This design comes from an exercise in tuning for small area, a short achievable clock period and few clock cycles on the open sky130 flow, not from production work. RTL that was checked went through simulation tests only; none was proved equivalent to the original. Some runs may be left out. An edit can pass the tests and still lose a function that they never use. No functional check of the RTL was part of runs 5 and 6. Power is estimated from default activity; no workload was simulated.

===== design/flow/design.v =====
module top (
	input		start,
	input		reset,
	input 	clk,
	input			load,
	input	[5:0]	load_addr,
	input	[7:0]	a_data,
	input	[7:0]	b_data,
	input	[5:0]	c_addr,
	output reg		done,
	output	[18:0]	c_data
	);
	reg [7:0] wa [0:63];
	reg [7:0] wb [0:63];
	reg [7:0] xa [0:63];
	reg [7:0] xb [0:63];
	reg busy;
	integer n;
	always @(posedge clk) begin
		if (load) begin
			wa[load_addr] <= a_data;
			wb[load_addr] <= b_data;
		end
		if (start)
			for (n = 0; n < 64; n = n + 1) begin
				xa[n] <= wa[n];
				xb[n] <= wb[n];
			end
	end
	always @(posedge clk) begin
		if (reset) begin
			done <= 1'b0;
			busy <= 1'b0;
		end else if (start) begin
			done <= 1'b0;
			busy <= 1'b1;
		end else if (busy) begin
			done <= 1'b1;
			busy <= 1'b0;
		end
	end
	wire [2:0] k = c_addr[2:0];
	wire [2:0] j = c_addr[5:3];
	wire [7:0] ra0 = xa[{3'd0, k}], ra1 = xa[{3'd1, k}], ra2 = xa[{3'd2, k}], ra3 = xa[{3'd3, k}];
	wire [7:0] ra4 = xa[{3'd4, k}], ra5 = xa[{3'd5, k}], ra6 = xa[{3'd6, k}], ra7 = xa[{3'd7, k}];
	wire [7:0] rb0 = xb[{j, 3'd0}], rb1 = xb[{j, 3'd1}], rb2 = xb[{j, 3'd2}], rb3 = xb[{j, 3'd3}];
	wire [7:0] rb4 = xb[{j, 3'd4}], rb5 = xb[{j, 3'd5}], rb6 = xb[{j, 3'd6}], rb7 = xb[{j, 3'd7}];
	wire [8:0] pp0_0, pp0_1, pp0_2, pp0_3;
	wire [3:0] ng0;
	booth_row br0 (.a(ra0), .b(rb0), .p0(pp0_0), .p1(pp0_1), .p2(pp0_2), .p3(pp0_3), .ng(ng0));
	wire [8:0] pp1_0, pp1_1, pp1_2, pp1_3;
	wire [3:0] ng1;
	booth_row br1 (.a(ra1), .b(rb1), .p0(pp1_0), .p1(pp1_1), .p2(pp1_2), .p3(pp1_3), .ng(ng1));
	wire [8:0] pp2_0, pp2_1, pp2_2, pp2_3;
	wire [3:0] ng2;
	booth_row br2 (.a(ra2), .b(rb2), .p0(pp2_0), .p1(pp2_1), .p2(pp2_2), .p3(pp2_3), .ng(ng2));
	wire [8:0] pp3_0, pp3_1, pp3_2, pp3_3;
	wire [3:0] ng3;
	booth_row br3 (.a(ra3), .b(rb3), .p0(pp3_0), .p1(pp3_1), .p2(pp3_2), .p3(pp3_3), .ng(ng3));
	wire [8:0] pp4_0, pp4_1, pp4_2, pp4_3;
	wire [3:0] ng4;
	booth_row br4 (.a(ra4), .b(rb4), .p0(pp4_0), .p1(pp4_1), .p2(pp4_2), .p3(pp4_3), .ng(ng4));
	wire [8:0] pp5_0, pp5_1, pp5_2, pp5_3;
	wire [3:0] ng5;
	booth_row br5 (.a(ra5), .b(rb5), .p0(pp5_0), .p1(pp5_1), .p2(pp5_2), .p3(pp5_3), .ng(ng5));
	wire [8:0] pp6_0, pp6_1, pp6_2, pp6_3;
	wire [3:0] ng6;
	booth_row br6 (.a(ra6), .b(rb6), .p0(pp6_0), .p1(pp6_1), .p2(pp6_2), .p3(pp6_3), .ng(ng6));
	wire [8:0] pp7_0, pp7_1, pp7_2, pp7_3;
	wire [3:0] ng7;
	booth_row br7 (.a(ra7), .b(rb7), .p0(pp7_0), .p1(pp7_1), .p2(pp7_2), .p3(pp7_3), .ng(ng7));
	wire s1 = pp0_0[0] ^ ng0[0] ^ pp1_0[0];
	wire k2 = (pp0_0[0] & ng0[0]) | (pp0_0[0] & pp1_0[0]) | (ng0[0] & pp1_0[0]);
	wire s3 = ng1[0] ^ pp2_0[0] ^ ng2[0];
	wire k4 = (ng1[0] & pp2_0[0]) | (ng1[0] & ng2[0]) | (pp2_0[0] & ng2[0]);
	wire s5 = pp3_0[0] ^ ng3[0] ^ pp4_0[0];
	wire k6 = (pp3_0[0] & ng3[0]) | (pp3_0[0] & pp4_0[0]) | (ng3[0] & pp4_0[0]);
	wire s7 = ng4[0] ^ pp5_0[0] ^ ng5[0];
	wire k8 = (ng4[0] & pp5_0[0]) | (ng4[0] & ng5[0]) | (pp5_0[0] & ng5[0]);
	wire s9 = pp6_0[0] ^ ng6[0] ^ pp7_0[0];
	wire k10 = (pp6_0[0] & ng6[0]) | (pp6_0[0] & pp7_0[0]) | (ng6[0] & pp7_0[0]);
	wire s11 = pp0_0[1] ^ pp1_0[1] ^ pp2_0[1];
	wire k12 = (pp0_0[1] & pp1_0[1]) | (pp0_0[1] & pp2_0[1]) | (pp1_0[1] & pp2_0[1]);
	wire s13 = pp3_0[1] ^ pp4_0[1] ^ pp5_0[1];
	wire k14 = (pp3_0[1] & pp4_0[1]) | (pp3_0[1] & pp5_0[1]) | (pp4_0[1] & pp5_0[1]);
	wire s15 = pp0_0[2] ^ pp0_1[0] ^ ng0[1];
	wire k16 = (pp0_0[2] & pp0_1[0]) | (pp0_0[2] & ng0[1]) | (pp0_1[0] & ng0[1]);
	wire s17 = pp1_0[2] ^ pp1_1[0] ^ ng1[1];
	wire k18 = (pp1_0[2] & pp1_1[0]) | (pp1_0[2] & ng1[1]) | (pp1_1[0] & ng1[1]);
	wire s19 = pp2_0[2] ^ pp2_1[0] ^ ng2[1];
	wire k20 = (pp2_0[2] & pp2_1[0]) | (pp2_0[2] & ng2[1]) | (pp2_1[0] & ng2[1]);
	wire s21 = pp3_0[2] ^ pp3_1[0] ^ ng3[1];
	wire k22 = (pp3_0[2] & pp3_1[0]) | (pp3_0[2] & ng3[1]) | (pp3_1[0] & ng3[1]);
	wire s23 = pp4_0[2] ^ pp4_1[0] ^ ng4[1];
	wire k24 = (pp4_0[2] & pp4_1[0]) | (pp4_0[2] & ng4[1]) | (pp4_1[0] & ng4[1]);
	wire s25 = pp5_0[2] ^ pp5_1[0] ^ ng5[1];
	wire k26 = (pp5_0[2] & pp5_1[0]) | (pp5_0[2] & ng5[1]) | (pp5_1[0] & ng5[1]);
	wire s27 = pp6_0[2] ^ pp6_1[0] ^ ng6[1];
	wire k28 = (pp6_0[2] & pp6_1[0]) | (pp6_0[2] & ng6[1]) | (pp6_1[0] & ng6[1]);
	wire s29 = pp7_0[2] ^ pp7_1[0] ^ ng7[1];
	wire k30 = (pp7_0[2] & pp7_1[0]) | (pp7_0[2] & ng7[1]) | (pp7_1[0] & ng7[1]);
	wire s31 = pp0_0[3] ^ pp0_1[1] ^ pp1_0[3];
	wire k32 = (pp0_0[3] & pp0_1[1]) | (pp0_0[3] & pp1_0[3]) | (pp0_1[1] & pp1_0[3]);
	wire s33 = pp1_1[1] ^ pp2_0[3] ^ pp2_1[1];
	wire k34 = (pp1_1[1] & pp2_0[3]) | (pp1_1[1] & pp2_1[1]) | (pp2_0[3] & pp2_1[1]);
	wire s35 = pp3_0[3] ^ pp3_1[1] ^ pp4_0[3];
	wire k36 = (pp3_0[3] & pp3_1[1]) | (pp3_0[3] & pp4_0[3]) | (pp3_1[1] & pp4_0[3]);
	wire s37 = pp4_1[1] ^ pp5_0[3] ^ pp5_1[1];
	wire k38 = (pp4_1[1] & pp5_0[3]) | (pp4_1[1] & pp5_1[1]) | (pp5_0[3] & pp5_1[1]);
	wire s39 = pp6_0[3] ^ pp6_1[1] ^ pp7_0[3];
	wire k40 = (pp6_0[3] & pp6_1[1]) | (pp6_0[3] & pp7_0[3]) | (pp6_1[1] & pp7_0[3]);
	wire s41 = pp0_0[4] ^ pp0_1[2] ^ pp0_2[0];
	wire k42 = (pp0_0[4] & pp0_1[2]) | (pp0_0[4] & pp0_2[0]) | (pp0_1[2] & pp0_2[0]);
	wire s43 = ng0[2] ^ pp1_0[4] ^ pp1_1[2];
	wire k44 = (ng0[2] & pp1_0[4]) | (ng0[2] & pp1_1[2]) | (pp1_0[4] & pp1_1[2]);
	wire s45 = pp1_2[0] ^ ng1[2] ^ pp2_0[4];
	wire k46 = (pp1_2[0] & ng1[2]) | (pp1_2[0] & pp2_0[4]) | (ng1[2] & pp2_0[4]);
	wire s47 = pp2_1[2] ^ pp2_2[0] ^ ng2[2];
	wire k48 = (pp2_1[2] & pp2_2[0]) | (pp2_1[2] & ng2[2]) | (pp2_2[0] & ng2[2]);
	wire s49 = pp3_0[4] ^ pp3_1[2] ^ pp3_2[0];
	wire k50 = (pp3_0[4] & pp3_1[2]) | (pp3_0[4] & pp3_2[0]) | (pp3_1[2] & pp3_2[0]);
	wire s51 = ng3[2] ^ pp4_0[4] ^ pp4_1[2];
	wire k52 = (ng3[2] & pp4_0[4]) | (ng3[2] & pp4_1[2]) | (pp4_0[4] & pp4_1[2]);
	wire s53 = pp4_2[0] ^ ng4[2] ^ pp5_0[4];
	wire k54 = (pp4_2[0] & ng4[2]) | (pp4_2[0] & pp5_0[4]) | (ng4[2] & pp5_0[4]);
	wire s55 = pp5_1[2] ^ pp5_2[0] ^ ng5[2];
	wire k56 = (pp5_1[2] & pp5_2[0]) | (pp5_1[2] & ng5[2]) | (pp5_2[0] & ng5[2]);
	wire s57 = pp6_0[4] ^ pp6_1[2] ^ pp6_2[0];
	wire k58 = (pp6_0[4] & pp6_1[2]) | (pp6_0[4] & pp6_2[0]) | (pp6_1[2] & pp6_2[0]);
	wire s59 = ng6[2] ^ pp7_0[4] ^ pp7_1[2];
	wire k60 = (ng6[2] & pp7_0[4]) | (ng6[2] & pp7_1[2]) | (pp7_0[4] & pp7_1[2]);
	wire s61 = pp0_0[5] ^ pp0_1[3] ^ pp0_2[1];
	wire k62 = (pp0_0[5] & pp0_1[3]) | (pp0_0[5] & pp0_2[1]) | (pp0_1[3] & pp0_2[1]);
	wire s63 = pp1_0[5] ^ pp1_1[3] ^ pp1_2[1];
	wire k64 = (pp1_0[5] & pp1_1[3]) | (pp1_0[5] & pp1_2[1]) | (pp1_1[3] & pp1_2[1]);
	wire s65 = pp2_0[5] ^ pp2_1[3] ^ pp2_2[1];
	wire k66 = (pp2_0[5] & pp2_1[3]) | (pp2_0[5] & pp2_2[1]) | (pp2_1[3] & pp2_2[1]);
	wire s67 = pp3_0[5] ^ pp3_1[3] ^ pp3_2[1];
	wire k68 = (pp3_0[5] & pp3_1[3]) | (pp3_0[5] & pp3_2[1]) | (pp3_1[3] & pp3_2[1]);
	wire s69 = pp4_0[5] ^ pp4_1[3] ^ pp4_2[1];
	wire k70 = (pp4_0[5] & pp4_1[3]) | (pp4_0[5] & pp4_2[1]) | (pp4_1[3] & pp4_2[1]);
	wire s71 = pp5_0[5] ^ pp5_1[3] ^ pp5_2[1];
	wire k72 = (pp5_0[5] & pp5_1[3]) | (pp5_0[5] & pp5_2[1]) | (pp5_1[3] & pp5_2[1]);
	wire s73 = pp6_0[5] ^ pp6_1[3] ^ pp6_2[1];
	wire k74 = (pp6_0[5] & pp6_1[3]) | (pp6_0[5] & pp6_2[1]) | (pp6_1[3] & pp6_2[1]);
	wire s75 = pp7_0[5] ^ pp7_1[3] ^ pp7_2[1];
	wire k76 = (pp7_0[5] & pp7_1[3]) | (pp7_0[5] & pp7_2[1]) | (pp7_1[3] & pp7_2[1]);
	wire s77 = pp0_0[6] ^ pp0_1[4] ^ pp0_2[2];
	wire k78 = (pp0_0[6] & pp0_1[4]) | (pp0_0[6] & pp0_2[2]) | (pp0_1[4] & pp0_2[2]);
	wire s79 = pp0_3[0] ^ ng0[3] ^ pp1_0[6];
	wire k80 = (pp0_3[0] & ng0[3]) | (pp0_3[0] & pp1_0[6]) | (ng0[3] & pp1_0[6]);
	wire s81 = pp1_1[4] ^ pp1_2[2] ^ pp1_3[0];
	wire k82 = (pp1_1[4] & pp1_2[2]) | (pp1_1[4] & pp1_3[0]) | (pp1_2[2] & pp1_3[0]);
	wire s83 = ng1[3] ^ pp2_0[6] ^ pp2_1[4];
	wire k84 = (ng1[3] & pp2_0[6]) | (ng1[3] & pp2_1[4]) | (pp2_0[6] & pp2_1[4]);
	wire s85 = pp2_2[2] ^ pp2_3[0] ^ ng2[3];
	wire k86 = (pp2_2[2] & pp2_3[0]) | (pp2_2[2] & ng2[3]) | (pp2_3[0] & ng2[3]);
	wire s87 = pp3_0[6] ^ pp3_1[4] ^ pp3_2[2];
	wire k88 = (pp3_0[6] & pp3_1[4]) | (pp3_0[6] & pp3_2[2]) | (pp3_1[4] & pp3_2[2]);
	wire s89 = pp3_3[0] ^ ng3[3] ^ pp4_0[6];
	wire k90 = (pp3_3[0] & ng3[3]) | (pp3_3[0] & pp4_0[6]) | (ng3[3] & pp4_0[6]);
	wire s91 = pp4_1[4] ^ pp4_2[2] ^ pp4_3[0];
	wire k92 = (pp4_1[4] & pp4_2[2]) | (pp4_1[4] & pp4_3[0]) | (pp4_2[2] & pp4_3[0]);
	wire s93 = ng4[3] ^ pp5_0[6] ^ pp5_1[4];
	wire k94 = (ng4[3] & pp5_0[6]) | (ng4[3] & pp5_1[4]) | (pp5_0[6] & pp5_1[4]);
	wire s95 = pp5_2[2] ^ pp5_3[0] ^ ng5[3];
	wire k96 = (pp5_2[2] & pp5_3[0]) | (pp5_2[2] & ng5[3]) | (pp5_3[0] & ng5[3]);
	wire s97 = pp6_0[6] ^ pp6_1[4] ^ pp6_2[2];
	wire k98 = (pp6_0[6] & pp6_1[4]) | (pp6_0[6] & pp6_2[2]) | (pp6_1[4] & pp6_2[2]);
	wire s99 = pp6_3[0] ^ ng6[3] ^ pp7_0[6];
	wire k100 = (pp6_3[0] & ng6[3]) | (pp6_3[0] & pp7_0[6]) | (ng6[3] & pp7_0[6]);
	wire s101 = pp7_1[4] ^ pp7_2[2] ^ pp7_3[0];
	wire k102 = (pp7_1[4] & pp7_2[2]) | (pp7_1[4] & pp7_3[0]) | (pp7_2[2] & pp7_3[0]);
	wire s103 = pp0_0[7] ^ pp0_1[5] ^ pp0_2[3];
	wire k104 = (pp0_0[7] & pp0_1[5]) | (pp0_0[7] & pp0_2[3]) | (pp0_1[5] & pp0_2[3]);
	wire s105 = pp0_3[1] ^ pp1_0[7] ^ pp1_1[5];
	wire k106 = (pp0_3[1] & pp1_0[7]) | (pp0_3[1] & pp1_1[5]) | (pp1_0[7] & pp1_1[5]);
	wire s107 = pp1_2[3] ^ pp1_3[1] ^ pp2_0[7];
	wire k108 = (pp1_2[3] & pp1_3[1]) | (pp1_2[3] & pp2_0[7]) | (pp1_3[1] & pp2_0[7]);
	wire s109 = pp2_1[5] ^ pp2_2[3] ^ pp2_3[1];
	wire k110 = (pp2_1[5] & pp2_2[3]) | (pp2_1[5] & pp2_3[1]) | (pp2_2[3] & pp2_3[1]);
	wire s111 = pp3_0[7] ^ pp3_1[5] ^ pp3_2[3];
	wire k112 = (pp3_0[7] & pp3_1[5]) | (pp3_0[7] & pp3_2[3]) | (pp3_1[5] & pp3_2[3]);
	wire s113 = pp3_3[1] ^ pp4_0[7] ^ pp4_1[5];
	wire k114 = (pp3_3[1] & pp4_0[7]) | (pp3_3[1] & pp4_1[5]) | (pp4_0[7] & pp4_1[5]);
	wire s115 = pp4_2[3] ^ pp4_3[1] ^ pp5_0[7];
	wire k116 = (pp4_2[3] & pp4_3[1]) | (pp4_2[3] & pp5_0[7]) | (pp4_3[1] & pp5_0[7]);
	wire s117 = pp5_1[5] ^ pp5_2[3] ^ pp5_3[1];
	wire k118 = (pp5_1[5] & pp5_2[3]) | (pp5_1[5] & pp5_3[1]) | (pp5_2[3] & pp5_3[1]);
	wire s119 = pp6_0[7] ^ pp6_1[5] ^ pp6_2[3];
	wire k120 = (pp6_0[7] & pp6_1[5]) | (pp6_0[7] & pp6_2[3]) | (pp6_1[5] & pp6_2[3]);
	wire s121 = pp6_3[1] ^ pp7_0[7] ^ pp7_1[5];
	wire k122 = (pp6_3[1] & pp7_0[7]) | (pp6_3[1] & pp7_1[5]) | (pp7_0[7] & pp7_1[5]);
	wire s123 = ~pp0_0[8] ^ pp0_1[6] ^ pp0_2[4];
	wire k124 = (~pp0_0[8] & pp0_1[6]) | (~pp0_0[8] & pp0_2[4]) | (pp0_1[6] & pp0_2[4]);
	wire s125 = pp0_3[2] ^ ~pp1_0[8] ^ pp1_1[6];
	wire k126 = (pp0_3[2] & ~pp1_0[8]) | (pp0_3[2] & pp1_1[6]) | (~pp1_0[8] & pp1_1[6]);
	wire s127 = pp1_2[4] ^ pp1_3[2] ^ ~pp2_0[8];
	wire k128 = (pp1_2[4] & pp1_3[2]) | (pp1_2[4] & ~pp2_0[8]) | (pp1_3[2] & ~pp2_0[8]);
	wire s129 = pp2_1[6] ^ pp2_2[4] ^ pp2_3[2];
	wire k130 = (pp2_1[6] & pp2_2[4]) | (pp2_1[6] & pp2_3[2]) | (pp2_2[4] & pp2_3[2]);
	wire s131 = ~pp3_0[8] ^ pp3_1[6] ^ pp3_2[4];
	wire k132 = (~pp3_0[8] & pp3_1[6]) | (~pp3_0[8] & pp3_2[4]) | (pp3_1[6] & pp3_2[4]);
	wire s133 = pp3_3[2] ^ ~pp4_0[8] ^ pp4_1[6];
	wire k134 = (pp3_3[2] & ~pp4_0[8]) | (pp3_3[2] & pp4_1[6]) | (~pp4_0[8] & pp4_1[6]);
	wire s135 = pp4_2[4] ^ pp4_3[2] ^ ~pp5_0[8];
	wire k136 = (pp4_2[4] & pp4_3[2]) | (pp4_2[4] & ~pp5_0[8]) | (pp4_3[2] & ~pp5_0[8]);
	wire s137 = pp5_1[6] ^ pp5_2[4] ^ pp5_3[2];
	wire k138 = (pp5_1[6] & pp5_2[4]) | (pp5_1[6] & pp5_3[2]) | (pp5_2[4] & pp5_3[2]);
	wire s139 = ~pp6_0[8] ^ pp6_1[6] ^ pp6_2[4];
	wire k140 = (~pp6_0[8] & pp6_1[6]) | (~pp6_0[8] & pp6_2[4]) | (pp6_1[6] & pp6_2[4]);
	wire s141 = pp6_3[2] ^ ~pp7_0[8] ^ pp7_1[6];
	wire k142 = (pp6_3[2] & ~pp7_0[8]) | (pp6_3[2] & pp7_1[6]) | (~pp7_0[8] & pp7_1[6]);
	wire s143 = pp0_1[7] ^ pp0_2[5] ^ pp0_3[3];
	wire k144 = (pp0_1[7] & pp0_2[5]) | (pp0_1[7] & pp0_3[3]) | (pp0_2[5] & pp0_3[3]);
	wire s145 = pp1_1[7] ^ pp1_2[5] ^ pp1_3[3];
	wire k146 = (pp1_1[7] & pp1_2[5]) | (pp1_1[7] & pp1_3[3]) | (pp1_2[5] & pp1_3[3]);
	wire s147 = pp2_1[7] ^ pp2_2[5] ^ pp2_3[3];
	wire k148 = (pp2_1[7] & pp2_2[5]) | (pp2_1[7] & pp2_3[3]) | (pp2_2[5] & pp2_3[3]);
	wire s149 = pp3_1[7] ^ pp3_2[5] ^ pp3_3[3];
	wire k150 = (pp3_1[7] & pp3_2[5]) | (pp3_1[7] & pp3_3[3]) | (pp3_2[5] & pp3_3[3]);
	wire s151 = pp4_1[7] ^ pp4_2[5] ^ pp4_3[3];
	wire k152 = (pp4_1[7] & pp4_2[5]) | (pp4_1[7] & pp4_3[3]) | (pp4_2[5] & pp4_3[3]);
	wire s153 = pp5_1[7] ^ pp5_2[5] ^ pp5_3[3];
	wire k154 = (pp5_1[7] & pp5_2[5]) | (pp5_1[7] & pp5_3[3]) | (pp5_2[5] & pp5_3[3]);
	wire s155 = pp6_1[7] ^ pp6_2[5] ^ pp6_3[3];
	wire k156 = (pp6_1[7] & pp6_2[5]) | (pp6_1[7] & pp6_3[3]) | (pp6_2[5] & pp6_3[3]);
	wire s157 = pp7_1[7] ^ pp7_2[5] ^ pp7_3[3];
	wire k158 = (pp7_1[7] & pp7_2[5]) | (pp7_1[7] & pp7_3[3]) | (pp7_2[5] & pp7_3[3]);
	wire s159 = ~pp0_1[8] ^ pp0_2[6] ^ pp0_3[4];
	wire k160 = (~pp0_1[8] & pp0_2[6]) | (~pp0_1[8] & pp0_3[4]) | (pp0_2[6] & pp0_3[4]);
	wire s161 = ~pp1_1[8] ^ pp1_2[6] ^ pp1_3[4];
	wire k162 = (~pp1_1[8] & pp1_2[6]) | (~pp1_1[8] & pp1_3[4]) | (pp1_2[6] & pp1_3[4]);
	wire s163 = ~pp2_1[8] ^ pp2_2[6] ^ pp2_3[4];
	wire k164 = (~pp2_1[8] & pp2_2[6]) | (~pp2_1[8] & pp2_3[4]) | (pp2_2[6] & pp2_3[4]);
	wire s165 = ~pp3_1[8] ^ pp3_2[6] ^ pp3_3[4];
	wire k166 = (~pp3_1[8] & pp3_2[6]) | (~pp3_1[8] & pp3_3[4]) | (pp3_2[6] & pp3_3[4]);
	wire s167 = ~pp4_1[8] ^ pp4_2[6] ^ pp4_3[4];
	wire k168 = (~pp4_1[8] & pp4_2[6]) | (~pp4_1[8] & pp4_3[4]) | (pp4_2[6] & pp4_3[4]);
	wire s169 = ~pp5_1[8] ^ pp5_2[6] ^ pp5_3[4];
	wire k170 = (~pp5_1[8] & pp5_2[6]) | (~pp5_1[8] & pp5_3[4]) | (pp5_2[6] & pp5_3[4]);
	wire s171 = ~pp6_1[8] ^ pp6_2[6] ^ pp6_3[4];
	wire k172 = (~pp6_1[8] & pp6_2[6]) | (~pp6_1[8] & pp6_3[4]) | (pp6_2[6] & pp6_3[4]);
	wire s173 = ~pp7_1[8] ^ pp7_2[6] ^ pp7_3[4];
	wire k174 = (~pp7_1[8] & pp7_2[6]) | (~pp7_1[8] & pp7_3[4]) | (pp7_2[6] & pp7_3[4]);
	wire s175 = pp0_2[7] ^ pp0_3[5] ^ pp1_2[7];
	wire k176 = (pp0_2[7] & pp0_3[5]) | (pp0_2[7] & pp1_2[7]) | (pp0_3[5] & pp1_2[7]);
	wire s177 = pp1_3[5] ^ pp2_2[7] ^ pp2_3[5];
	wire k178 = (pp1_3[5] & pp2_2[7]) | (pp1_3[5] & pp2_3[5]) | (pp2_2[7] & pp2_3[5]);
	wire s179 = pp3_2[7] ^ pp3_3[5] ^ pp4_2[7];
	wire k180 = (pp3_2[7] & pp3_3[5]) | (pp3_2[7] & pp4_2[7]) | (pp3_3[5] & pp4_2[7]);
	wire s181 = pp4_3[5] ^ pp5_2[7] ^ pp5_3[5];
	wire k182 = (pp4_3[5] & pp5_2[7]) | (pp4_3[5] & pp5_3[5]) | (pp5_2[7] & pp5_3[5]);
	wire s183 = pp6_2[7] ^ pp6_3[5] ^ pp7_2[7];
	wire k184 = (pp6_2[7] & pp6_3[5]) | (pp6_2[7] & pp7_2[7]) | (pp6_3[5] & pp7_2[7]);
	wire s185 = ~pp0_2[8] ^ pp0_3[6] ^ ~pp1_2[8];
	wire k186 = (~pp0_2[8] & pp0_3[6]) | (~pp0_2[8] & ~pp1_2[8]) | (pp0_3[6] & ~pp1_2[8]);
	wire s187 = pp1_3[6] ^ ~pp2_2[8] ^ pp2_3[6];
	wire k188 = (pp1_3[6] & ~pp2_2[8]) | (pp1_3[6] & pp2_3[6]) | (~pp2_2[8] & pp2_3[6]);
	wire s189 = ~pp3_2[8] ^ pp3_3[6] ^ ~pp4_2[8];
	wire k190 = (~pp3_2[8] & pp3_3[6]) | (~pp3_2[8] & ~pp4_2[8]) | (pp3_3[6] & ~pp4_2[8]);
	wire s191 = pp4_3[6] ^ ~pp5_2[8] ^ pp5_3[6];
	wire k192 = (pp4_3[6] & ~pp5_2[8]) | (pp4_3[6] & pp5_3[6]) | (~pp5_2[8] & pp5_3[6]);
	wire s193 = ~pp6_2[8] ^ pp6_3[6] ^ ~pp7_2[8];
	wire k194 = (~pp6_2[8] & pp6_3[6]) | (~pp6_2[8] & ~pp7_2[8]) | (pp6_3[6] & ~pp7_2[8]);
	wire s195 = pp0_3[7] ^ pp1_3[7] ^ pp2_3[7];
	wire k196 = (pp0_3[7] & pp1_3[7]) | (pp0_3[7] & pp2_3[7]) | (pp1_3[7] & pp2_3[7]);
	wire s197 = pp3_3[7] ^ pp4_3[7] ^ pp5_3[7];
	wire k198 = (pp3_3[7] & pp4_3[7]) | (pp3_3[7] & pp5_3[7]) | (pp4_3[7] & pp5_3[7]);
	wire s199 = ~pp0_3[8] ^ ~pp1_3[8] ^ ~pp2_3[8];
	wire k200 = (~pp0_3[8] & ~pp1_3[8]) | (~pp0_3[8] & ~pp2_3[8]) | (~pp1_3[8] & ~pp2_3[8]);
	wire s201 = ~pp3_3[8] ^ ~pp4_3[8] ^ ~pp5_3[8];
	wire k202 = (~pp3_3[8] & ~pp4_3[8]) | (~pp3_3[8] & ~pp5_3[8]) | (~pp4_3[8] & ~pp5_3[8]);
	wire s203 = ~pp6_3[8] ^ ~pp7_3[8] ^ 1'b1;
	wire k204 = (~pp6_3[8] & ~pp7_3[8]) | (~pp6_3[8] & 1'b1) | (~pp7_3[8] & 1'b1);
	wire s205 = s1 ^ s3 ^ s5;
	wire k206 = (s1 & s3) | (s1 & s5) | (s3 & s5);
	wire s207 = s7 ^ s9 ^ ng7[0];
	wire k208 = (s7 & s9) | (s7 & ng7[0]) | (s9 & ng7[0]);
	wire s209 = k2 ^ k4 ^ k6;
	wire k210 = (k2 & k4) | (k2 & k6) | (k4 & k6);
	wire s211 = k8 ^ k10 ^ s11;
	wire k212 = (k8 & k10) | (k8 & s11) | (k10 & s11);
	wire s213 = s13 ^ pp6_0[1] ^ pp7_0[1];
	wire k214 = (s13 & pp6_0[1]) | (s13 & pp7_0[1]) | (pp6_0[1] & pp7_0[1]);
	wire s215 = k12 ^ k14 ^ s15;
	wire k216 = (k12 & k14) | (k12 & s15) | (k14 & s15);
	wire s217 = s17 ^ s19 ^ s21;
	wire k218 = (s17 & s19) | (s17 & s21) | (s19 & s21);
	wire s219 = s23 ^ s25 ^ s27;
	wire k220 = (s23 & s25) | (s23 & s27) | (s25 & s27);
	wire s221 = k16 ^ k18 ^ k20;
	wire k222 = (k16 & k18) | (k16 & k20) | (k18 & k20);
	wire s223 = k22 ^ k24 ^ k26;
	wire k224 = (k22 & k24) | (k22 & k26) | (k24 & k26);
	wire s225 = k28 ^ k30 ^ s31;
	wire k226 = (k28 & k30) | (k28 & s31) | (k30 & s31);
	wire s227 = s33 ^ s35 ^ s37;
	wire k228 = (s33 & s35) | (s33 & s37) | (s35 & s37);
	wire s229 = k32 ^ k34 ^ k36;
	wire k230 = (k32 & k34) | (k32 & k36) | (k34 & k36);
	wire s231 = k38 ^ k40 ^ s41;
	wire k232 = (k38 & k40) | (k38 & s41) | (k40 & s41);
	wire s233 = s43 ^ s45 ^ s47;
	wire k234 = (s43 & s45) | (s43 & s47) | (s45 & s47);
	wire s235 = s49 ^ s51 ^ s53;
	wire k236 = (s49 & s51) | (s49 & s53) | (s51 & s53);
	wire s237 = s55 ^ s57 ^ s59;
	wire k238 = (s55 & s57) | (s55 & s59) | (s57 & s59);
	wire s239 = k42 ^ k44 ^ k46;
	wire k240 = (k42 & k44) | (k42 & k46) | (k44 & k46);
	wire s241 = k48 ^ k50 ^ k52;
	wire k242 = (k48 & k50) | (k48 & k52) | (k50 & k52);
	wire s243 = k54 ^ k56 ^ k58;
	wire k244 = (k54 & k56) | (k54 & k58) | (k56 & k58);
	wire s245 = k60 ^ s61 ^ s63;
	wire k246 = (k60 & s61) | (k60 & s63) | (s61 & s63);
	wire s247 = s65 ^ s67 ^ s69;
	wire k248 = (s65 & s67) | (s65 & s69) | (s67 & s69);
	wire s249 = s71 ^ s73 ^ s75;
	wire k250 = (s71 & s73) | (s71 & s75) | (s73 & s75);
	wire s251 = k62 ^ k64 ^ k66;
	wire k252 = (k62 & k64) | (k62 & k66) | (k64 & k66);
	wire s253 = k68 ^ k70 ^ k72;
	wire k254 = (k68 & k70) | (k68 & k72) | (k70 & k72);
	wire s255 = k74 ^ k76 ^ s77;
	wire k256 = (k74 & k76) | (k74 & s77) | (k76 & s77);
	wire s257 = s79 ^ s81 ^ s83;
	wire k258 = (s79 & s81) | (s79 & s83) | (s81 & s83);
	wire s259 = s85 ^ s87 ^ s89;
	wire k260 = (s85 & s87) | (s85 & s89) | (s87 & s89);
	wire s261 = s91 ^ s93 ^ s95;
	wire k262 = (s91 & s93) | (s91 & s95) | (s93 & s95);
	wire s263 = s97 ^ s99 ^ s101;
	wire k264 = (s97 & s99) | (s97 & s101) | (s99 & s101);
	wire s265 = k78 ^ k80 ^ k82;
	wire k266 = (k78 & k80) | (k78 & k82) | (k80 & k82);
	wire s267 = k84 ^ k86 ^ k88;
	wire k268 = (k84 & k86) | (k84 & k88) | (k86 & k88);
	wire s269 = k90 ^ k92 ^ k94;
	wire k270 = (k90 & k92) | (k90 & k94) | (k92 & k94);
	wire s271 = k96 ^ k98 ^ k100;
	wire k272 = (k96 & k98) | (k96 & k100) | (k98 & k100);
	wire s273 = k102 ^ s103 ^ s105;
	wire k274 = (k102 & s103) | (k102 & s105) | (s103 & s105);
	wire s275 = s107 ^ s109 ^ s111;
	wire k276 = (s107 & s109) | (s107 & s111) | (s109 & s111);
	wire s277 = s113 ^ s115 ^ s117;
	wire k278 = (s113 & s115) | (s113 & s117) | (s115 & s117);
	wire s279 = s119 ^ s121 ^ pp7_2[3];
	wire k280 = (s119 & s121) | (s119 & pp7_2[3]) | (s121 & pp7_2[3]);
	wire s281 = k104 ^ k106 ^ k108;
	wire k282 = (k104 & k106) | (k104 & k108) | (k106 & k108);
	wire s283 = k110 ^ k112 ^ k114;
	wire k284 = (k110 & k112) | (k110 & k114) | (k112 & k114);
	wire s285 = k116 ^ k118 ^ k120;
	wire k286 = (k116 & k118) | (k116 & k120) | (k118 & k120);
	wire s287 = k122 ^ s123 ^ s125;
	wire k288 = (k122 & s123) | (k122 & s125) | (s123 & s125);
	wire s289 = s127 ^ s129 ^ s131;
	wire k290 = (s127 & s129) | (s127 & s131) | (s129 & s131);
	wire s291 = s133 ^ s135 ^ s137;
	wire k292 = (s133 & s135) | (s133 & s137) | (s135 & s137);
	wire s293 = s139 ^ s141 ^ pp7_2[4];
	wire k294 = (s139 & s141) | (s139 & pp7_2[4]) | (s141 & pp7_2[4]);
	wire s295 = k124 ^ k126 ^ k128;
	wire k296 = (k124 & k126) | (k124 & k128) | (k126 & k128);
	wire s297 = k130 ^ k132 ^ k134;
	wire k298 = (k130 & k132) | (k130 & k134) | (k132 & k134);
	wire s299 = k136 ^ k138 ^ k140;
	wire k300 = (k136 & k138) | (k136 & k140) | (k138 & k140);
	wire s301 = k142 ^ s143 ^ s145;
	wire k302 = (k142 & s143) | (k142 & s145) | (s143 & s145);
	wire s303 = s147 ^ s149 ^ s151;
	wire k304 = (s147 & s149) | (s147 & s151) | (s149 & s151);
	wire s305 = s153 ^ s155 ^ s157;
	wire k306 = (s153 & s155) | (s153 & s157) | (s155 & s157);
	wire s307 = k144 ^ k146 ^ k148;
	wire k308 = (k144 & k146) | (k144 & k148) | (k146 & k148);
	wire s309 = k150 ^ k152 ^ k154;
	wire k310 = (k150 & k152) | (k150 & k154) | (k152 & k154);
	wire s311 = k156 ^ k158 ^ s159;
	wire k312 = (k156 & k158) | (k156 & s159) | (k158 & s159);
	wire s313 = s161 ^ s163 ^ s165;
	wire k314 = (s161 & s163) | (s161 & s165) | (s163 & s165);
	wire s315 = s167 ^ s169 ^ s171;
	wire k316 = (s167 & s169) | (s167 & s171) | (s169 & s171);
	wire s317 = k160 ^ k162 ^ k164;
	wire k318 = (k160 & k162) | (k160 & k164) | (k162 & k164);
	wire s319 = k166 ^ k168 ^ k170;
	wire k320 = (k166 & k168) | (k166 & k170) | (k168 & k170);
	wire s321 = k172 ^ k174 ^ s175;
	wire k322 = (k172 & k174) | (k172 & s175) | (k174 & s175);
	wire s323 = s177 ^ s179 ^ s181;
	wire k324 = (s177 & s179) | (s177 & s181) | (s179 & s181);
	wire s325 = s183 ^ pp7_3[5] ^ 1'b1;
	wire k326 = (s183 & pp7_3[5]) | (s183 & 1'b1) | (pp7_3[5] & 1'b1);
	wire s327 = k176 ^ k178 ^ k180;
	wire k328 = (k176 & k178) | (k176 & k180) | (k178 & k180);
	wire s329 = k182 ^ k184 ^ s185;
	wire k330 = (k182 & k184) | (k182 & s185) | (k184 & s185);
	wire s331 = s187 ^ s189 ^ s191;
	wire k332 = (s187 & s189) | (s187 & s191) | (s189 & s191);
	wire s333 = s193 ^ pp7_3[6] ^ 1'b1;
	wire k334 = (s193 & pp7_3[6]) | (s193 & 1'b1) | (pp7_3[6] & 1'b1);
	wire s335 = k186 ^ k188 ^ k190;
	wire k336 = (k186 & k188) | (k186 & k190) | (k188 & k190);
	wire s337 = k192 ^ k194 ^ s195;
	wire k338 = (k192 & k194) | (k192 & s195) | (k194 & s195);
	wire s339 = s197 ^ pp6_3[7] ^ pp7_3[7];
	wire k340 = (s197 & pp6_3[7]) | (s197 & pp7_3[7]) | (pp6_3[7] & pp7_3[7]);
	wire s341 = k196 ^ k198 ^ s199;
	wire k342 = (k196 & k198) | (k196 & s199) | (k198 & s199);
	wire s343 = k200 ^ k202 ^ k204;
	wire k344 = (k200 & k202) | (k200 & k204) | (k202 & k204);
	wire s345 = k206 ^ k208 ^ s209;
	wire k346 = (k206 & k208) | (k206 & s209) | (k208 & s209);
	wire s347 = k210 ^ k212 ^ k214;
	wire k348 = (k210 & k212) | (k210 & k214) | (k212 & k214);
	wire s349 = s215 ^ s217 ^ s219;
	wire k350 = (s215 & s217) | (s215 & s219) | (s217 & s219);
	wire s351 = k216 ^ k218 ^ k220;
	wire k352 = (k216 & k218) | (k216 & k220) | (k218 & k220);
	wire s353 = s221 ^ s223 ^ s225;
	wire k354 = (s221 & s223) | (s221 & s225) | (s223 & s225);
	wire s355 = s227 ^ s39 ^ pp7_1[1];
	wire k356 = (s227 & s39) | (s227 & pp7_1[1]) | (s39 & pp7_1[1]);
	wire s357 = k222 ^ k224 ^ k226;
	wire k358 = (k222 & k224) | (k222 & k226) | (k224 & k226);
	wire s359 = k228 ^ s229 ^ s231;
	wire k360 = (k228 & s229) | (k228 & s231) | (s229 & s231);
	wire s361 = s233 ^ s235 ^ s237;
	wire k362 = (s233 & s235) | (s233 & s237) | (s235 & s237);
	wire s363 = k230 ^ k232 ^ k234;
	wire k364 = (k230 & k232) | (k230 & k234) | (k232 & k234);
	wire s365 = k236 ^ k238 ^ s239;
	wire k366 = (k236 & k238) | (k236 & s239) | (k238 & s239);
	wire s367 = s241 ^ s243 ^ s245;
	wire k368 = (s241 & s243) | (s241 & s245) | (s243 & s245);
	wire s369 = k240 ^ k242 ^ k244;
	wire k370 = (k240 & k242) | (k240 & k244) | (k242 & k244);
	wire s371 = k246 ^ k248 ^ k250;
	wire k372 = (k246 & k248) | (k246 & k250) | (k248 & k250);
	wire s373 = s251 ^ s253 ^ s255;
	wire k374 = (s251 & s253) | (s251 & s255) | (s253 & s255);
	wire s375 = s257 ^ s259 ^ s261;
	wire k376 = (s257 & s259) | (s257 & s261) | (s259 & s261);
	wire s377 = k252 ^ k254 ^ k256;
	wire k378 = (k252 & k254) | (k252 & k256) | (k254 & k256);
	wire s379 = k258 ^ k260 ^ k262;
	wire k380 = (k258 & k260) | (k258 & k262) | (k260 & k262);
	wire s381 = k264 ^ s265 ^ s267;
	wire k382 = (k264 & s265) | (k264 & s267) | (s265 & s267);
	wire s383 = s269 ^ s271 ^ s273;
	wire k384 = (s269 & s271) | (s269 & s273) | (s271 & s273);
	wire s385 = s275 ^ s277 ^ s279;
	wire k386 = (s275 & s277) | (s275 & s279) | (s277 & s279);
	wire s387 = k266 ^ k268 ^ k270;
	wire k388 = (k266 & k268) | (k266 & k270) | (k268 & k270);
	wire s389 = k272 ^ k274 ^ k276;
	wire k390 = (k272 & k274) | (k272 & k276) | (k274 & k276);
	wire s391 = k278 ^ k280 ^ s281;
	wire k392 = (k278 & k280) | (k278 & s281) | (k280 & s281);
	wire s393 = s283 ^ s285 ^ s287;
	wire k394 = (s283 & s285) | (s283 & s287) | (s285 & s287);
	wire s395 = s289 ^ s291 ^ s293;
	wire k396 = (s289 & s291) | (s289 & s293) | (s291 & s293);
	wire s397 = k282 ^ k284 ^ k286;
	wire k398 = (k282 & k284) | (k282 & k286) | (k284 & k286);
	wire s399 = k288 ^ k290 ^ k292;
	wire k400 = (k288 & k290) | (k288 & k292) | (k290 & k292);
	wire s401 = k294 ^ s295 ^ s297;
	wire k402 = (k294 & s295) | (k294 & s297) | (s295 & s297);
	wire s403 = s299 ^ s301 ^ s303;
	wire k404 = (s299 & s301) | (s299 & s303) | (s301 & s303);
	wire s405 = k296 ^ k298 ^ k300;
	wire k406 = (k296 & k298) | (k296 & k300) | (k298 & k300);
	wire s407 = k302 ^ k304 ^ k306;
	wire k408 = (k302 & k304) | (k302 & k306) | (k304 & k306);
	wire s409 = s307 ^ s309 ^ s311;
	wire k410 = (s307 & s309) | (s307 & s311) | (s309 & s311);
	wire s411 = s313 ^ s315 ^ s173;
	wire k412 = (s313 & s315) | (s313 & s173) | (s315 & s173);
	wire s413 = k308 ^ k310 ^ k312;
	wire k414 = (k308 & k310) | (k308 & k312) | (k310 & k312);
	wire s415 = k314 ^ k316 ^ s317;
	wire k416 = (k314 & k316) | (k314 & s317) | (k316 & s317);
	wire s417 = s319 ^ s321 ^ s323;
	wire k418 = (s319 & s321) | (s319 & s323) | (s321 & s323);
	wire s419 = k318 ^ k320 ^ k322;
	wire k420 = (k318 & k320) | (k318 & k322) | (k320 & k322);
	wire s421 = k324 ^ k326 ^ s327;
	wire k422 = (k324 & k326) | (k324 & s327) | (k326 & s327);
	wire s423 = s329 ^ s331 ^ s333;
	wire k424 = (s329 & s331) | (s329 & s333) | (s331 & s333);
	wire s425 = k328 ^ k330 ^ k332;
	wire k426 = (k328 & k330) | (k328 & k332) | (k330 & k332);
	wire s427 = k334 ^ s335 ^ s337;
	wire k428 = (k334 & s335) | (k334 & s337) | (s335 & s337);
	wire s429 = k336 ^ k338 ^ k340;
	wire k430 = (k336 & k338) | (k336 & k340) | (k338 & k340);
	wire s431 = s341 ^ s201 ^ s203;
	wire k432 = (s341 & s201) | (s341 & s203) | (s201 & s203);
	wire s433 = s345 ^ s211 ^ s213;
	wire k434 = (s345 & s211) | (s345 & s213) | (s211 & s213);
	wire s435 = k346 ^ s347 ^ s349;
	wire k436 = (k346 & s347) | (k346 & s349) | (s347 & s349);
	wire s437 = k348 ^ k350 ^ s351;
	wire k438 = (k348 & k350) | (k348 & s351) | (k350 & s351);
	wire s439 = k352 ^ k354 ^ k356;
	wire k440 = (k352 & k354) | (k352 & k356) | (k354 & k356);
	wire s441 = s357 ^ s359 ^ s361;
	wire k442 = (s357 & s359) | (s357 & s361) | (s359 & s361);
	wire s443 = k358 ^ k360 ^ k362;
	wire k444 = (k358 & k360) | (k358 & k362) | (k360 & k362);
	wire s445 = s363 ^ s365 ^ s367;
	wire k446 = (s363 & s365) | (s363 & s367) | (s365 & s367);
	wire s447 = k364 ^ k366 ^ k368;
	wire k448 = (k364 & k366) | (k364 & k368) | (k366 & k368);
	wire s449 = s369 ^ s371 ^ s373;
	wire k450 = (s369 & s371) | (s369 & s373) | (s371 & s373);
	wire s451 = s375 ^ s263 ^ ng7[3];
	wire k452 = (s375 & s263) | (s375 & ng7[3]) | (s263 & ng7[3]);
	wire s453 = k370 ^ k372 ^ k374;
	wire k454 = (k370 & k372) | (k370 & k374) | (k372 & k374);
	wire s455 = k376 ^ s377 ^ s379;
	wire k456 = (k376 & s377) | (k376 & s379) | (s377 & s379);
	wire s457 = s381 ^ s383 ^ s385;
	wire k458 = (s381 & s383) | (s381 & s385) | (s383 & s385);
	wire s459 = k378 ^ k380 ^ k382;
	wire k460 = (k378 & k380) | (k378 & k382) | (k380 & k382);
	wire s461 = k384 ^ k386 ^ s387;
	wire k462 = (k384 & k386) | (k384 & s387) | (k386 & s387);
	wire s463 = s389 ^ s391 ^ s393;
	wire k464 = (s389 & s391) | (s389 & s393) | (s391 & s393);
	wire s465 = k388 ^ k390 ^ k392;
	wire k466 = (k388 & k390) | (k388 & k392) | (k390 & k392);
	wire s467 = k394 ^ k396 ^ s397;
	wire k468 = (k394 & k396) | (k394 & s397) | (k396 & s397);
	wire s469 = s399 ^ s401 ^ s403;
	wire k470 = (s399 & s401) | (s399 & s403) | (s401 & s403);
	wire s471 = k398 ^ k400 ^ k402;
	wire k472 = (k398 & k400) | (k398 & k402) | (k400 & k402);
	wire s473 = k404 ^ s405 ^ s407;
	wire k474 = (k404 & s405) | (k404 & s407) | (s405 & s407);
	wire s475 = k406 ^ k408 ^ k410;
	wire k476 = (k406 & k408) | (k406 & k410) | (k408 & k410);
	wire s477 = k412 ^ s413 ^ s415;
	wire k478 = (k412 & s413) | (k412 & s415) | (s413 & s415);
	wire s479 = k414 ^ k416 ^ k418;
	wire k480 = (k414 & k416) | (k414 & k418) | (k416 & k418);
	wire s481 = s419 ^ s421 ^ s423;
	wire k482 = (s419 & s421) | (s419 & s423) | (s421 & s423);
	wire s483 = k420 ^ k422 ^ k424;
	wire k484 = (k420 & k422) | (k420 & k424) | (k422 & k424);
	wire s485 = s425 ^ s427 ^ s339;
	wire k486 = (s425 & s427) | (s425 & s339) | (s427 & s339);
	wire s487 = k426 ^ k428 ^ s429;
	wire k488 = (k426 & k428) | (k426 & s429) | (k428 & s429);
	wire s489 = k430 ^ k432 ^ k342;
	wire k490 = (k430 & k432) | (k430 & k342) | (k432 & k342);
	wire s491 = k434 ^ s435 ^ s29;
	wire k492 = (k434 & s435) | (k434 & s29) | (s435 & s29);
	wire s493 = k436 ^ s437 ^ s353;
	wire k494 = (k436 & s437) | (k436 & s353) | (s437 & s353);
	wire s495 = k438 ^ s439 ^ s441;
	wire k496 = (k438 & s439) | (k438 & s441) | (s439 & s441);
	wire s497 = k440 ^ k442 ^ s443;
	wire k498 = (k440 & k442) | (k440 & s443) | (k442 & s443);
	wire s499 = s445 ^ s247 ^ s249;
	wire k500 = (s445 & s247) | (s445 & s249) | (s247 & s249);
	wire s501 = k444 ^ k446 ^ s447;
	wire k502 = (k444 & k446) | (k444 & s447) | (k446 & s447);
	wire s503 = k448 ^ k450 ^ k452;
	wire k504 = (k448 & k450) | (k448 & k452) | (k450 & k452);
	wire s505 = s453 ^ s455 ^ s457;
	wire k506 = (s453 & s455) | (s453 & s457) | (s455 & s457);
	wire s507 = k454 ^ k456 ^ k458;
	wire k508 = (k454 & k456) | (k454 & k458) | (k456 & k458);
	wire s509 = s459 ^ s461 ^ s463;
	wire k510 = (s459 & s461) | (s459 & s463) | (s461 & s463);
	wire s511 = k460 ^ k462 ^ k464;
	wire k512 = (k460 & k462) | (k460 & k464) | (k462 & k464);
	wire s513 = s465 ^ s467 ^ s469;
	wire k514 = (s465 & s467) | (s465 & s469) | (s467 & s469);
	wire s515 = k466 ^ k468 ^ k470;
	wire k516 = (k466 & k468) | (k466 & k470) | (k468 & k470);
	wire s517 = s471 ^ s473 ^ s409;
	wire k518 = (s471 & s473) | (s471 & s409) | (s473 & s409);
	wire s519 = k472 ^ k474 ^ s475;
	wire k520 = (k472 & k474) | (k472 & s475) | (k474 & s475);
	wire s521 = s477 ^ s417 ^ s325;
	wire k522 = (s477 & s417) | (s477 & s325) | (s417 & s325);
	wire s523 = k476 ^ k478 ^ s479;
	wire k524 = (k476 & k478) | (k476 & s479) | (k478 & s479);
	wire s525 = k480 ^ k482 ^ s483;
	wire k526 = (k480 & k482) | (k480 & s483) | (k482 & s483);
	wire s527 = k484 ^ k486 ^ s487;
	wire k528 = (k484 & k486) | (k484 & s487) | (k486 & s487);
	wire s529 = k488 ^ s489 ^ s343;
	wire k530 = (k488 & s489) | (k488 & s343) | (s489 & s343);
	wire s531 = k490 ^ k344 ^ 1'b1;
	wire k532 = (k490 & k344) | (k490 & 1'b1) | (k344 & 1'b1);
	reg q0;
	reg q1;
	reg q2;
	reg q3;
	reg q4;
	reg q5;
	reg q6;
	reg q7;
	reg q8;
	reg q9;
	reg q10;
	reg q11;
	reg q12;
	reg q13;
	reg q14;
	reg q15;
	reg q16;
	reg q17;
	reg q18;
	reg q19;
	reg q20;
	reg q21;
	reg q22;
	reg q23;
	reg q24;
	reg q25;
	reg q26;
	reg q27;
	reg q28;
	reg q29;
	reg q30;
	reg q31;
	reg q32;
	reg q33;
	reg q34;
	reg q35;
	reg q36;
	reg q37;
	reg q38;
	reg q39;
	reg q40;
	reg q41;
	reg q42;
	reg q43;
	reg q44;
	reg q45;
	reg q46;
	reg q47;
	reg q48;
	reg q49;
	reg q50;
	reg q51;
	reg q52;
	reg q53;
	reg q54;
	reg q55;
	reg q56;
	reg q57;
	always @(posedge clk) begin
		q0 <= s205;
		q1 <= s207;
		q2 <= s433;
		q3 <= s491;
		q4 <= k492;
		q5 <= s493;
		q6 <= s355;
		q7 <= k494;
		q8 <= s495;
		q9 <= pp7_2[0];
		q10 <= ng7[2];
		q11 <= k496;
		q12 <= s497;
		q13 <= s499;
		q14 <= k498;
		q15 <= k500;
		q16 <= s501;
		q17 <= s449;
		q18 <= s451;
		q19 <= k502;
		q20 <= s503;
		q21 <= s505;
		q22 <= pp7_3[1];
		q23 <= k504;
		q24 <= k506;
		q25 <= s507;
		q26 <= s509;
		q27 <= s395;
		q28 <= pp7_3[2];
		q29 <= k508;
		q30 <= k510;
		q31 <= s511;
		q32 <= s513;
		q33 <= s305;
		q34 <= k512;
		q35 <= k514;
		q36 <= s515;
		q37 <= s517;
		q38 <= s411;
		q39 <= k516;
		q40 <= k518;
		q41 <= s519;
		q42 <= s521;
		q43 <= k520;
		q44 <= k522;
		q45 <= s523;
		q46 <= s481;
		q47 <= k524;
		q48 <= s525;
		q49 <= s485;
		q50 <= k526;
		q51 <= s527;
		q52 <= s431;
		q53 <= k528;
		q54 <= s529;
		q55 <= k530;
		q56 <= s531;
		q57 <= k532;
	end
	wire s533 = q14 ^ q15;
	wire k534 = q14 & q15;
	wire s535 = q19 ^ q20;
	wire k536 = q19 & q20;
	wire s537 = q23 ^ q24 ^ q25;
	wire k538 = (q23 & q24) | (q23 & q25) | (q24 & q25);
	wire s539 = q26 ^ q27;
	wire k540 = q26 & q27;
	wire s541 = q29 ^ q30 ^ q31;
	wire k542 = (q29 & q30) | (q29 & q31) | (q30 & q31);
	wire s543 = q32 ^ q33;
	wire k544 = q32 & q33;
	wire s545 = q34 ^ q35 ^ q36;
	wire k546 = (q34 & q35) | (q34 & q36) | (q35 & q36);
	wire s547 = q37 ^ q38;
	wire k548 = q37 & q38;
	wire s549 = q39 ^ q40 ^ q41;
	wire k550 = (q39 & q40) | (q39 & q41) | (q40 & q41);
	wire s551 = q43 ^ q44;
	wire k552 = q43 & q44;
	wire s553 = q7 ^ q8;
	wire k554 = q7 & q8;
	wire s555 = q11 ^ q12;
	wire k556 = q11 & q12;
	wire s557 = s533 ^ q16 ^ q17;
	wire k558 = (s533 & q16) | (s533 & q17) | (q16 & q17);
	wire s559 = k534 ^ s535 ^ q21;
	wire k560 = (k534 & s535) | (k534 & q21) | (s535 & q21);
	wire s561 = k536 ^ s537 ^ s539;
	wire k562 = (k536 & s537) | (k536 & s539) | (s537 & s539);
	wire s563 = k538 ^ k540 ^ s541;
	wire k564 = (k538 & k540) | (k538 & s541) | (k540 & s541);
	wire s565 = k542 ^ k544 ^ s545;
	wire k566 = (k542 & k544) | (k542 & s545) | (k544 & s545);
	wire s567 = k546 ^ k548 ^ s549;
	wire k568 = (k546 & k548) | (k546 & s549) | (k548 & s549);
	wire s569 = k550 ^ s551 ^ q45;
	wire k570 = (k550 & s551) | (k550 & q45) | (s551 & q45);
	wire s571 = k552 ^ q47 ^ q48;
	wire k572 = (k552 & q47) | (k552 & q48) | (q47 & q48);
	wire s573 = q50 ^ q51;
	wire k574 = q50 & q51;
	wire s575 = q4 ^ q5;
	wire k576 = q4 & q5;
	wire s577 = s553 ^ q9 ^ q10;
	wire k578 = (s553 & q9) | (s553 & q10) | (q9 & q10);
	wire s579 = k554 ^ s555 ^ q13;
	wire k580 = (k554 & s555) | (k554 & q13) | (s555 & q13);
	wire s581 = k556 ^ s557 ^ q18;
	wire k582 = (k556 & s557) | (k556 & q18) | (s557 & q18);
	wire s583 = k558 ^ s559 ^ q22;
	wire k584 = (k558 & s559) | (k558 & q22) | (s559 & q22);
	wire s585 = k560 ^ s561 ^ q28;
	wire k586 = (k560 & s561) | (k560 & q28) | (s561 & q28);
	wire s587 = k562 ^ s563 ^ s543;
	wire k588 = (k562 & s563) | (k562 & s543) | (s563 & s543);
	wire s589 = k564 ^ s565 ^ s547;
	wire k590 = (k564 & s565) | (k564 & s547) | (s565 & s547);
	wire s591 = k566 ^ s567 ^ q42;
	wire k592 = (k566 & s567) | (k566 & q42) | (s567 & q42);
	wire s593 = k568 ^ s569 ^ q46;
	wire k594 = (k568 & s569) | (k568 & q46) | (s569 & q46);
	wire s595 = k570 ^ s571 ^ q49;
	wire k596 = (k570 & s571) | (k570 & q49) | (s571 & q49);
	wire s597 = k572 ^ s573 ^ q52;
	wire k598 = (k572 & s573) | (k572 & q52) | (s573 & q52);
	wire s599 = k574 ^ q53 ^ q54;
	wire k600 = (k574 & q53) | (k574 & q54) | (q53 & q54);
	wire s601 = q55 ^ q56;
	wire k602 = q55 & q56;
	assign c_data = {1'b1, k602, k600, k598, k596, k594, k592, k590, k588, k586, k584, k582, k580, k578, k576, s575, q3, q2, q0} + {1'b0, q57, s601, s599, s597, s595, s593, s591, s589, s587, s585, s583, s581, s579, s577, q6, 1'b0, 1'b0, q1};
endmodule
module booth_row (
	input	[7:0]	a,
	input	[7:0]	b,
	output	[8:0]	p0, p1, p2, p3,
	output	[3:0]	ng
	);
	wire [8:0] b9 = {b, 1'b0};
	wire [8:0] a1 = {a[7], a};
	wire [8:0] a2 = {a, 1'b0};
	wire [8:0] p [0:3];
	genvar r;
	generate
		for (r = 0; r < 4; r = r + 1) begin : g
			wire lo = b9[2*r], mid = b9[2*r+1], hi = b9[2*r+2];
			wire one = lo ^ mid;
			wire two = (hi & ~mid & ~lo) | (~hi & mid & lo);
			wire [8:0] mag = one ? a1 : (two ? a2 : 9'd0);
			assign p[r] = mag ^ {9{hi}};
			assign ng[r] = hi;
		end
	endgenerate
	assign p0 = p[0];
	assign p1 = p[1];
	assign p2 = p[2];
	assign p3 = p[3];
endmodule

===== design/flow/flow/run.sh =====
#!/bin/bash
# The standard layout with two changes to how it is made:
#  - Yosys's synth runs without its early ABC pass (-noabc), which otherwise
#    remaps the compressor tree before extract_fa and leaves inverters between
#    the full-adder cells (the flow's later ABC pass still maps the rest);
#  - the port buffers that placement inserts on every input and output are
#    buf_4 cells instead of the delay cells buffer_ports picks by default.
# Everything else, from floorplan to the final DEF, is the standard flow.
set -euo pipefail
bash standard.sh SYNTH_ARGS=-noabc "BUFFER_PORTS_ARGS=-buffer_cell sky130_fd_sc_hd__buf_4" finish > standard_flow.log 2>&1

===== design/flow/standard.sh =====
#!/bin/bash
# synth_recipe.tcl (not shown) runs the flow's synth.tcl, then flattens the netlist and writes it again
# the make line also repeats each setting of config.mk as NAME=value (left out here)
make -C /OpenROAD-flow-scripts/flow DESIGN_CONFIG=/design/flow/config.mk WORK_HOME=/design/flow/orfs CLKGATE_MAP_FILE= SYNTH_SCRIPT=/design/flow/synth_recipe.tcl "${@:-finish}"

===== design/flow/config.mk =====
export PLATFORM = sky130hd
export DESIGN_NAME = top
export DESIGN_NICKNAME = top
export VERILOG_FILES = /design/flow/design.v
export SDC_FILE = /design/flow/constraint.sdc
export NUM_CORES = 4
export LEC_CHECK = 0
export ABC_AREA = 1
export CAP_MARGIN = 20
export CORE_MARGIN = 2
export CORE_UTILIZATION = 55
export CTS_CLUSTER_DIAMETER = 90
export CTS_CLUSTER_SIZE = 28
export PLACE_DENSITY = 0.68
export SETUP_SLACK_MARGIN = 1.5
export SLEW_MARGIN = 20

===== design/flow/constraint.sdc =====
create_clock -name core_clock -period 7.0 [get_ports {clk}]
set_input_delay 1.4000 -clock core_clock [delete_from_list [all_inputs] [get_ports {clk}]]
set_output_delay 1.4000 -clock core_clock [all_outputs]
set_load 0.01 [all_outputs]

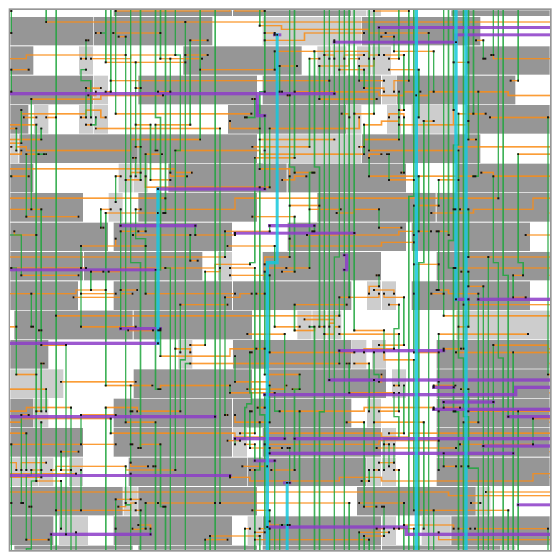
Run 1: close-up of the layout
Window x 76 to 126, y 277 to 327 microns. Cells in grey, sequential cells in the stronger grey; small squares are vias.
colour	layer
green	M2
cyan	M4
orange	M1
purple	M3
netlist names of flops here include	xa (19), wb (17), wa (16)
most frequent	edfxtp_1 (56), nand2_1 (32)
sequential cells in the window	56
cells with their middle in the window	102

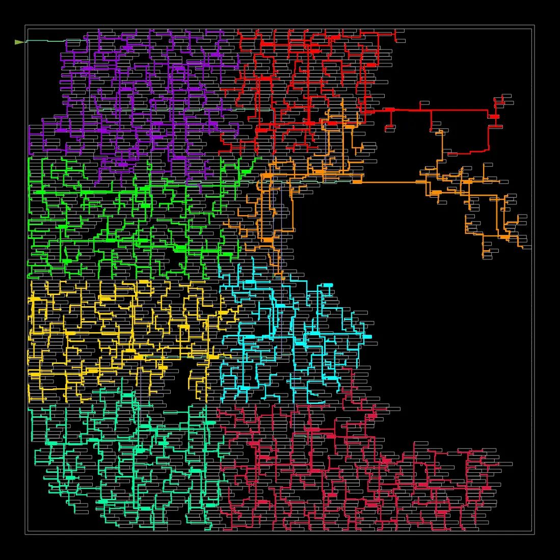
Run 1: clock tree branches
number of levels the H-tree was split into: 3
FFs & Latches: 2,108
# clock sinks: 2,108
total clock buffers created by CTS: 90

==> key figures, run 1 <==
Power
  – Total power divided by cell area: 371 nW/um^2
  – Net Sw Power: 12.6 mW
  – Clk pwr: 6.27 mW
  – Combinational-cell power consumption: 14.8 mW
  – LEAKAGE: 36.6 nW

Global routing
  – Met1 capacity usage during global routing: 45.6%
  – Most Used Layer, Global Route: met2

Detailed routing
  – First-pass iteration count of the detailed router: 6
  – Met2 routed WL: 119,000 microns

Layout
  – Area of the multi-input gates: 23,300 sq um
  – Number of fill cells in the layout: 12.0k
  – Top class by area: flip-flops and latches
  – Seq/total area: 65.2%
  – Clock Buffer Count: 101

Hold path
  – Min-Delay Startpoint: wb[33][7]$_DFFE_PP_
  – Worst Hold Path Cells: 0

Synth
  – Share of synthesized area spent on multiplexers: 0%
  – Number of instances in the synthesized netlist: 6,617
  – Share of the synthesized area in compound gates (AO/OA/AOI/OAI): 1.54%
  – Xor/xnor cell area share of the yosys netlist: 0.260%
  – Post-Synthesis Mean Instance Area: 13.2 sq um

Worst setup path
  – Required time of the critical path: 7.61 ns
  – Slack of the worst reg-to-reg path: 2.43 ns
  – Slowest cell on crit path: fa_1
  – Cell count along the critical path: 19
  – Worst reg2reg path endpoint: q21$_DFF_P_

Floorplan
  – Vert. Die Dim: 403 microns
  – Row Count: 146
  – Die width: 403 microns

Placement
  – Quantity of I/O buffers inserted on ports: 51

STA
  – Total count of max-transition violations in the final report: 0
  – Worst Max-Slew Pin Slew: 1.19 ns
  – Finish-stage setup viols: 0

Run status
  – Run status: complete, no violations

Clock network
  – Worst-case clock buffer depth: 3
Testbench counts for the RTL of run 1, summed over its fixed seeds: cycles 3,680.
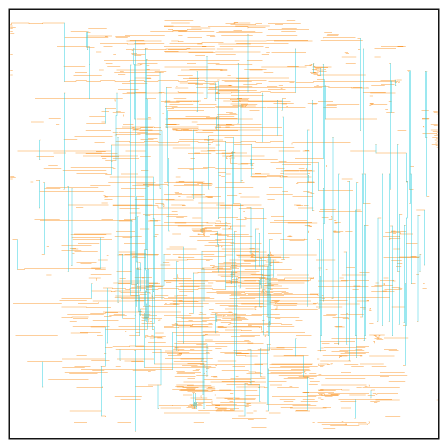
Run 1: wiring by layer
Only two layers are drawn.
colour	layer	wire length
cyan	M4	11,000 microns
orange	M3	22.1 mm

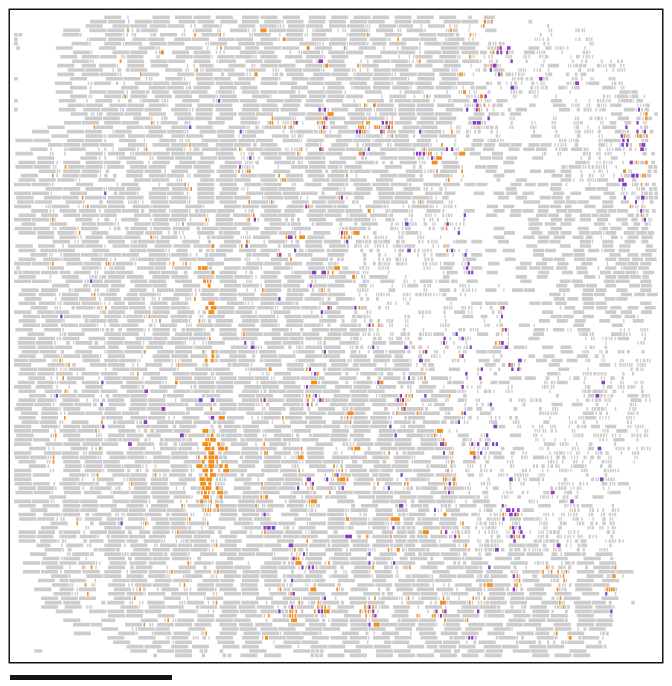
Run 1: gate families picked out
Scale bar: 100 microns.
colour	family	cells
orange	nor cells	436
purple	aoi and oai cells	244

Run 1, top view of the die:
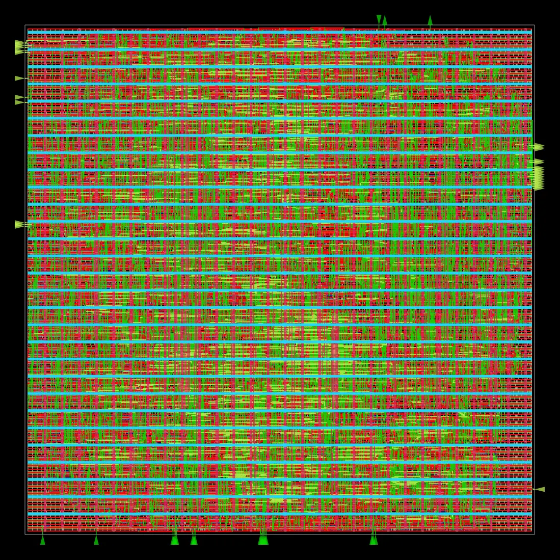

==> inputs of run 2 (changes only) <==
--- a/design/flow/config.mk
+++ b/design/flow/config.mk
@@ -14,3 +14,3 @@
 export PLACE_DENSITY = 0.68
-export SETUP_SLACK_MARGIN = 1.5
+export SETUP_SLACK_MARGIN = 1.7
 export SLEW_MARGIN = 20
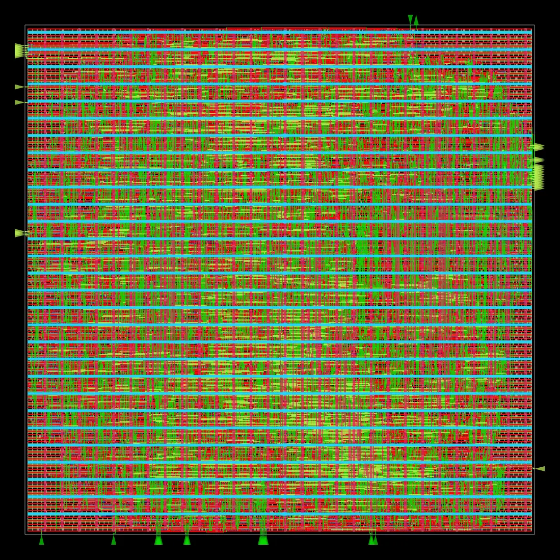
Run 2: top view of the die
final std cells w/o fill: 9,060
die width: 403 microns
Row Count: 146

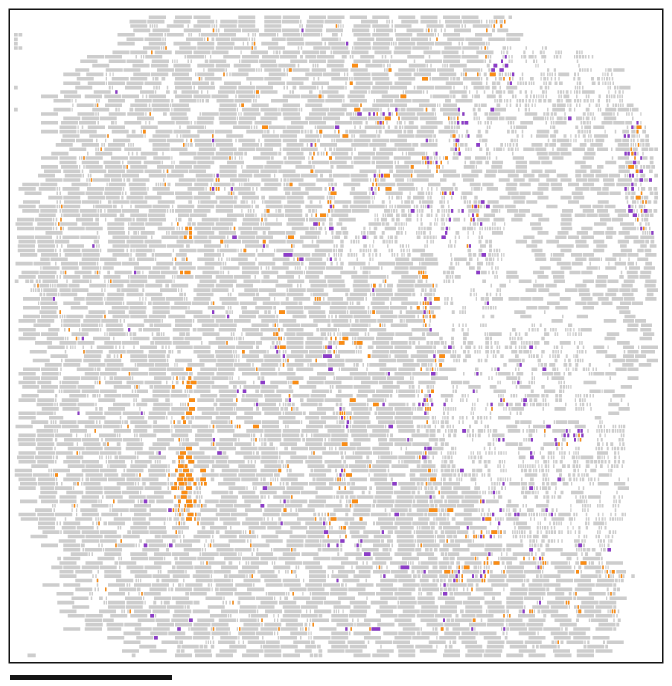
Run 2: gate families picked out
Scale bar: 100 microns.
colour	family	cells
purple	aoi and oai cells	244
orange	nor cells	436
leading cell type in the layout, fill and taps excluded: edfxtp_1
share of the final layout cell area in multi-input gates: 24.8%

==> key figures, run 2 <==
Layout
  – Area share of buffers outside the clock network: 4.48%
  – FFs & Latches: 2,108 (unchanged)
  – Seq/total area: 63.8% (-1.5 points)
  – Top class by area: flip-flops and latches
  – Area of the multi-input gates: 24,400 sq um (+4.6%)
  – Number of fill cells in the layout: 11.6k (-3.5%)
  – Clock Buffer Count: 94 (-6.9%)

Worst setup path
  – Worst Setup Path Type: primary input to flip-flop
  – Worst reg2reg path endpoint: q21$_DFF_P_
  – Required time of the critical path: 7.59 ns (-0.02 ns)
  – Cell count along the critical path: 21 (+2)
  – Slack of the worst reg-to-reg path: 2.45 ns (+0.02 ns)
  – Slowest cell on crit path: fa_2

Placement
  – Placer's final routability congestion estimate: 0.989
  – Quantity of I/O buffers inserted on ports: 51 (unchanged)

Global routing
  – Met3 GRT Util: 4.72%
  – Most Used Layer, Global Route: met2
  – Met1 capacity usage during global routing: 44.1% (-1.5 points)

Synth
  – Synth Area in Adders: 7.31%
  – Most common cell in the netlist: nand2_1
  – Number of instances in the synthesized netlist: 6,617 (unchanged)
  – Post-Synthesis Mean Instance Area: 13.2 sq um (unchanged)
  – Post-synthesis instance area: 87,500 sq um
  – Share of the synthesized area in compound gates (AO/OA/AOI/OAI): 1.54% (unchanged)
  – Share of synthesized area spent on multiplexers: 0% (unchanged)
  – Post-synth top cells: 2,078 x nand2_1, 2,048 x edfxtp_1, 467 x nand3_1
  – Async S/R FF share, synth: 0%
  – Xor/xnor cell area share of the yosys netlist: 0.260% (unchanged)

Hold path
  – Min-Delay Startpoint: wa[61][1]$_DFFE_PP_
  – Worst Hold Path Cells: 0 (unchanged)

STA
  – Worst-case headroom to the max-slew limit: 20.8%
  – Worst Max-Slew Pin Slew: 1.19 ns (-0.00477 ns)
  – Final Hold Slack: 0.393 ns
  – Least setup slack across all paths after layout: 1.65 ns
  – Total count of max-transition violations in the final report: 0 (unchanged)
  – Finish-stage setup viols: 0 (unchanged)
  – Minimum clock period: 5.35 ns

Clock network
  – Number of levels the H-tree was split into: 3 (unchanged)
  – # clock sinks: 2,108 (unchanged)

Power
  – Net Sw Power: 13.2 mW (+4.8%)
  – Total power divided by cell area: 377 nW/um^2 (+1.5%)
  – Clk pwr: 6.31 mW (+0.6%)
  – LEAKAGE: 37.4 nW (+2.0%)

Detailed routing
  – Met2 routed WL: 118,000 microns (-0.75%)
  – First-pass iteration count of the detailed router: 7 (+1)

Run status
  – Run status: complete, no violations
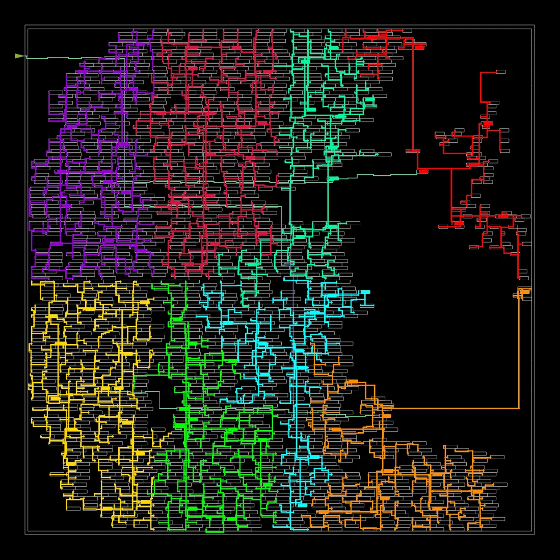
Run 2: clock tree branches
total clock buffers created by CTS: 91
root buffer cell: clkbuf_16

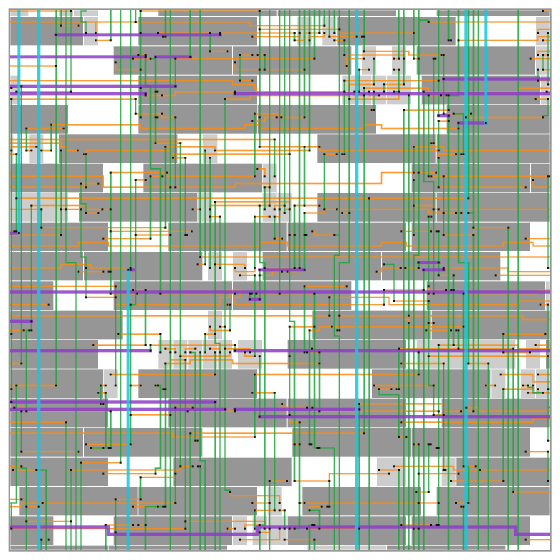
Run 2: close-up of the layout
Window x 76 to 126, y 277 to 327 microns. Cells in grey, sequential cells in the stronger grey; small squares are vias.
colour	layer
purple	M3
green	M2
orange	M1
cyan	M4
cells with their middle in the window	98
netlist names of flops here include	wb (16), xa (16), wa (13)
most frequent	edfxtp_1 (57), nand2_1 (23), nor2_1 (6)
sequential cells in the window	57

Run 2, wiring by layer:
Only two layers are drawn.
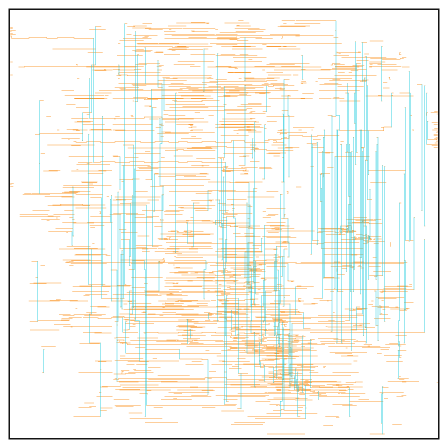

==> inputs of run 3 (changes only) <==
--- a/design/flow/config.mk
+++ b/design/flow/config.mk
@@ -10,7 +10,7 @@
 export CORE_MARGIN = 2
-export CORE_UTILIZATION = 55
+export CORE_UTILIZATION = 65
 export CTS_CLUSTER_DIAMETER = 90
 export CTS_CLUSTER_SIZE = 28
-export PLACE_DENSITY = 0.68
-export SETUP_SLACK_MARGIN = 1.7
+export PLACE_DENSITY = 0.78
+export SETUP_SLACK_MARGIN = 1.5
 export SLEW_MARGIN = 20
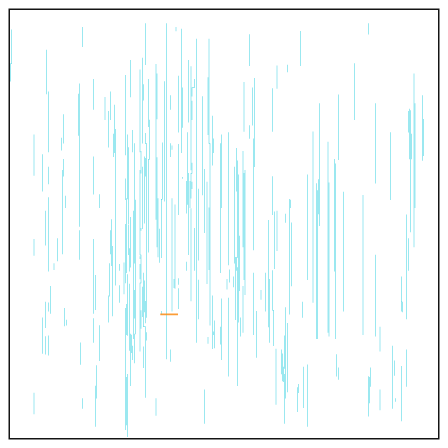
Run 3: wiring by layer
Only two layers are drawn.
colour	layer	wire length
cyan	M4	12,400 microns
orange	M5	13.8 microns

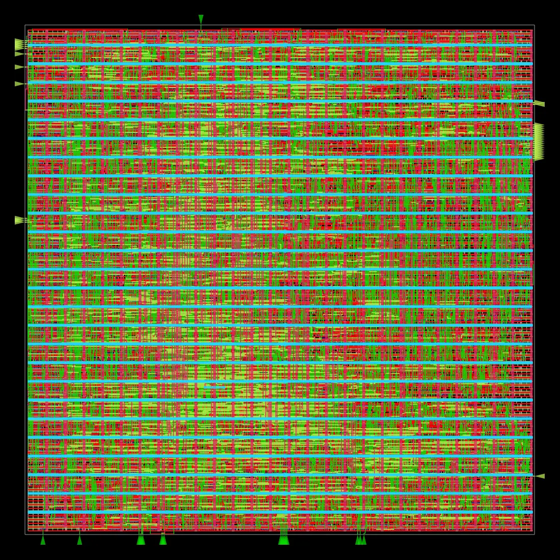
Run 3: top view of the die
# IOs: 52
final std cells w/o fill: 8,693

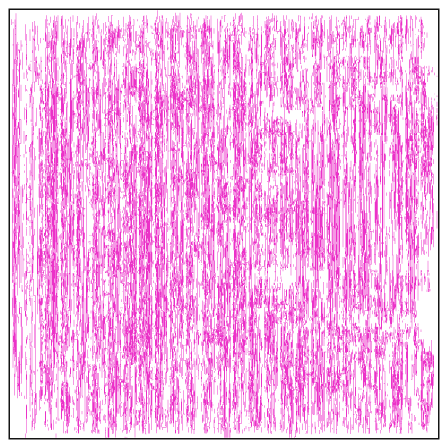
Run 3: met2 routing
longest straight run	174 microns
share of all routed wire	45%
nets with wire on the layer	5,732
main direction	vertical

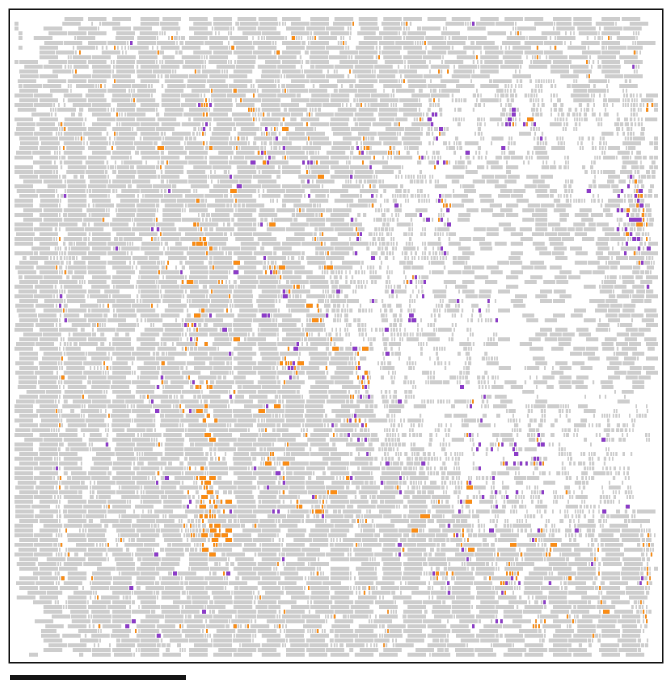
Run 3: gate families picked out
Scale bar: 100 microns.
colour	family	cells	where
purple	aoi and oai cells	244	all over the die
orange	nor cells	436	all over the die
share of the final layout cell area in multi-input gates: 24.5%

==> key figures, run 3 <==
Run status
  – Run status: complete, no violations

Clock network
  – # clock sinks: 2,108 (unchanged)
  – Root buffer cell: clkbuf_16

Layout
  – Top class by area: flip-flops and latches
  – Number of fill cells in the layout: 8,427 (-27%)
  – FFs & Latches: 2,108 (unchanged)
  – Area share of buffers outside the clock network: 3.79% (-0.68 points)
  – Area of the multi-input gates: 23,500 sq um (-3.8%)
  – Seq/total area: 65.4% (+1.6 points)
  – Clock Buffer Count: 91 (-3.2%)

Hold path
  – Min-Delay Startpoint: wa[7][2]$_DFFE_PP_
  – Worst Hold Path Cells: 0 (unchanged)

Floorplan
  – Row Count: 134 (-8.2%)

Worst setup path
  – Cell count along the critical path: 20 (-4.8%)
  – Worst Setup Path Type: primary input to flip-flop
  – Slowest cell on crit path: fa_1

Power
  – Total power divided by cell area: 383 nW/um^2 (+1.7%)
  – Net Sw Power: 13.1 mW (-1.0%)

STA
  – Final Hold Slack: 0.408 ns (+0.0143 ns)
  – Minimum clock period: 5.54 ns (+0.189 ns)
  – Least setup slack across all paths after layout: 1.46 ns (-0.189 ns)
  – Worst-case headroom to the max-slew limit: 19.7% (-1.0 points)
  – Finish-stage setup viols: 0 (unchanged)
  – Total count of max-transition violations in the final report: 0 (unchanged)

Placement
  – Placer's final routability congestion estimate: 1.03 (+4.5%)

Synth
  – Share of the synthesized area in compound gates (AO/OA/AOI/OAI): 1.54% (unchanged)
  – Share of synthesized area spent on multiplexers: 0% (unchanged)
  – Most common cell in the netlist: nand2_1
  – Post-Synthesis Mean Instance Area: 13.2 sq um (unchanged)
  – Xor/xnor cell area share of the yosys netlist: 0.260% (unchanged)
  – Async S/R FF share, synth: 0% (unchanged)
  – Post-synthesis instance area: 87,500 sq um (unchanged)
  – Post-synth top cells: 2,078 x nand2_1, 2,048 x edfxtp_1, 467 x nand3_1

Detailed routing
  – First-pass iteration count of the detailed router: 6 (-1)
  – Met2 routed WL: 112,000 microns (-4.7%)

Global routing
  – Met1 capacity usage during global routing: 52.8% (+8.7 points)
  – Met3 GRT Util: 7.21% (+2.5 points)
Run 3, clock tree branches:
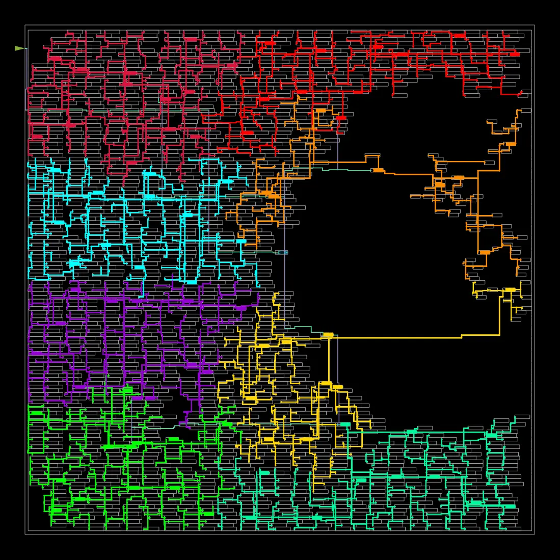

==> inputs of run 4 (changes only) <==
--- a/design/flow/config.mk
+++ b/design/flow/config.mk
@@ -10,6 +10,6 @@
 export CORE_MARGIN = 2
-export CORE_UTILIZATION = 65
+export CORE_UTILIZATION = 50
 export CTS_CLUSTER_DIAMETER = 90
 export CTS_CLUSTER_SIZE = 28
-export PLACE_DENSITY = 0.78
+export PLACE_DENSITY = 0.64
 export SETUP_SLACK_MARGIN = 1.5
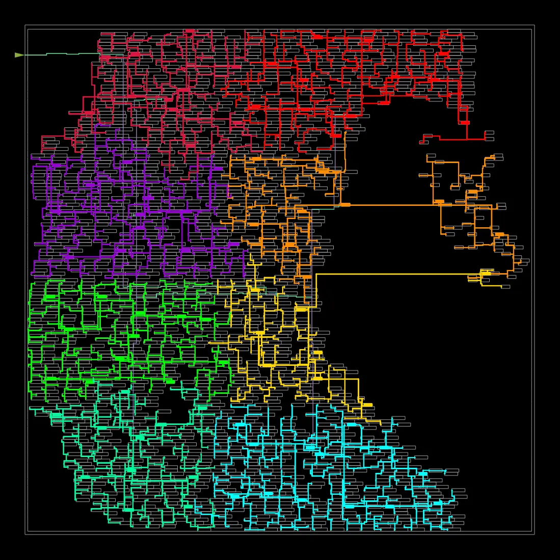
Run 4: clock tree branches
total clock buffers created by CTS: 92

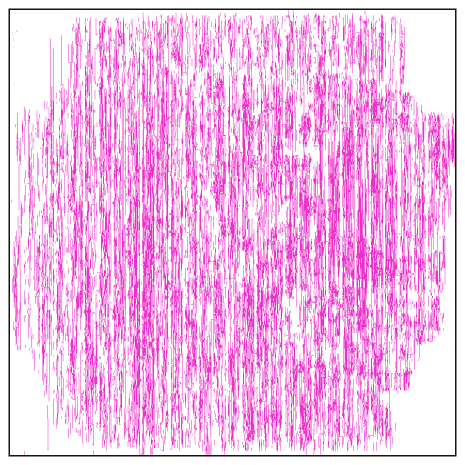
Run 4: met2 routing
main direction	vertical
nets with wire on the layer	5,579
wire length on this layer	118 mm
GRT met2 Usage: 44.0%
wire length after detailed routing: 256,000 microns
via count: 52.9k

==> key figures, run 4 <==
Run status
  – Run status: complete, no violations

Synth
  – Most common cell in the netlist: nand2_1
  – Synth Register Bits: 2,108
  – Post-Synthesis Mean Instance Area: 13.2 sq um (unchanged)
  – Post-synthesis instance area: 87,500 sq um (unchanged)
  – Post-synth top cells: 2,078 x nand2_1, 2,048 x edfxtp_1, 467 x nand3_1
  – Async S/R FF share, synth: 0% (unchanged)
  – Xor/xnor cell area share of the yosys netlist: 0.260% (unchanged)
  – Share of synthesized area spent on multiplexers: 0% (unchanged)
  – Share of the synthesized area in compound gates (AO/OA/AOI/OAI): 1.54% (unchanged)

Layout
  – Clock Buffer Count: 101 (+11%)
  – Top class by area: flip-flops and latches
  – Number of fill cells in the layout: 14.0k (+66%)
  – FFs & Latches: 2,108 (unchanged)
  – Area occupied by registers: 62,700 sq um
  – Area of the multi-input gates: 23,400 sq um (-0.24%)
  – Leading cell type in the layout, fill and taps excluded: edfxtp_1
  – Area share of buffers outside the clock network: 3.75% (-0.042 points)
  – Seq/total area: 64.8% (-0.59 points)

Floorplan
  – # IOs: 52 (unchanged)
  – Die width: 422 microns
  – Row Count: 153 (+14%)

Power
  – Switching power share of the total: 35.7%
  – Total power divided by cell area: 378 nW/um^2 (-1.3%)
  – Net Sw Power: 13.1 mW (-0.15%)

Placement
  – Placer's final routability congestion estimate: 0.998 (-3.5%)
  – Pre-CTS setup slack: 0.187 ns

Global routing
  – Met3 GRT Util: 3.41% (-3.8 points)
  – Met1 capacity usage during global routing: 41.6% (-11 points)

STA
  – Total count of max-transition violations in the final report: 0 (unchanged)
  – Final Hold Slack: 0.401 ns (-0.00634 ns)
  – Worst-case headroom to the max-slew limit: 22.6% (+2.9 points)
  – Finish-stage setup viols: 0 (unchanged)
  – Least setup slack across all paths after layout: 1.53 ns (+0.0684 ns)
  – Minimum clock period: 5.47 ns (-0.0684 ns)

Hold path
  – Endpoint of the worst hold path: xa[20][6]$_DFFE_PP_
  – Worst Hold Path Cells: 0 (unchanged)
  – Min-Delay Startpoint: wa[20][6]$_DFFE_PP_

Worst setup path
  – Worst Setup Path Type: primary input to flip-flop
  – Worst reg2reg path endpoint: q21$_DFF_P_
  – Worst flop-to-flop path startpoint: xb[30][5]$_DFFE_PP_
  – Buf+Inv Stages, Crit Path: 7
  – Cell count along the critical path: 17 (-15%)
  – Startpoint kind of the worst setup timing path: primary input

Detailed routing
  – Met2 routed WL: 118,000 microns (+5.0%)
  – Iteration-0 DRC count of the detailed router: 7,356
  – First-pass iteration count of the detailed router: 6 (unchanged)

Clock network
  – Worst-path clk slew: 0.11 ns
  – Root buffer cell: clkbuf_16
  – # clock sinks: 2,108 (unchanged)
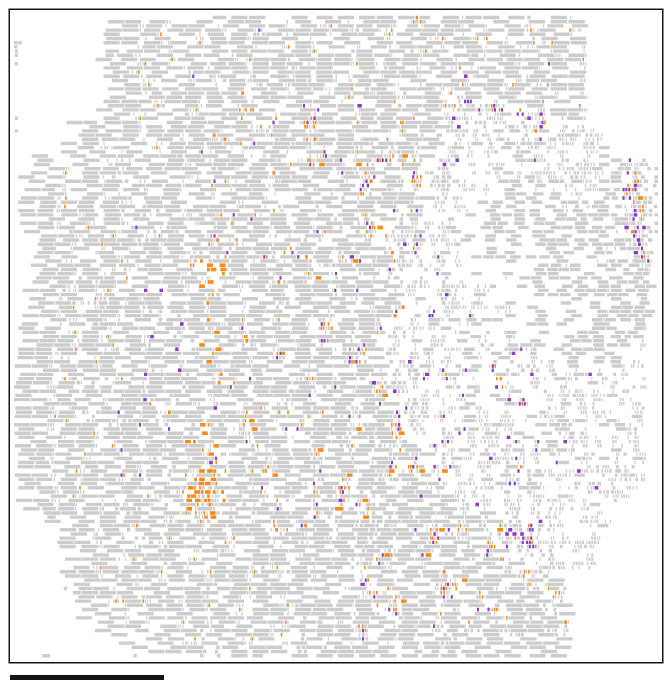
Run 4: gate families picked out
Scale bar: 100 microns.
colour	family	cells
orange	nor cells	436
purple	aoi and oai cells	244
final std cells w/o fill: 9,244
share of the final layout cell area in multi-input gates: 24.2%

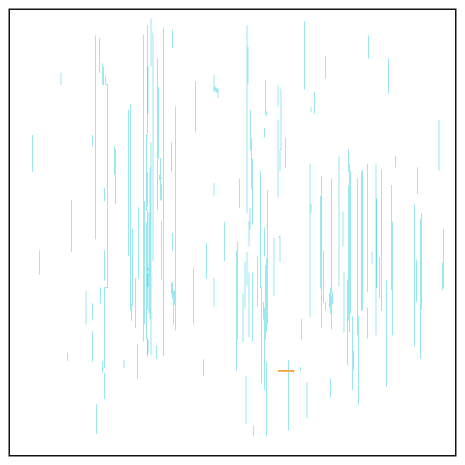
Run 4: wiring by layer
Only two layers are drawn.
colour	layer	wire length
cyan	M4	10,100 microns
orange	M5	13.8 microns
Routed WL per cell: 27.7 microns
Global Route Usage Sum: 28.3%

Run 4, close-up of the layout:
Window x 81 to 131, y 292 to 342 microns. Cells in grey, sequential cells in the stronger grey; small squares are vias.
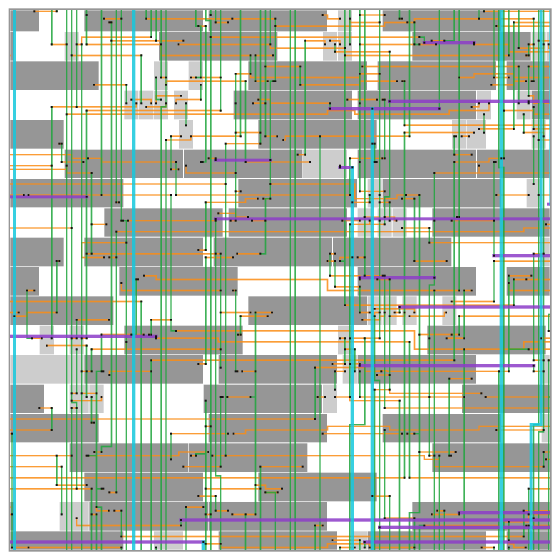

==> inputs of run 5 (changes only) <==
--- a/design/flow/design.v
+++ b/design/flow/design.v
@@ -12,2 +12,5 @@
 	);
+	wire [8:0] b9 = {b_data, 1'b0};
+	wire [7:0] b_enc = {b9[8] ^ b9[6], b9[7] ^ b9[6], b9[6] ^ b9[4], b9[5] ^ b9[4],
+	                    b9[4] ^ b9[2], b9[3] ^ b9[2], b9[2] ^ b9[0], b9[1] ^ b9[0]};
 	reg [7:0] wa [0:63];
@@ -21,3 +24,3 @@
 			wa[load_addr] <= a_data;
-			wb[load_addr] <= b_data;
+			wb[load_addr] <= b_enc;
 		end
@@ -799,5 +802,7 @@
 	);
-	wire [8:0] b9 = {b, 1'b0};
 	wire [8:0] a1 = {a[7], a};
 	wire [8:0] a2 = {a, 1'b0};
+	wire [3:0] one = {b[6], b[4], b[2], b[0]};
+	wire [3:0] t = {b[7], b[5], b[3], b[1]};
+	wire [3:0] neg = {t[3] ^ t[2] ^ t[1] ^ t[0], t[2] ^ t[1] ^ t[0], t[1] ^ t[0], t[0]};
 	wire [8:0] p [0:3];
@@ -806,8 +811,5 @@
 		for (r = 0; r < 4; r = r + 1) begin : g
-			wire lo = b9[2*r], mid = b9[2*r+1], hi = b9[2*r+2];
-			wire one = lo ^ mid;
-			wire two = (hi & ~mid & ~lo) | (~hi & mid & lo);
-			wire [8:0] mag = one ? a1 : (two ? a2 : 9'd0);
-			assign p[r] = mag ^ {9{hi}};
-			assign ng[r] = hi;
+			wire [8:0] mag = one[r] ? a1 : (t[r] ? a2 : 9'd0);
+			assign p[r] = mag ^ {9{neg[r]}};
+			assign ng[r] = neg[r];
 		end
--- a/design/flow/config.mk
+++ b/design/flow/config.mk
@@ -10,7 +10,6 @@
 export CORE_MARGIN = 2
-export CORE_UTILIZATION = 50
+export CORE_UTILIZATION = 40
 export CTS_CLUSTER_DIAMETER = 90
 export CTS_CLUSTER_SIZE = 28
-export PLACE_DENSITY = 0.64
-export SETUP_SLACK_MARGIN = 1.5
+export SETUP_SLACK_MARGIN = 1.0
 export SLEW_MARGIN = 20
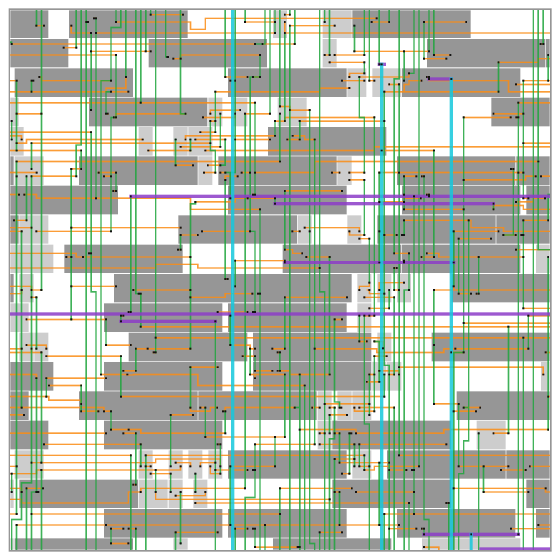
Run 5: close-up of the layout
Window x 93 to 143, y 328 to 378 microns. Cells in grey, sequential cells in the stronger grey; small squares are vias.
colour	layer
green	M2
cyan	M4
purple	M3
orange	M1
sequential cells in the window	42
cells with their middle in the window	86
most frequent	edfxtp_1 (42), nand2_1 (22), buf_4 (7)
netlist names of flops here include	xa (17), wa (14), wb (9)

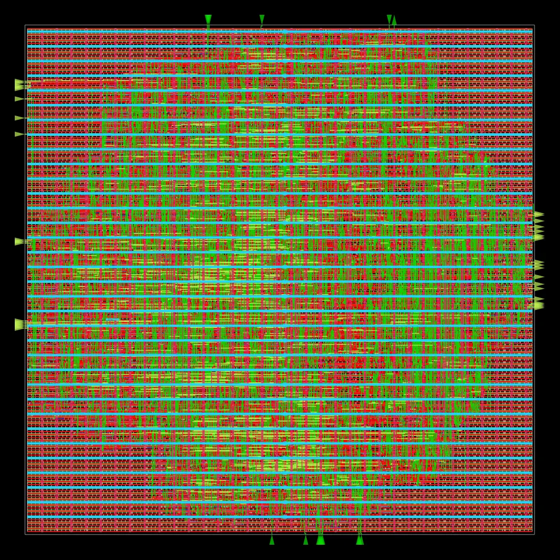
Run 5: top view of the die
area enclosed by the die boundary: 222,000 sq um
share of the core filled with cells in the final layout: 44.2%
area of all placed cells without fillers: 96,000 sq um
Row Count: 171
Vert. Die Dim: 471 microns

==> key figures, run 5 <==
Layout
  – Seq/total area: 65.3% (+0.55 points)
  – Top class by area: flip-flops and latches
  – Leading cell type in the layout, fill and taps excluded: edfxtp_1
  – Area share of buffers outside the clock network: 2.99% (-0.77 points)
  – Share of the final layout cell area in multi-input gates: 22.8% (-1.4 points)
  – FFs & Latches: 2,108 (unchanged)
  – Area occupied by registers: 62,700 sq um (unchanged)
  – Area of the multi-input gates: 21,900 sq um (-6.6%)
  – Final std cells w/o fill: 9,791 (+5.9%)
  – Number of fill cells in the layout: 19.5k (+39%)

Synth
  – Xor/xnor cell area share of the yosys netlist: 0.582% (+0.32 points)
  – Async S/R FF share, synth: 0% (unchanged)
  – Post-synthesis instance area: 87,300 sq um (-0.21%)
  – Synth Register Bits: 2,108 (unchanged)
  – Synth Flop Type: edfxtp_1
  – Share of synthesized area spent on multiplexers: 0% (unchanged)
  – Post-synth top cells: 2,048 x edfxtp_1, 2,001 x nand2_1, 595 x inv_1
  – Basic-gate share of the synthesized area counting and, or, nand and nor cells: 14.2%
  – Share of the synthesized area in compound gates (AO/OA/AOI/OAI): 2.46% (+0.91 points)
  – Post-Synthesis Mean Instance Area: 13.2 sq um (-0.46%)

Power
  – Total power divided by cell area: 391 nW/um^2 (+3.3%)
  – Main power group: combinational logic
  – Net Sw Power: 13.8 mW (+5.6%)
  – Switching power share of the total: 36.8% (+1.1 points)
  – P_int: 23.7 mW

Clock network
  – Worst-path clk slew: 0.12 ns (about the same)
  – Root buffer cell: clkbuf_16
  – # clock sinks: 2,108 (unchanged)

Detailed routing
  – First-pass iteration count of the detailed router: 6 (unchanged)
  – Routed WL per cell: 26.6 microns (-3.8%)
  – Via count: 50.8k (-3.9%)
  – Wire length after detailed routing: 261,000 microns (+1.9%)
  – Iteration-0 DRC count of the detailed router: 6,893 (-6.3%)
  – Met2 routed WL: 123,000 microns (+4.4%)

Global routing
  – Global Route Usage Sum: 23.1% (-5.2 points)
  – Met1 capacity usage during global routing: 33.1% (-8.5 points)
  – Met3 GRT Util: 2.63% (-0.77 points)
  – GRT met2 Usage: 37.2% (-6.8 points)

Worst setup path
  – Last element of the critical path: q21$_DFF_P_
  – Worst Setup Path Type: primary input to flip-flop
  – Buf+Inv Stages, Crit Path: 5 (-2)
  – Worst setup EP type: flip-flop
  – Worst flop-to-flop path startpoint: xb[40][1]$_DFFE_PP_
  – Cell count along the critical path: 19 (+2)
  – Startpoint kind of the worst setup timing path: primary input

Floorplan
  – # IOs: 52 (unchanged)
  – Die width: 471 microns (+12%)

Run status
  – Run status: complete, no violations

STA
  – Final Hold Slack: 0.397 ns (-0.00492 ns)
  – Accumulated negative setup slack: 0 ns
  – Worst-case headroom to the max-slew limit: 19.3% (-3.4 points)
  – Minimum clock period: 5.96 ns (+0.488 ns)
  – Worst Max-Slew Pin Slew: 1.21 ns
  – Finish-stage setup viols: 0 (unchanged)
  – Total count of max-transition violations in the final report: 0 (unchanged)

Hold path
  – Min-Delay Startpoint: wb[51][7]$_DFFE_PP_
  – Worst Hold Path Cells: 0 (unchanged)
  – Endpoint of the worst hold path: xb[51][7]$_DFFE_PP_

Placement
  – Pre-CTS setup slack: 0.0835 ns (-0.104 ns)
  – Placer's final routability congestion estimate: 0.919 (-7.9%)
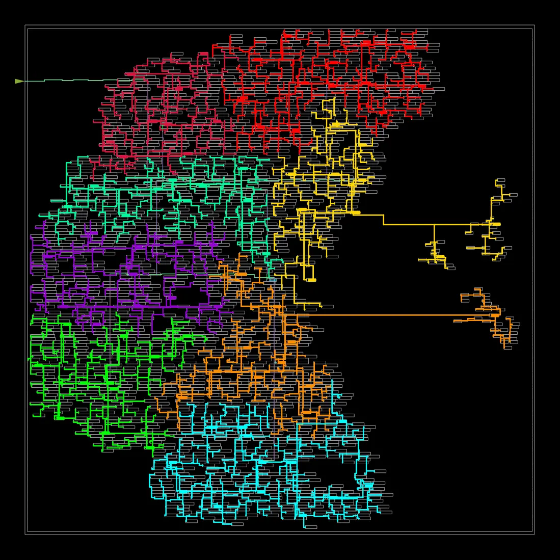
Run 5: clock tree branches
total clock buffers created by CTS: 89

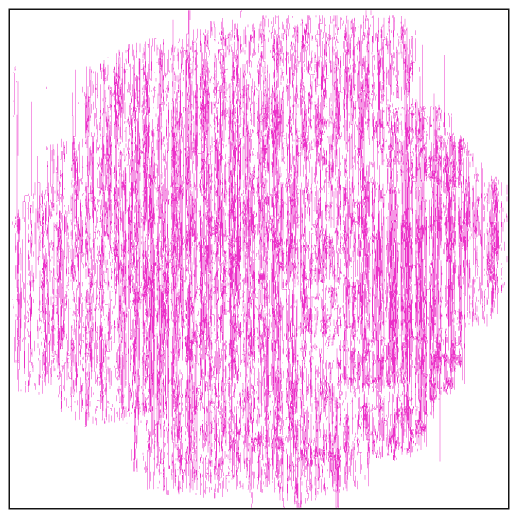
Run 5: met2 routing
longest straight run	228 microns
share of all routed wire	47%

Run 5, gate families picked out:
Scale bar: 100 microns.
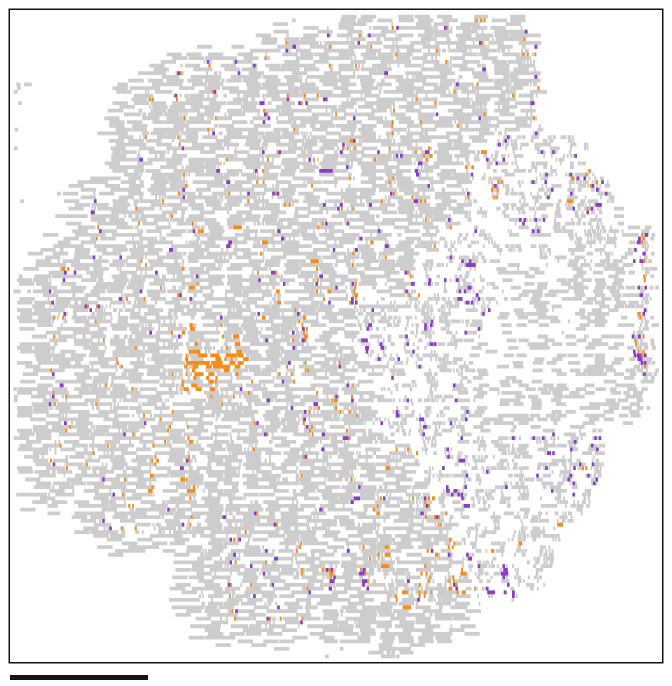

==> inputs of run 6 (changes only) <==
--- a/design/flow/config.mk
+++ b/design/flow/config.mk
@@ -10,6 +10,7 @@
 export CORE_MARGIN = 2
-export CORE_UTILIZATION = 40
+export CORE_UTILIZATION = 55
 export CTS_CLUSTER_DIAMETER = 90
 export CTS_CLUSTER_SIZE = 28
-export SETUP_SLACK_MARGIN = 1.0
+export PLACE_DENSITY = 0.68
+export SETUP_SLACK_MARGIN = 1.2
 export SLEW_MARGIN = 20
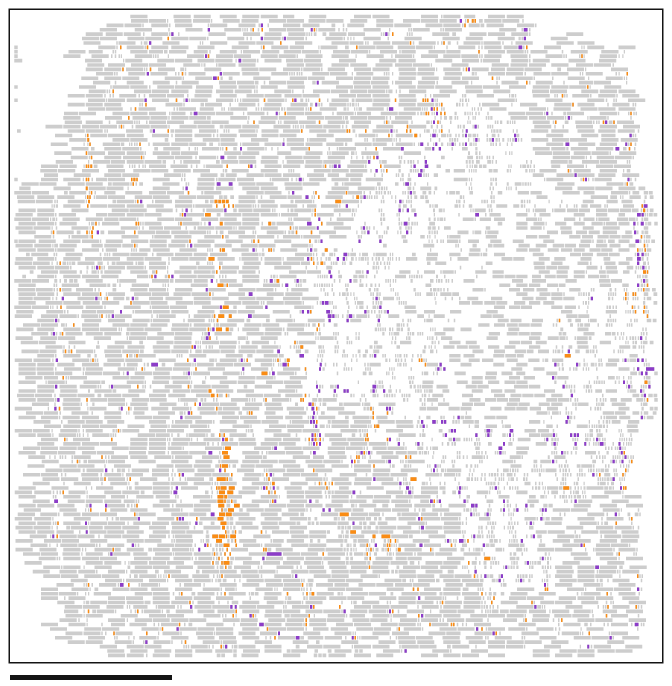
Run 6: gate families picked out
Scale bar: 100 microns.
colour	family	cells	where
purple	aoi and oai cells	390	all over the die
orange	nor cells	454	all over the die

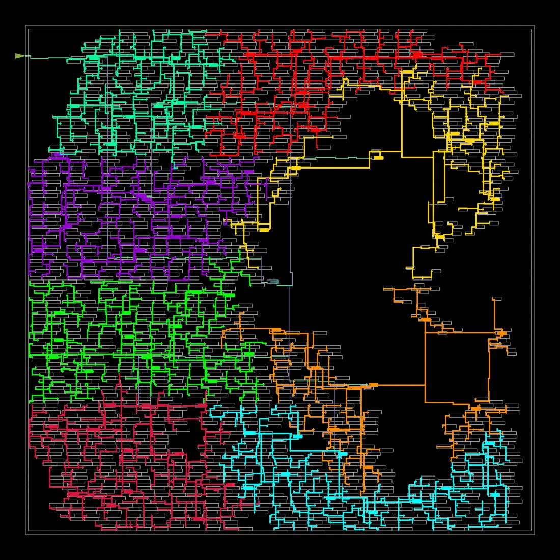
Run 6: clock tree branches

==> key figures, run 6 <==
Power
  – P_int: 23.6 mW (-0.54%)
  – Main power group: combinational logic
  – Switching power share of the total: 36.0% (-0.79 points)

Worst setup path
  – Worst flop-to-flop path startpoint: xa[3][5]$_DFFE_PP_
  – Buf+Inv Stages, Crit Path: 4 (-1)
  – Last element of the critical path: q51$_DFF_P_
  – Startpoint kind of the worst setup timing path: primary input
  – Worst setup EP type: flip-flop

Clock network
  – Total clock buffers created by CTS: 89 (unchanged)
  – Root buffer cell: clkbuf_16
  – # clock sinks: 2,108 (unchanged)
  – Worst-path clk slew: 0.11 ns (about the same)

Layout
  – Area share of buffers outside the clock network: 3.01% (+0.026 points)
  – Seq/total area: 66.0% (+0.63 points)
  – Final std cells w/o fill: 9,000 (-8.1%)
  – Top class by area: flip-flops and latches
  – Share of the core filled with cells in the final layout: 60.2% (+16 points)
  – Area of the multi-input gates: 22,000 sq um (+0.31%)
  – Share of the final layout cell area in multi-input gates: 23.1% (+0.29 points)
  – Leading cell type in the layout, fill and taps excluded: edfxtp_1
  – Area of all placed cells without fillers: 95,000 sq um (-0.96%)
  – Area occupied by registers: 62,700 sq um (unchanged)

Hold path
  – Worst Hold Path Cells: 0 (unchanged)
  – Endpoint of the worst hold path: xb[19][0]$_DFFE_PP_

Synth
  – Share of the synthesized area in compound gates (AO/OA/AOI/OAI): 2.46% (unchanged)
  – Post-synthesis instance area: 87,300 sq um (unchanged)
  – Xor/xnor cell area share of the yosys netlist: 0.582% (unchanged)
  – Synth Flop Type: edfxtp_1
  – Synth Register Bits: 2,108 (unchanged)

Run status
  – Run status: complete, no violations

Floorplan
  – Row Count: 146 (-15%)
  – Die width: 403 microns (-15%)
  – # IOs: 52 (unchanged)
  – Vert. Die Dim: 403 microns (-15%)

Placement
  – Pre-CTS setup slack: 0.269 ns (+0.186 ns)

Global routing
  – Met1 capacity usage during global routing: 44.1% (+11 points)
  – GRT met2 Usage: 46.5% (+9.3 points)

STA
  – Final Hold Slack: 0.413 ns (+0.0166 ns)
  – Minimum clock period: 5.77 ns (-0.193 ns)

Detailed routing
  – Met2 routed WL: 112,000 microns (-9.2%)
  – First-pass iteration count of the detailed router: 8 (+2)
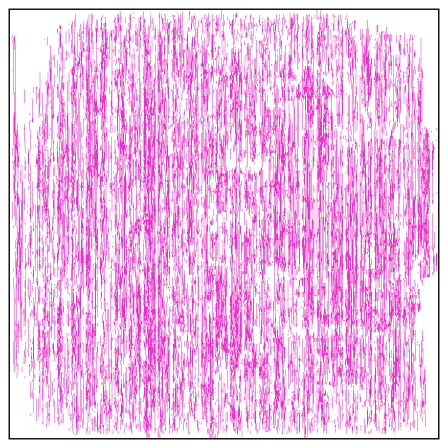
Run 6: met2 routing
share of all routed wire	46%
longest straight run	212 microns
wire length on this layer	112 mm

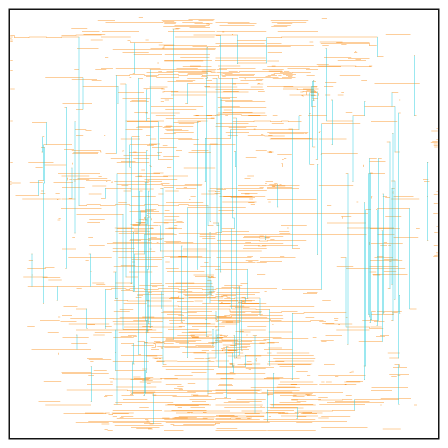
Run 6: wiring by layer
Only two layers are drawn.
colour	layer	wire length
orange	M3	21.4 mm
cyan	M4	9,580 microns
Global Route Usage Sum: 29.9%
Routed WL per cell: 26.9 microns
wire length after detailed routing: 243,000 microns
via count: 50.8k

## afterwards: timing with drivers on the ports
In the flow no input, the clock included, has a driving cell. The finished layouts below were timed again as built, in two steps.
Step 1 (the two cells are an assumption about what drives the block):
set clk [get_ports {clk}]
set_driving_cell -lib_cell sky130_fd_sc_hd__clkbuf_16 $clk
set_driving_cell -lib_cell sky130_fd_sc_hd__buf_2 [delete_from_list [all_inputs] $clk]
Step 2 adds t to the input delays and takes it off the output delays; t is the mean of the earliest and latest rising clock arrival at the registers after step 1. Input paths then give back, and output paths get back, about the clock's delay inside the block.
a / b / c = no drivers / after step 1 / after step 2; a / b = the first two.
run	t, ns	setup WS [ns]	worst hold slack (ns)	worst data-port slew with drivers (ns)	cell pins on the clock port's net
run 1	0.817	1.559 / 1.523 / 0.767	0.409 / 0.409 / 0.409	0.07	1
run 2	0.822	1.649 / 1.558 / 0.736	0.393 / 0.393 / 0.393	0.18	1
run 3	0.816	1.460 / 1.509 / 0.693	0.408 / 0.408 / 0.408	0.09	1
run 4	0.832	1.528 / 1.567 / 0.735	0.401 / 0.401 / 0.401	0.06	1
run 5	0.852	1.040 / 1.083 / 0.231	0.397 / 0.397 / 0.397	0.20	1
run 6	0.825	1.233 / 1.282 / 0.457	0.413 / 0.413 / 0.413	0.08	1
After both steps every run listed still meets setup and hold. The setup slack of run 2, which loses most, moves by -0.091 ns with the drivers and by -0.913 ns with both steps.
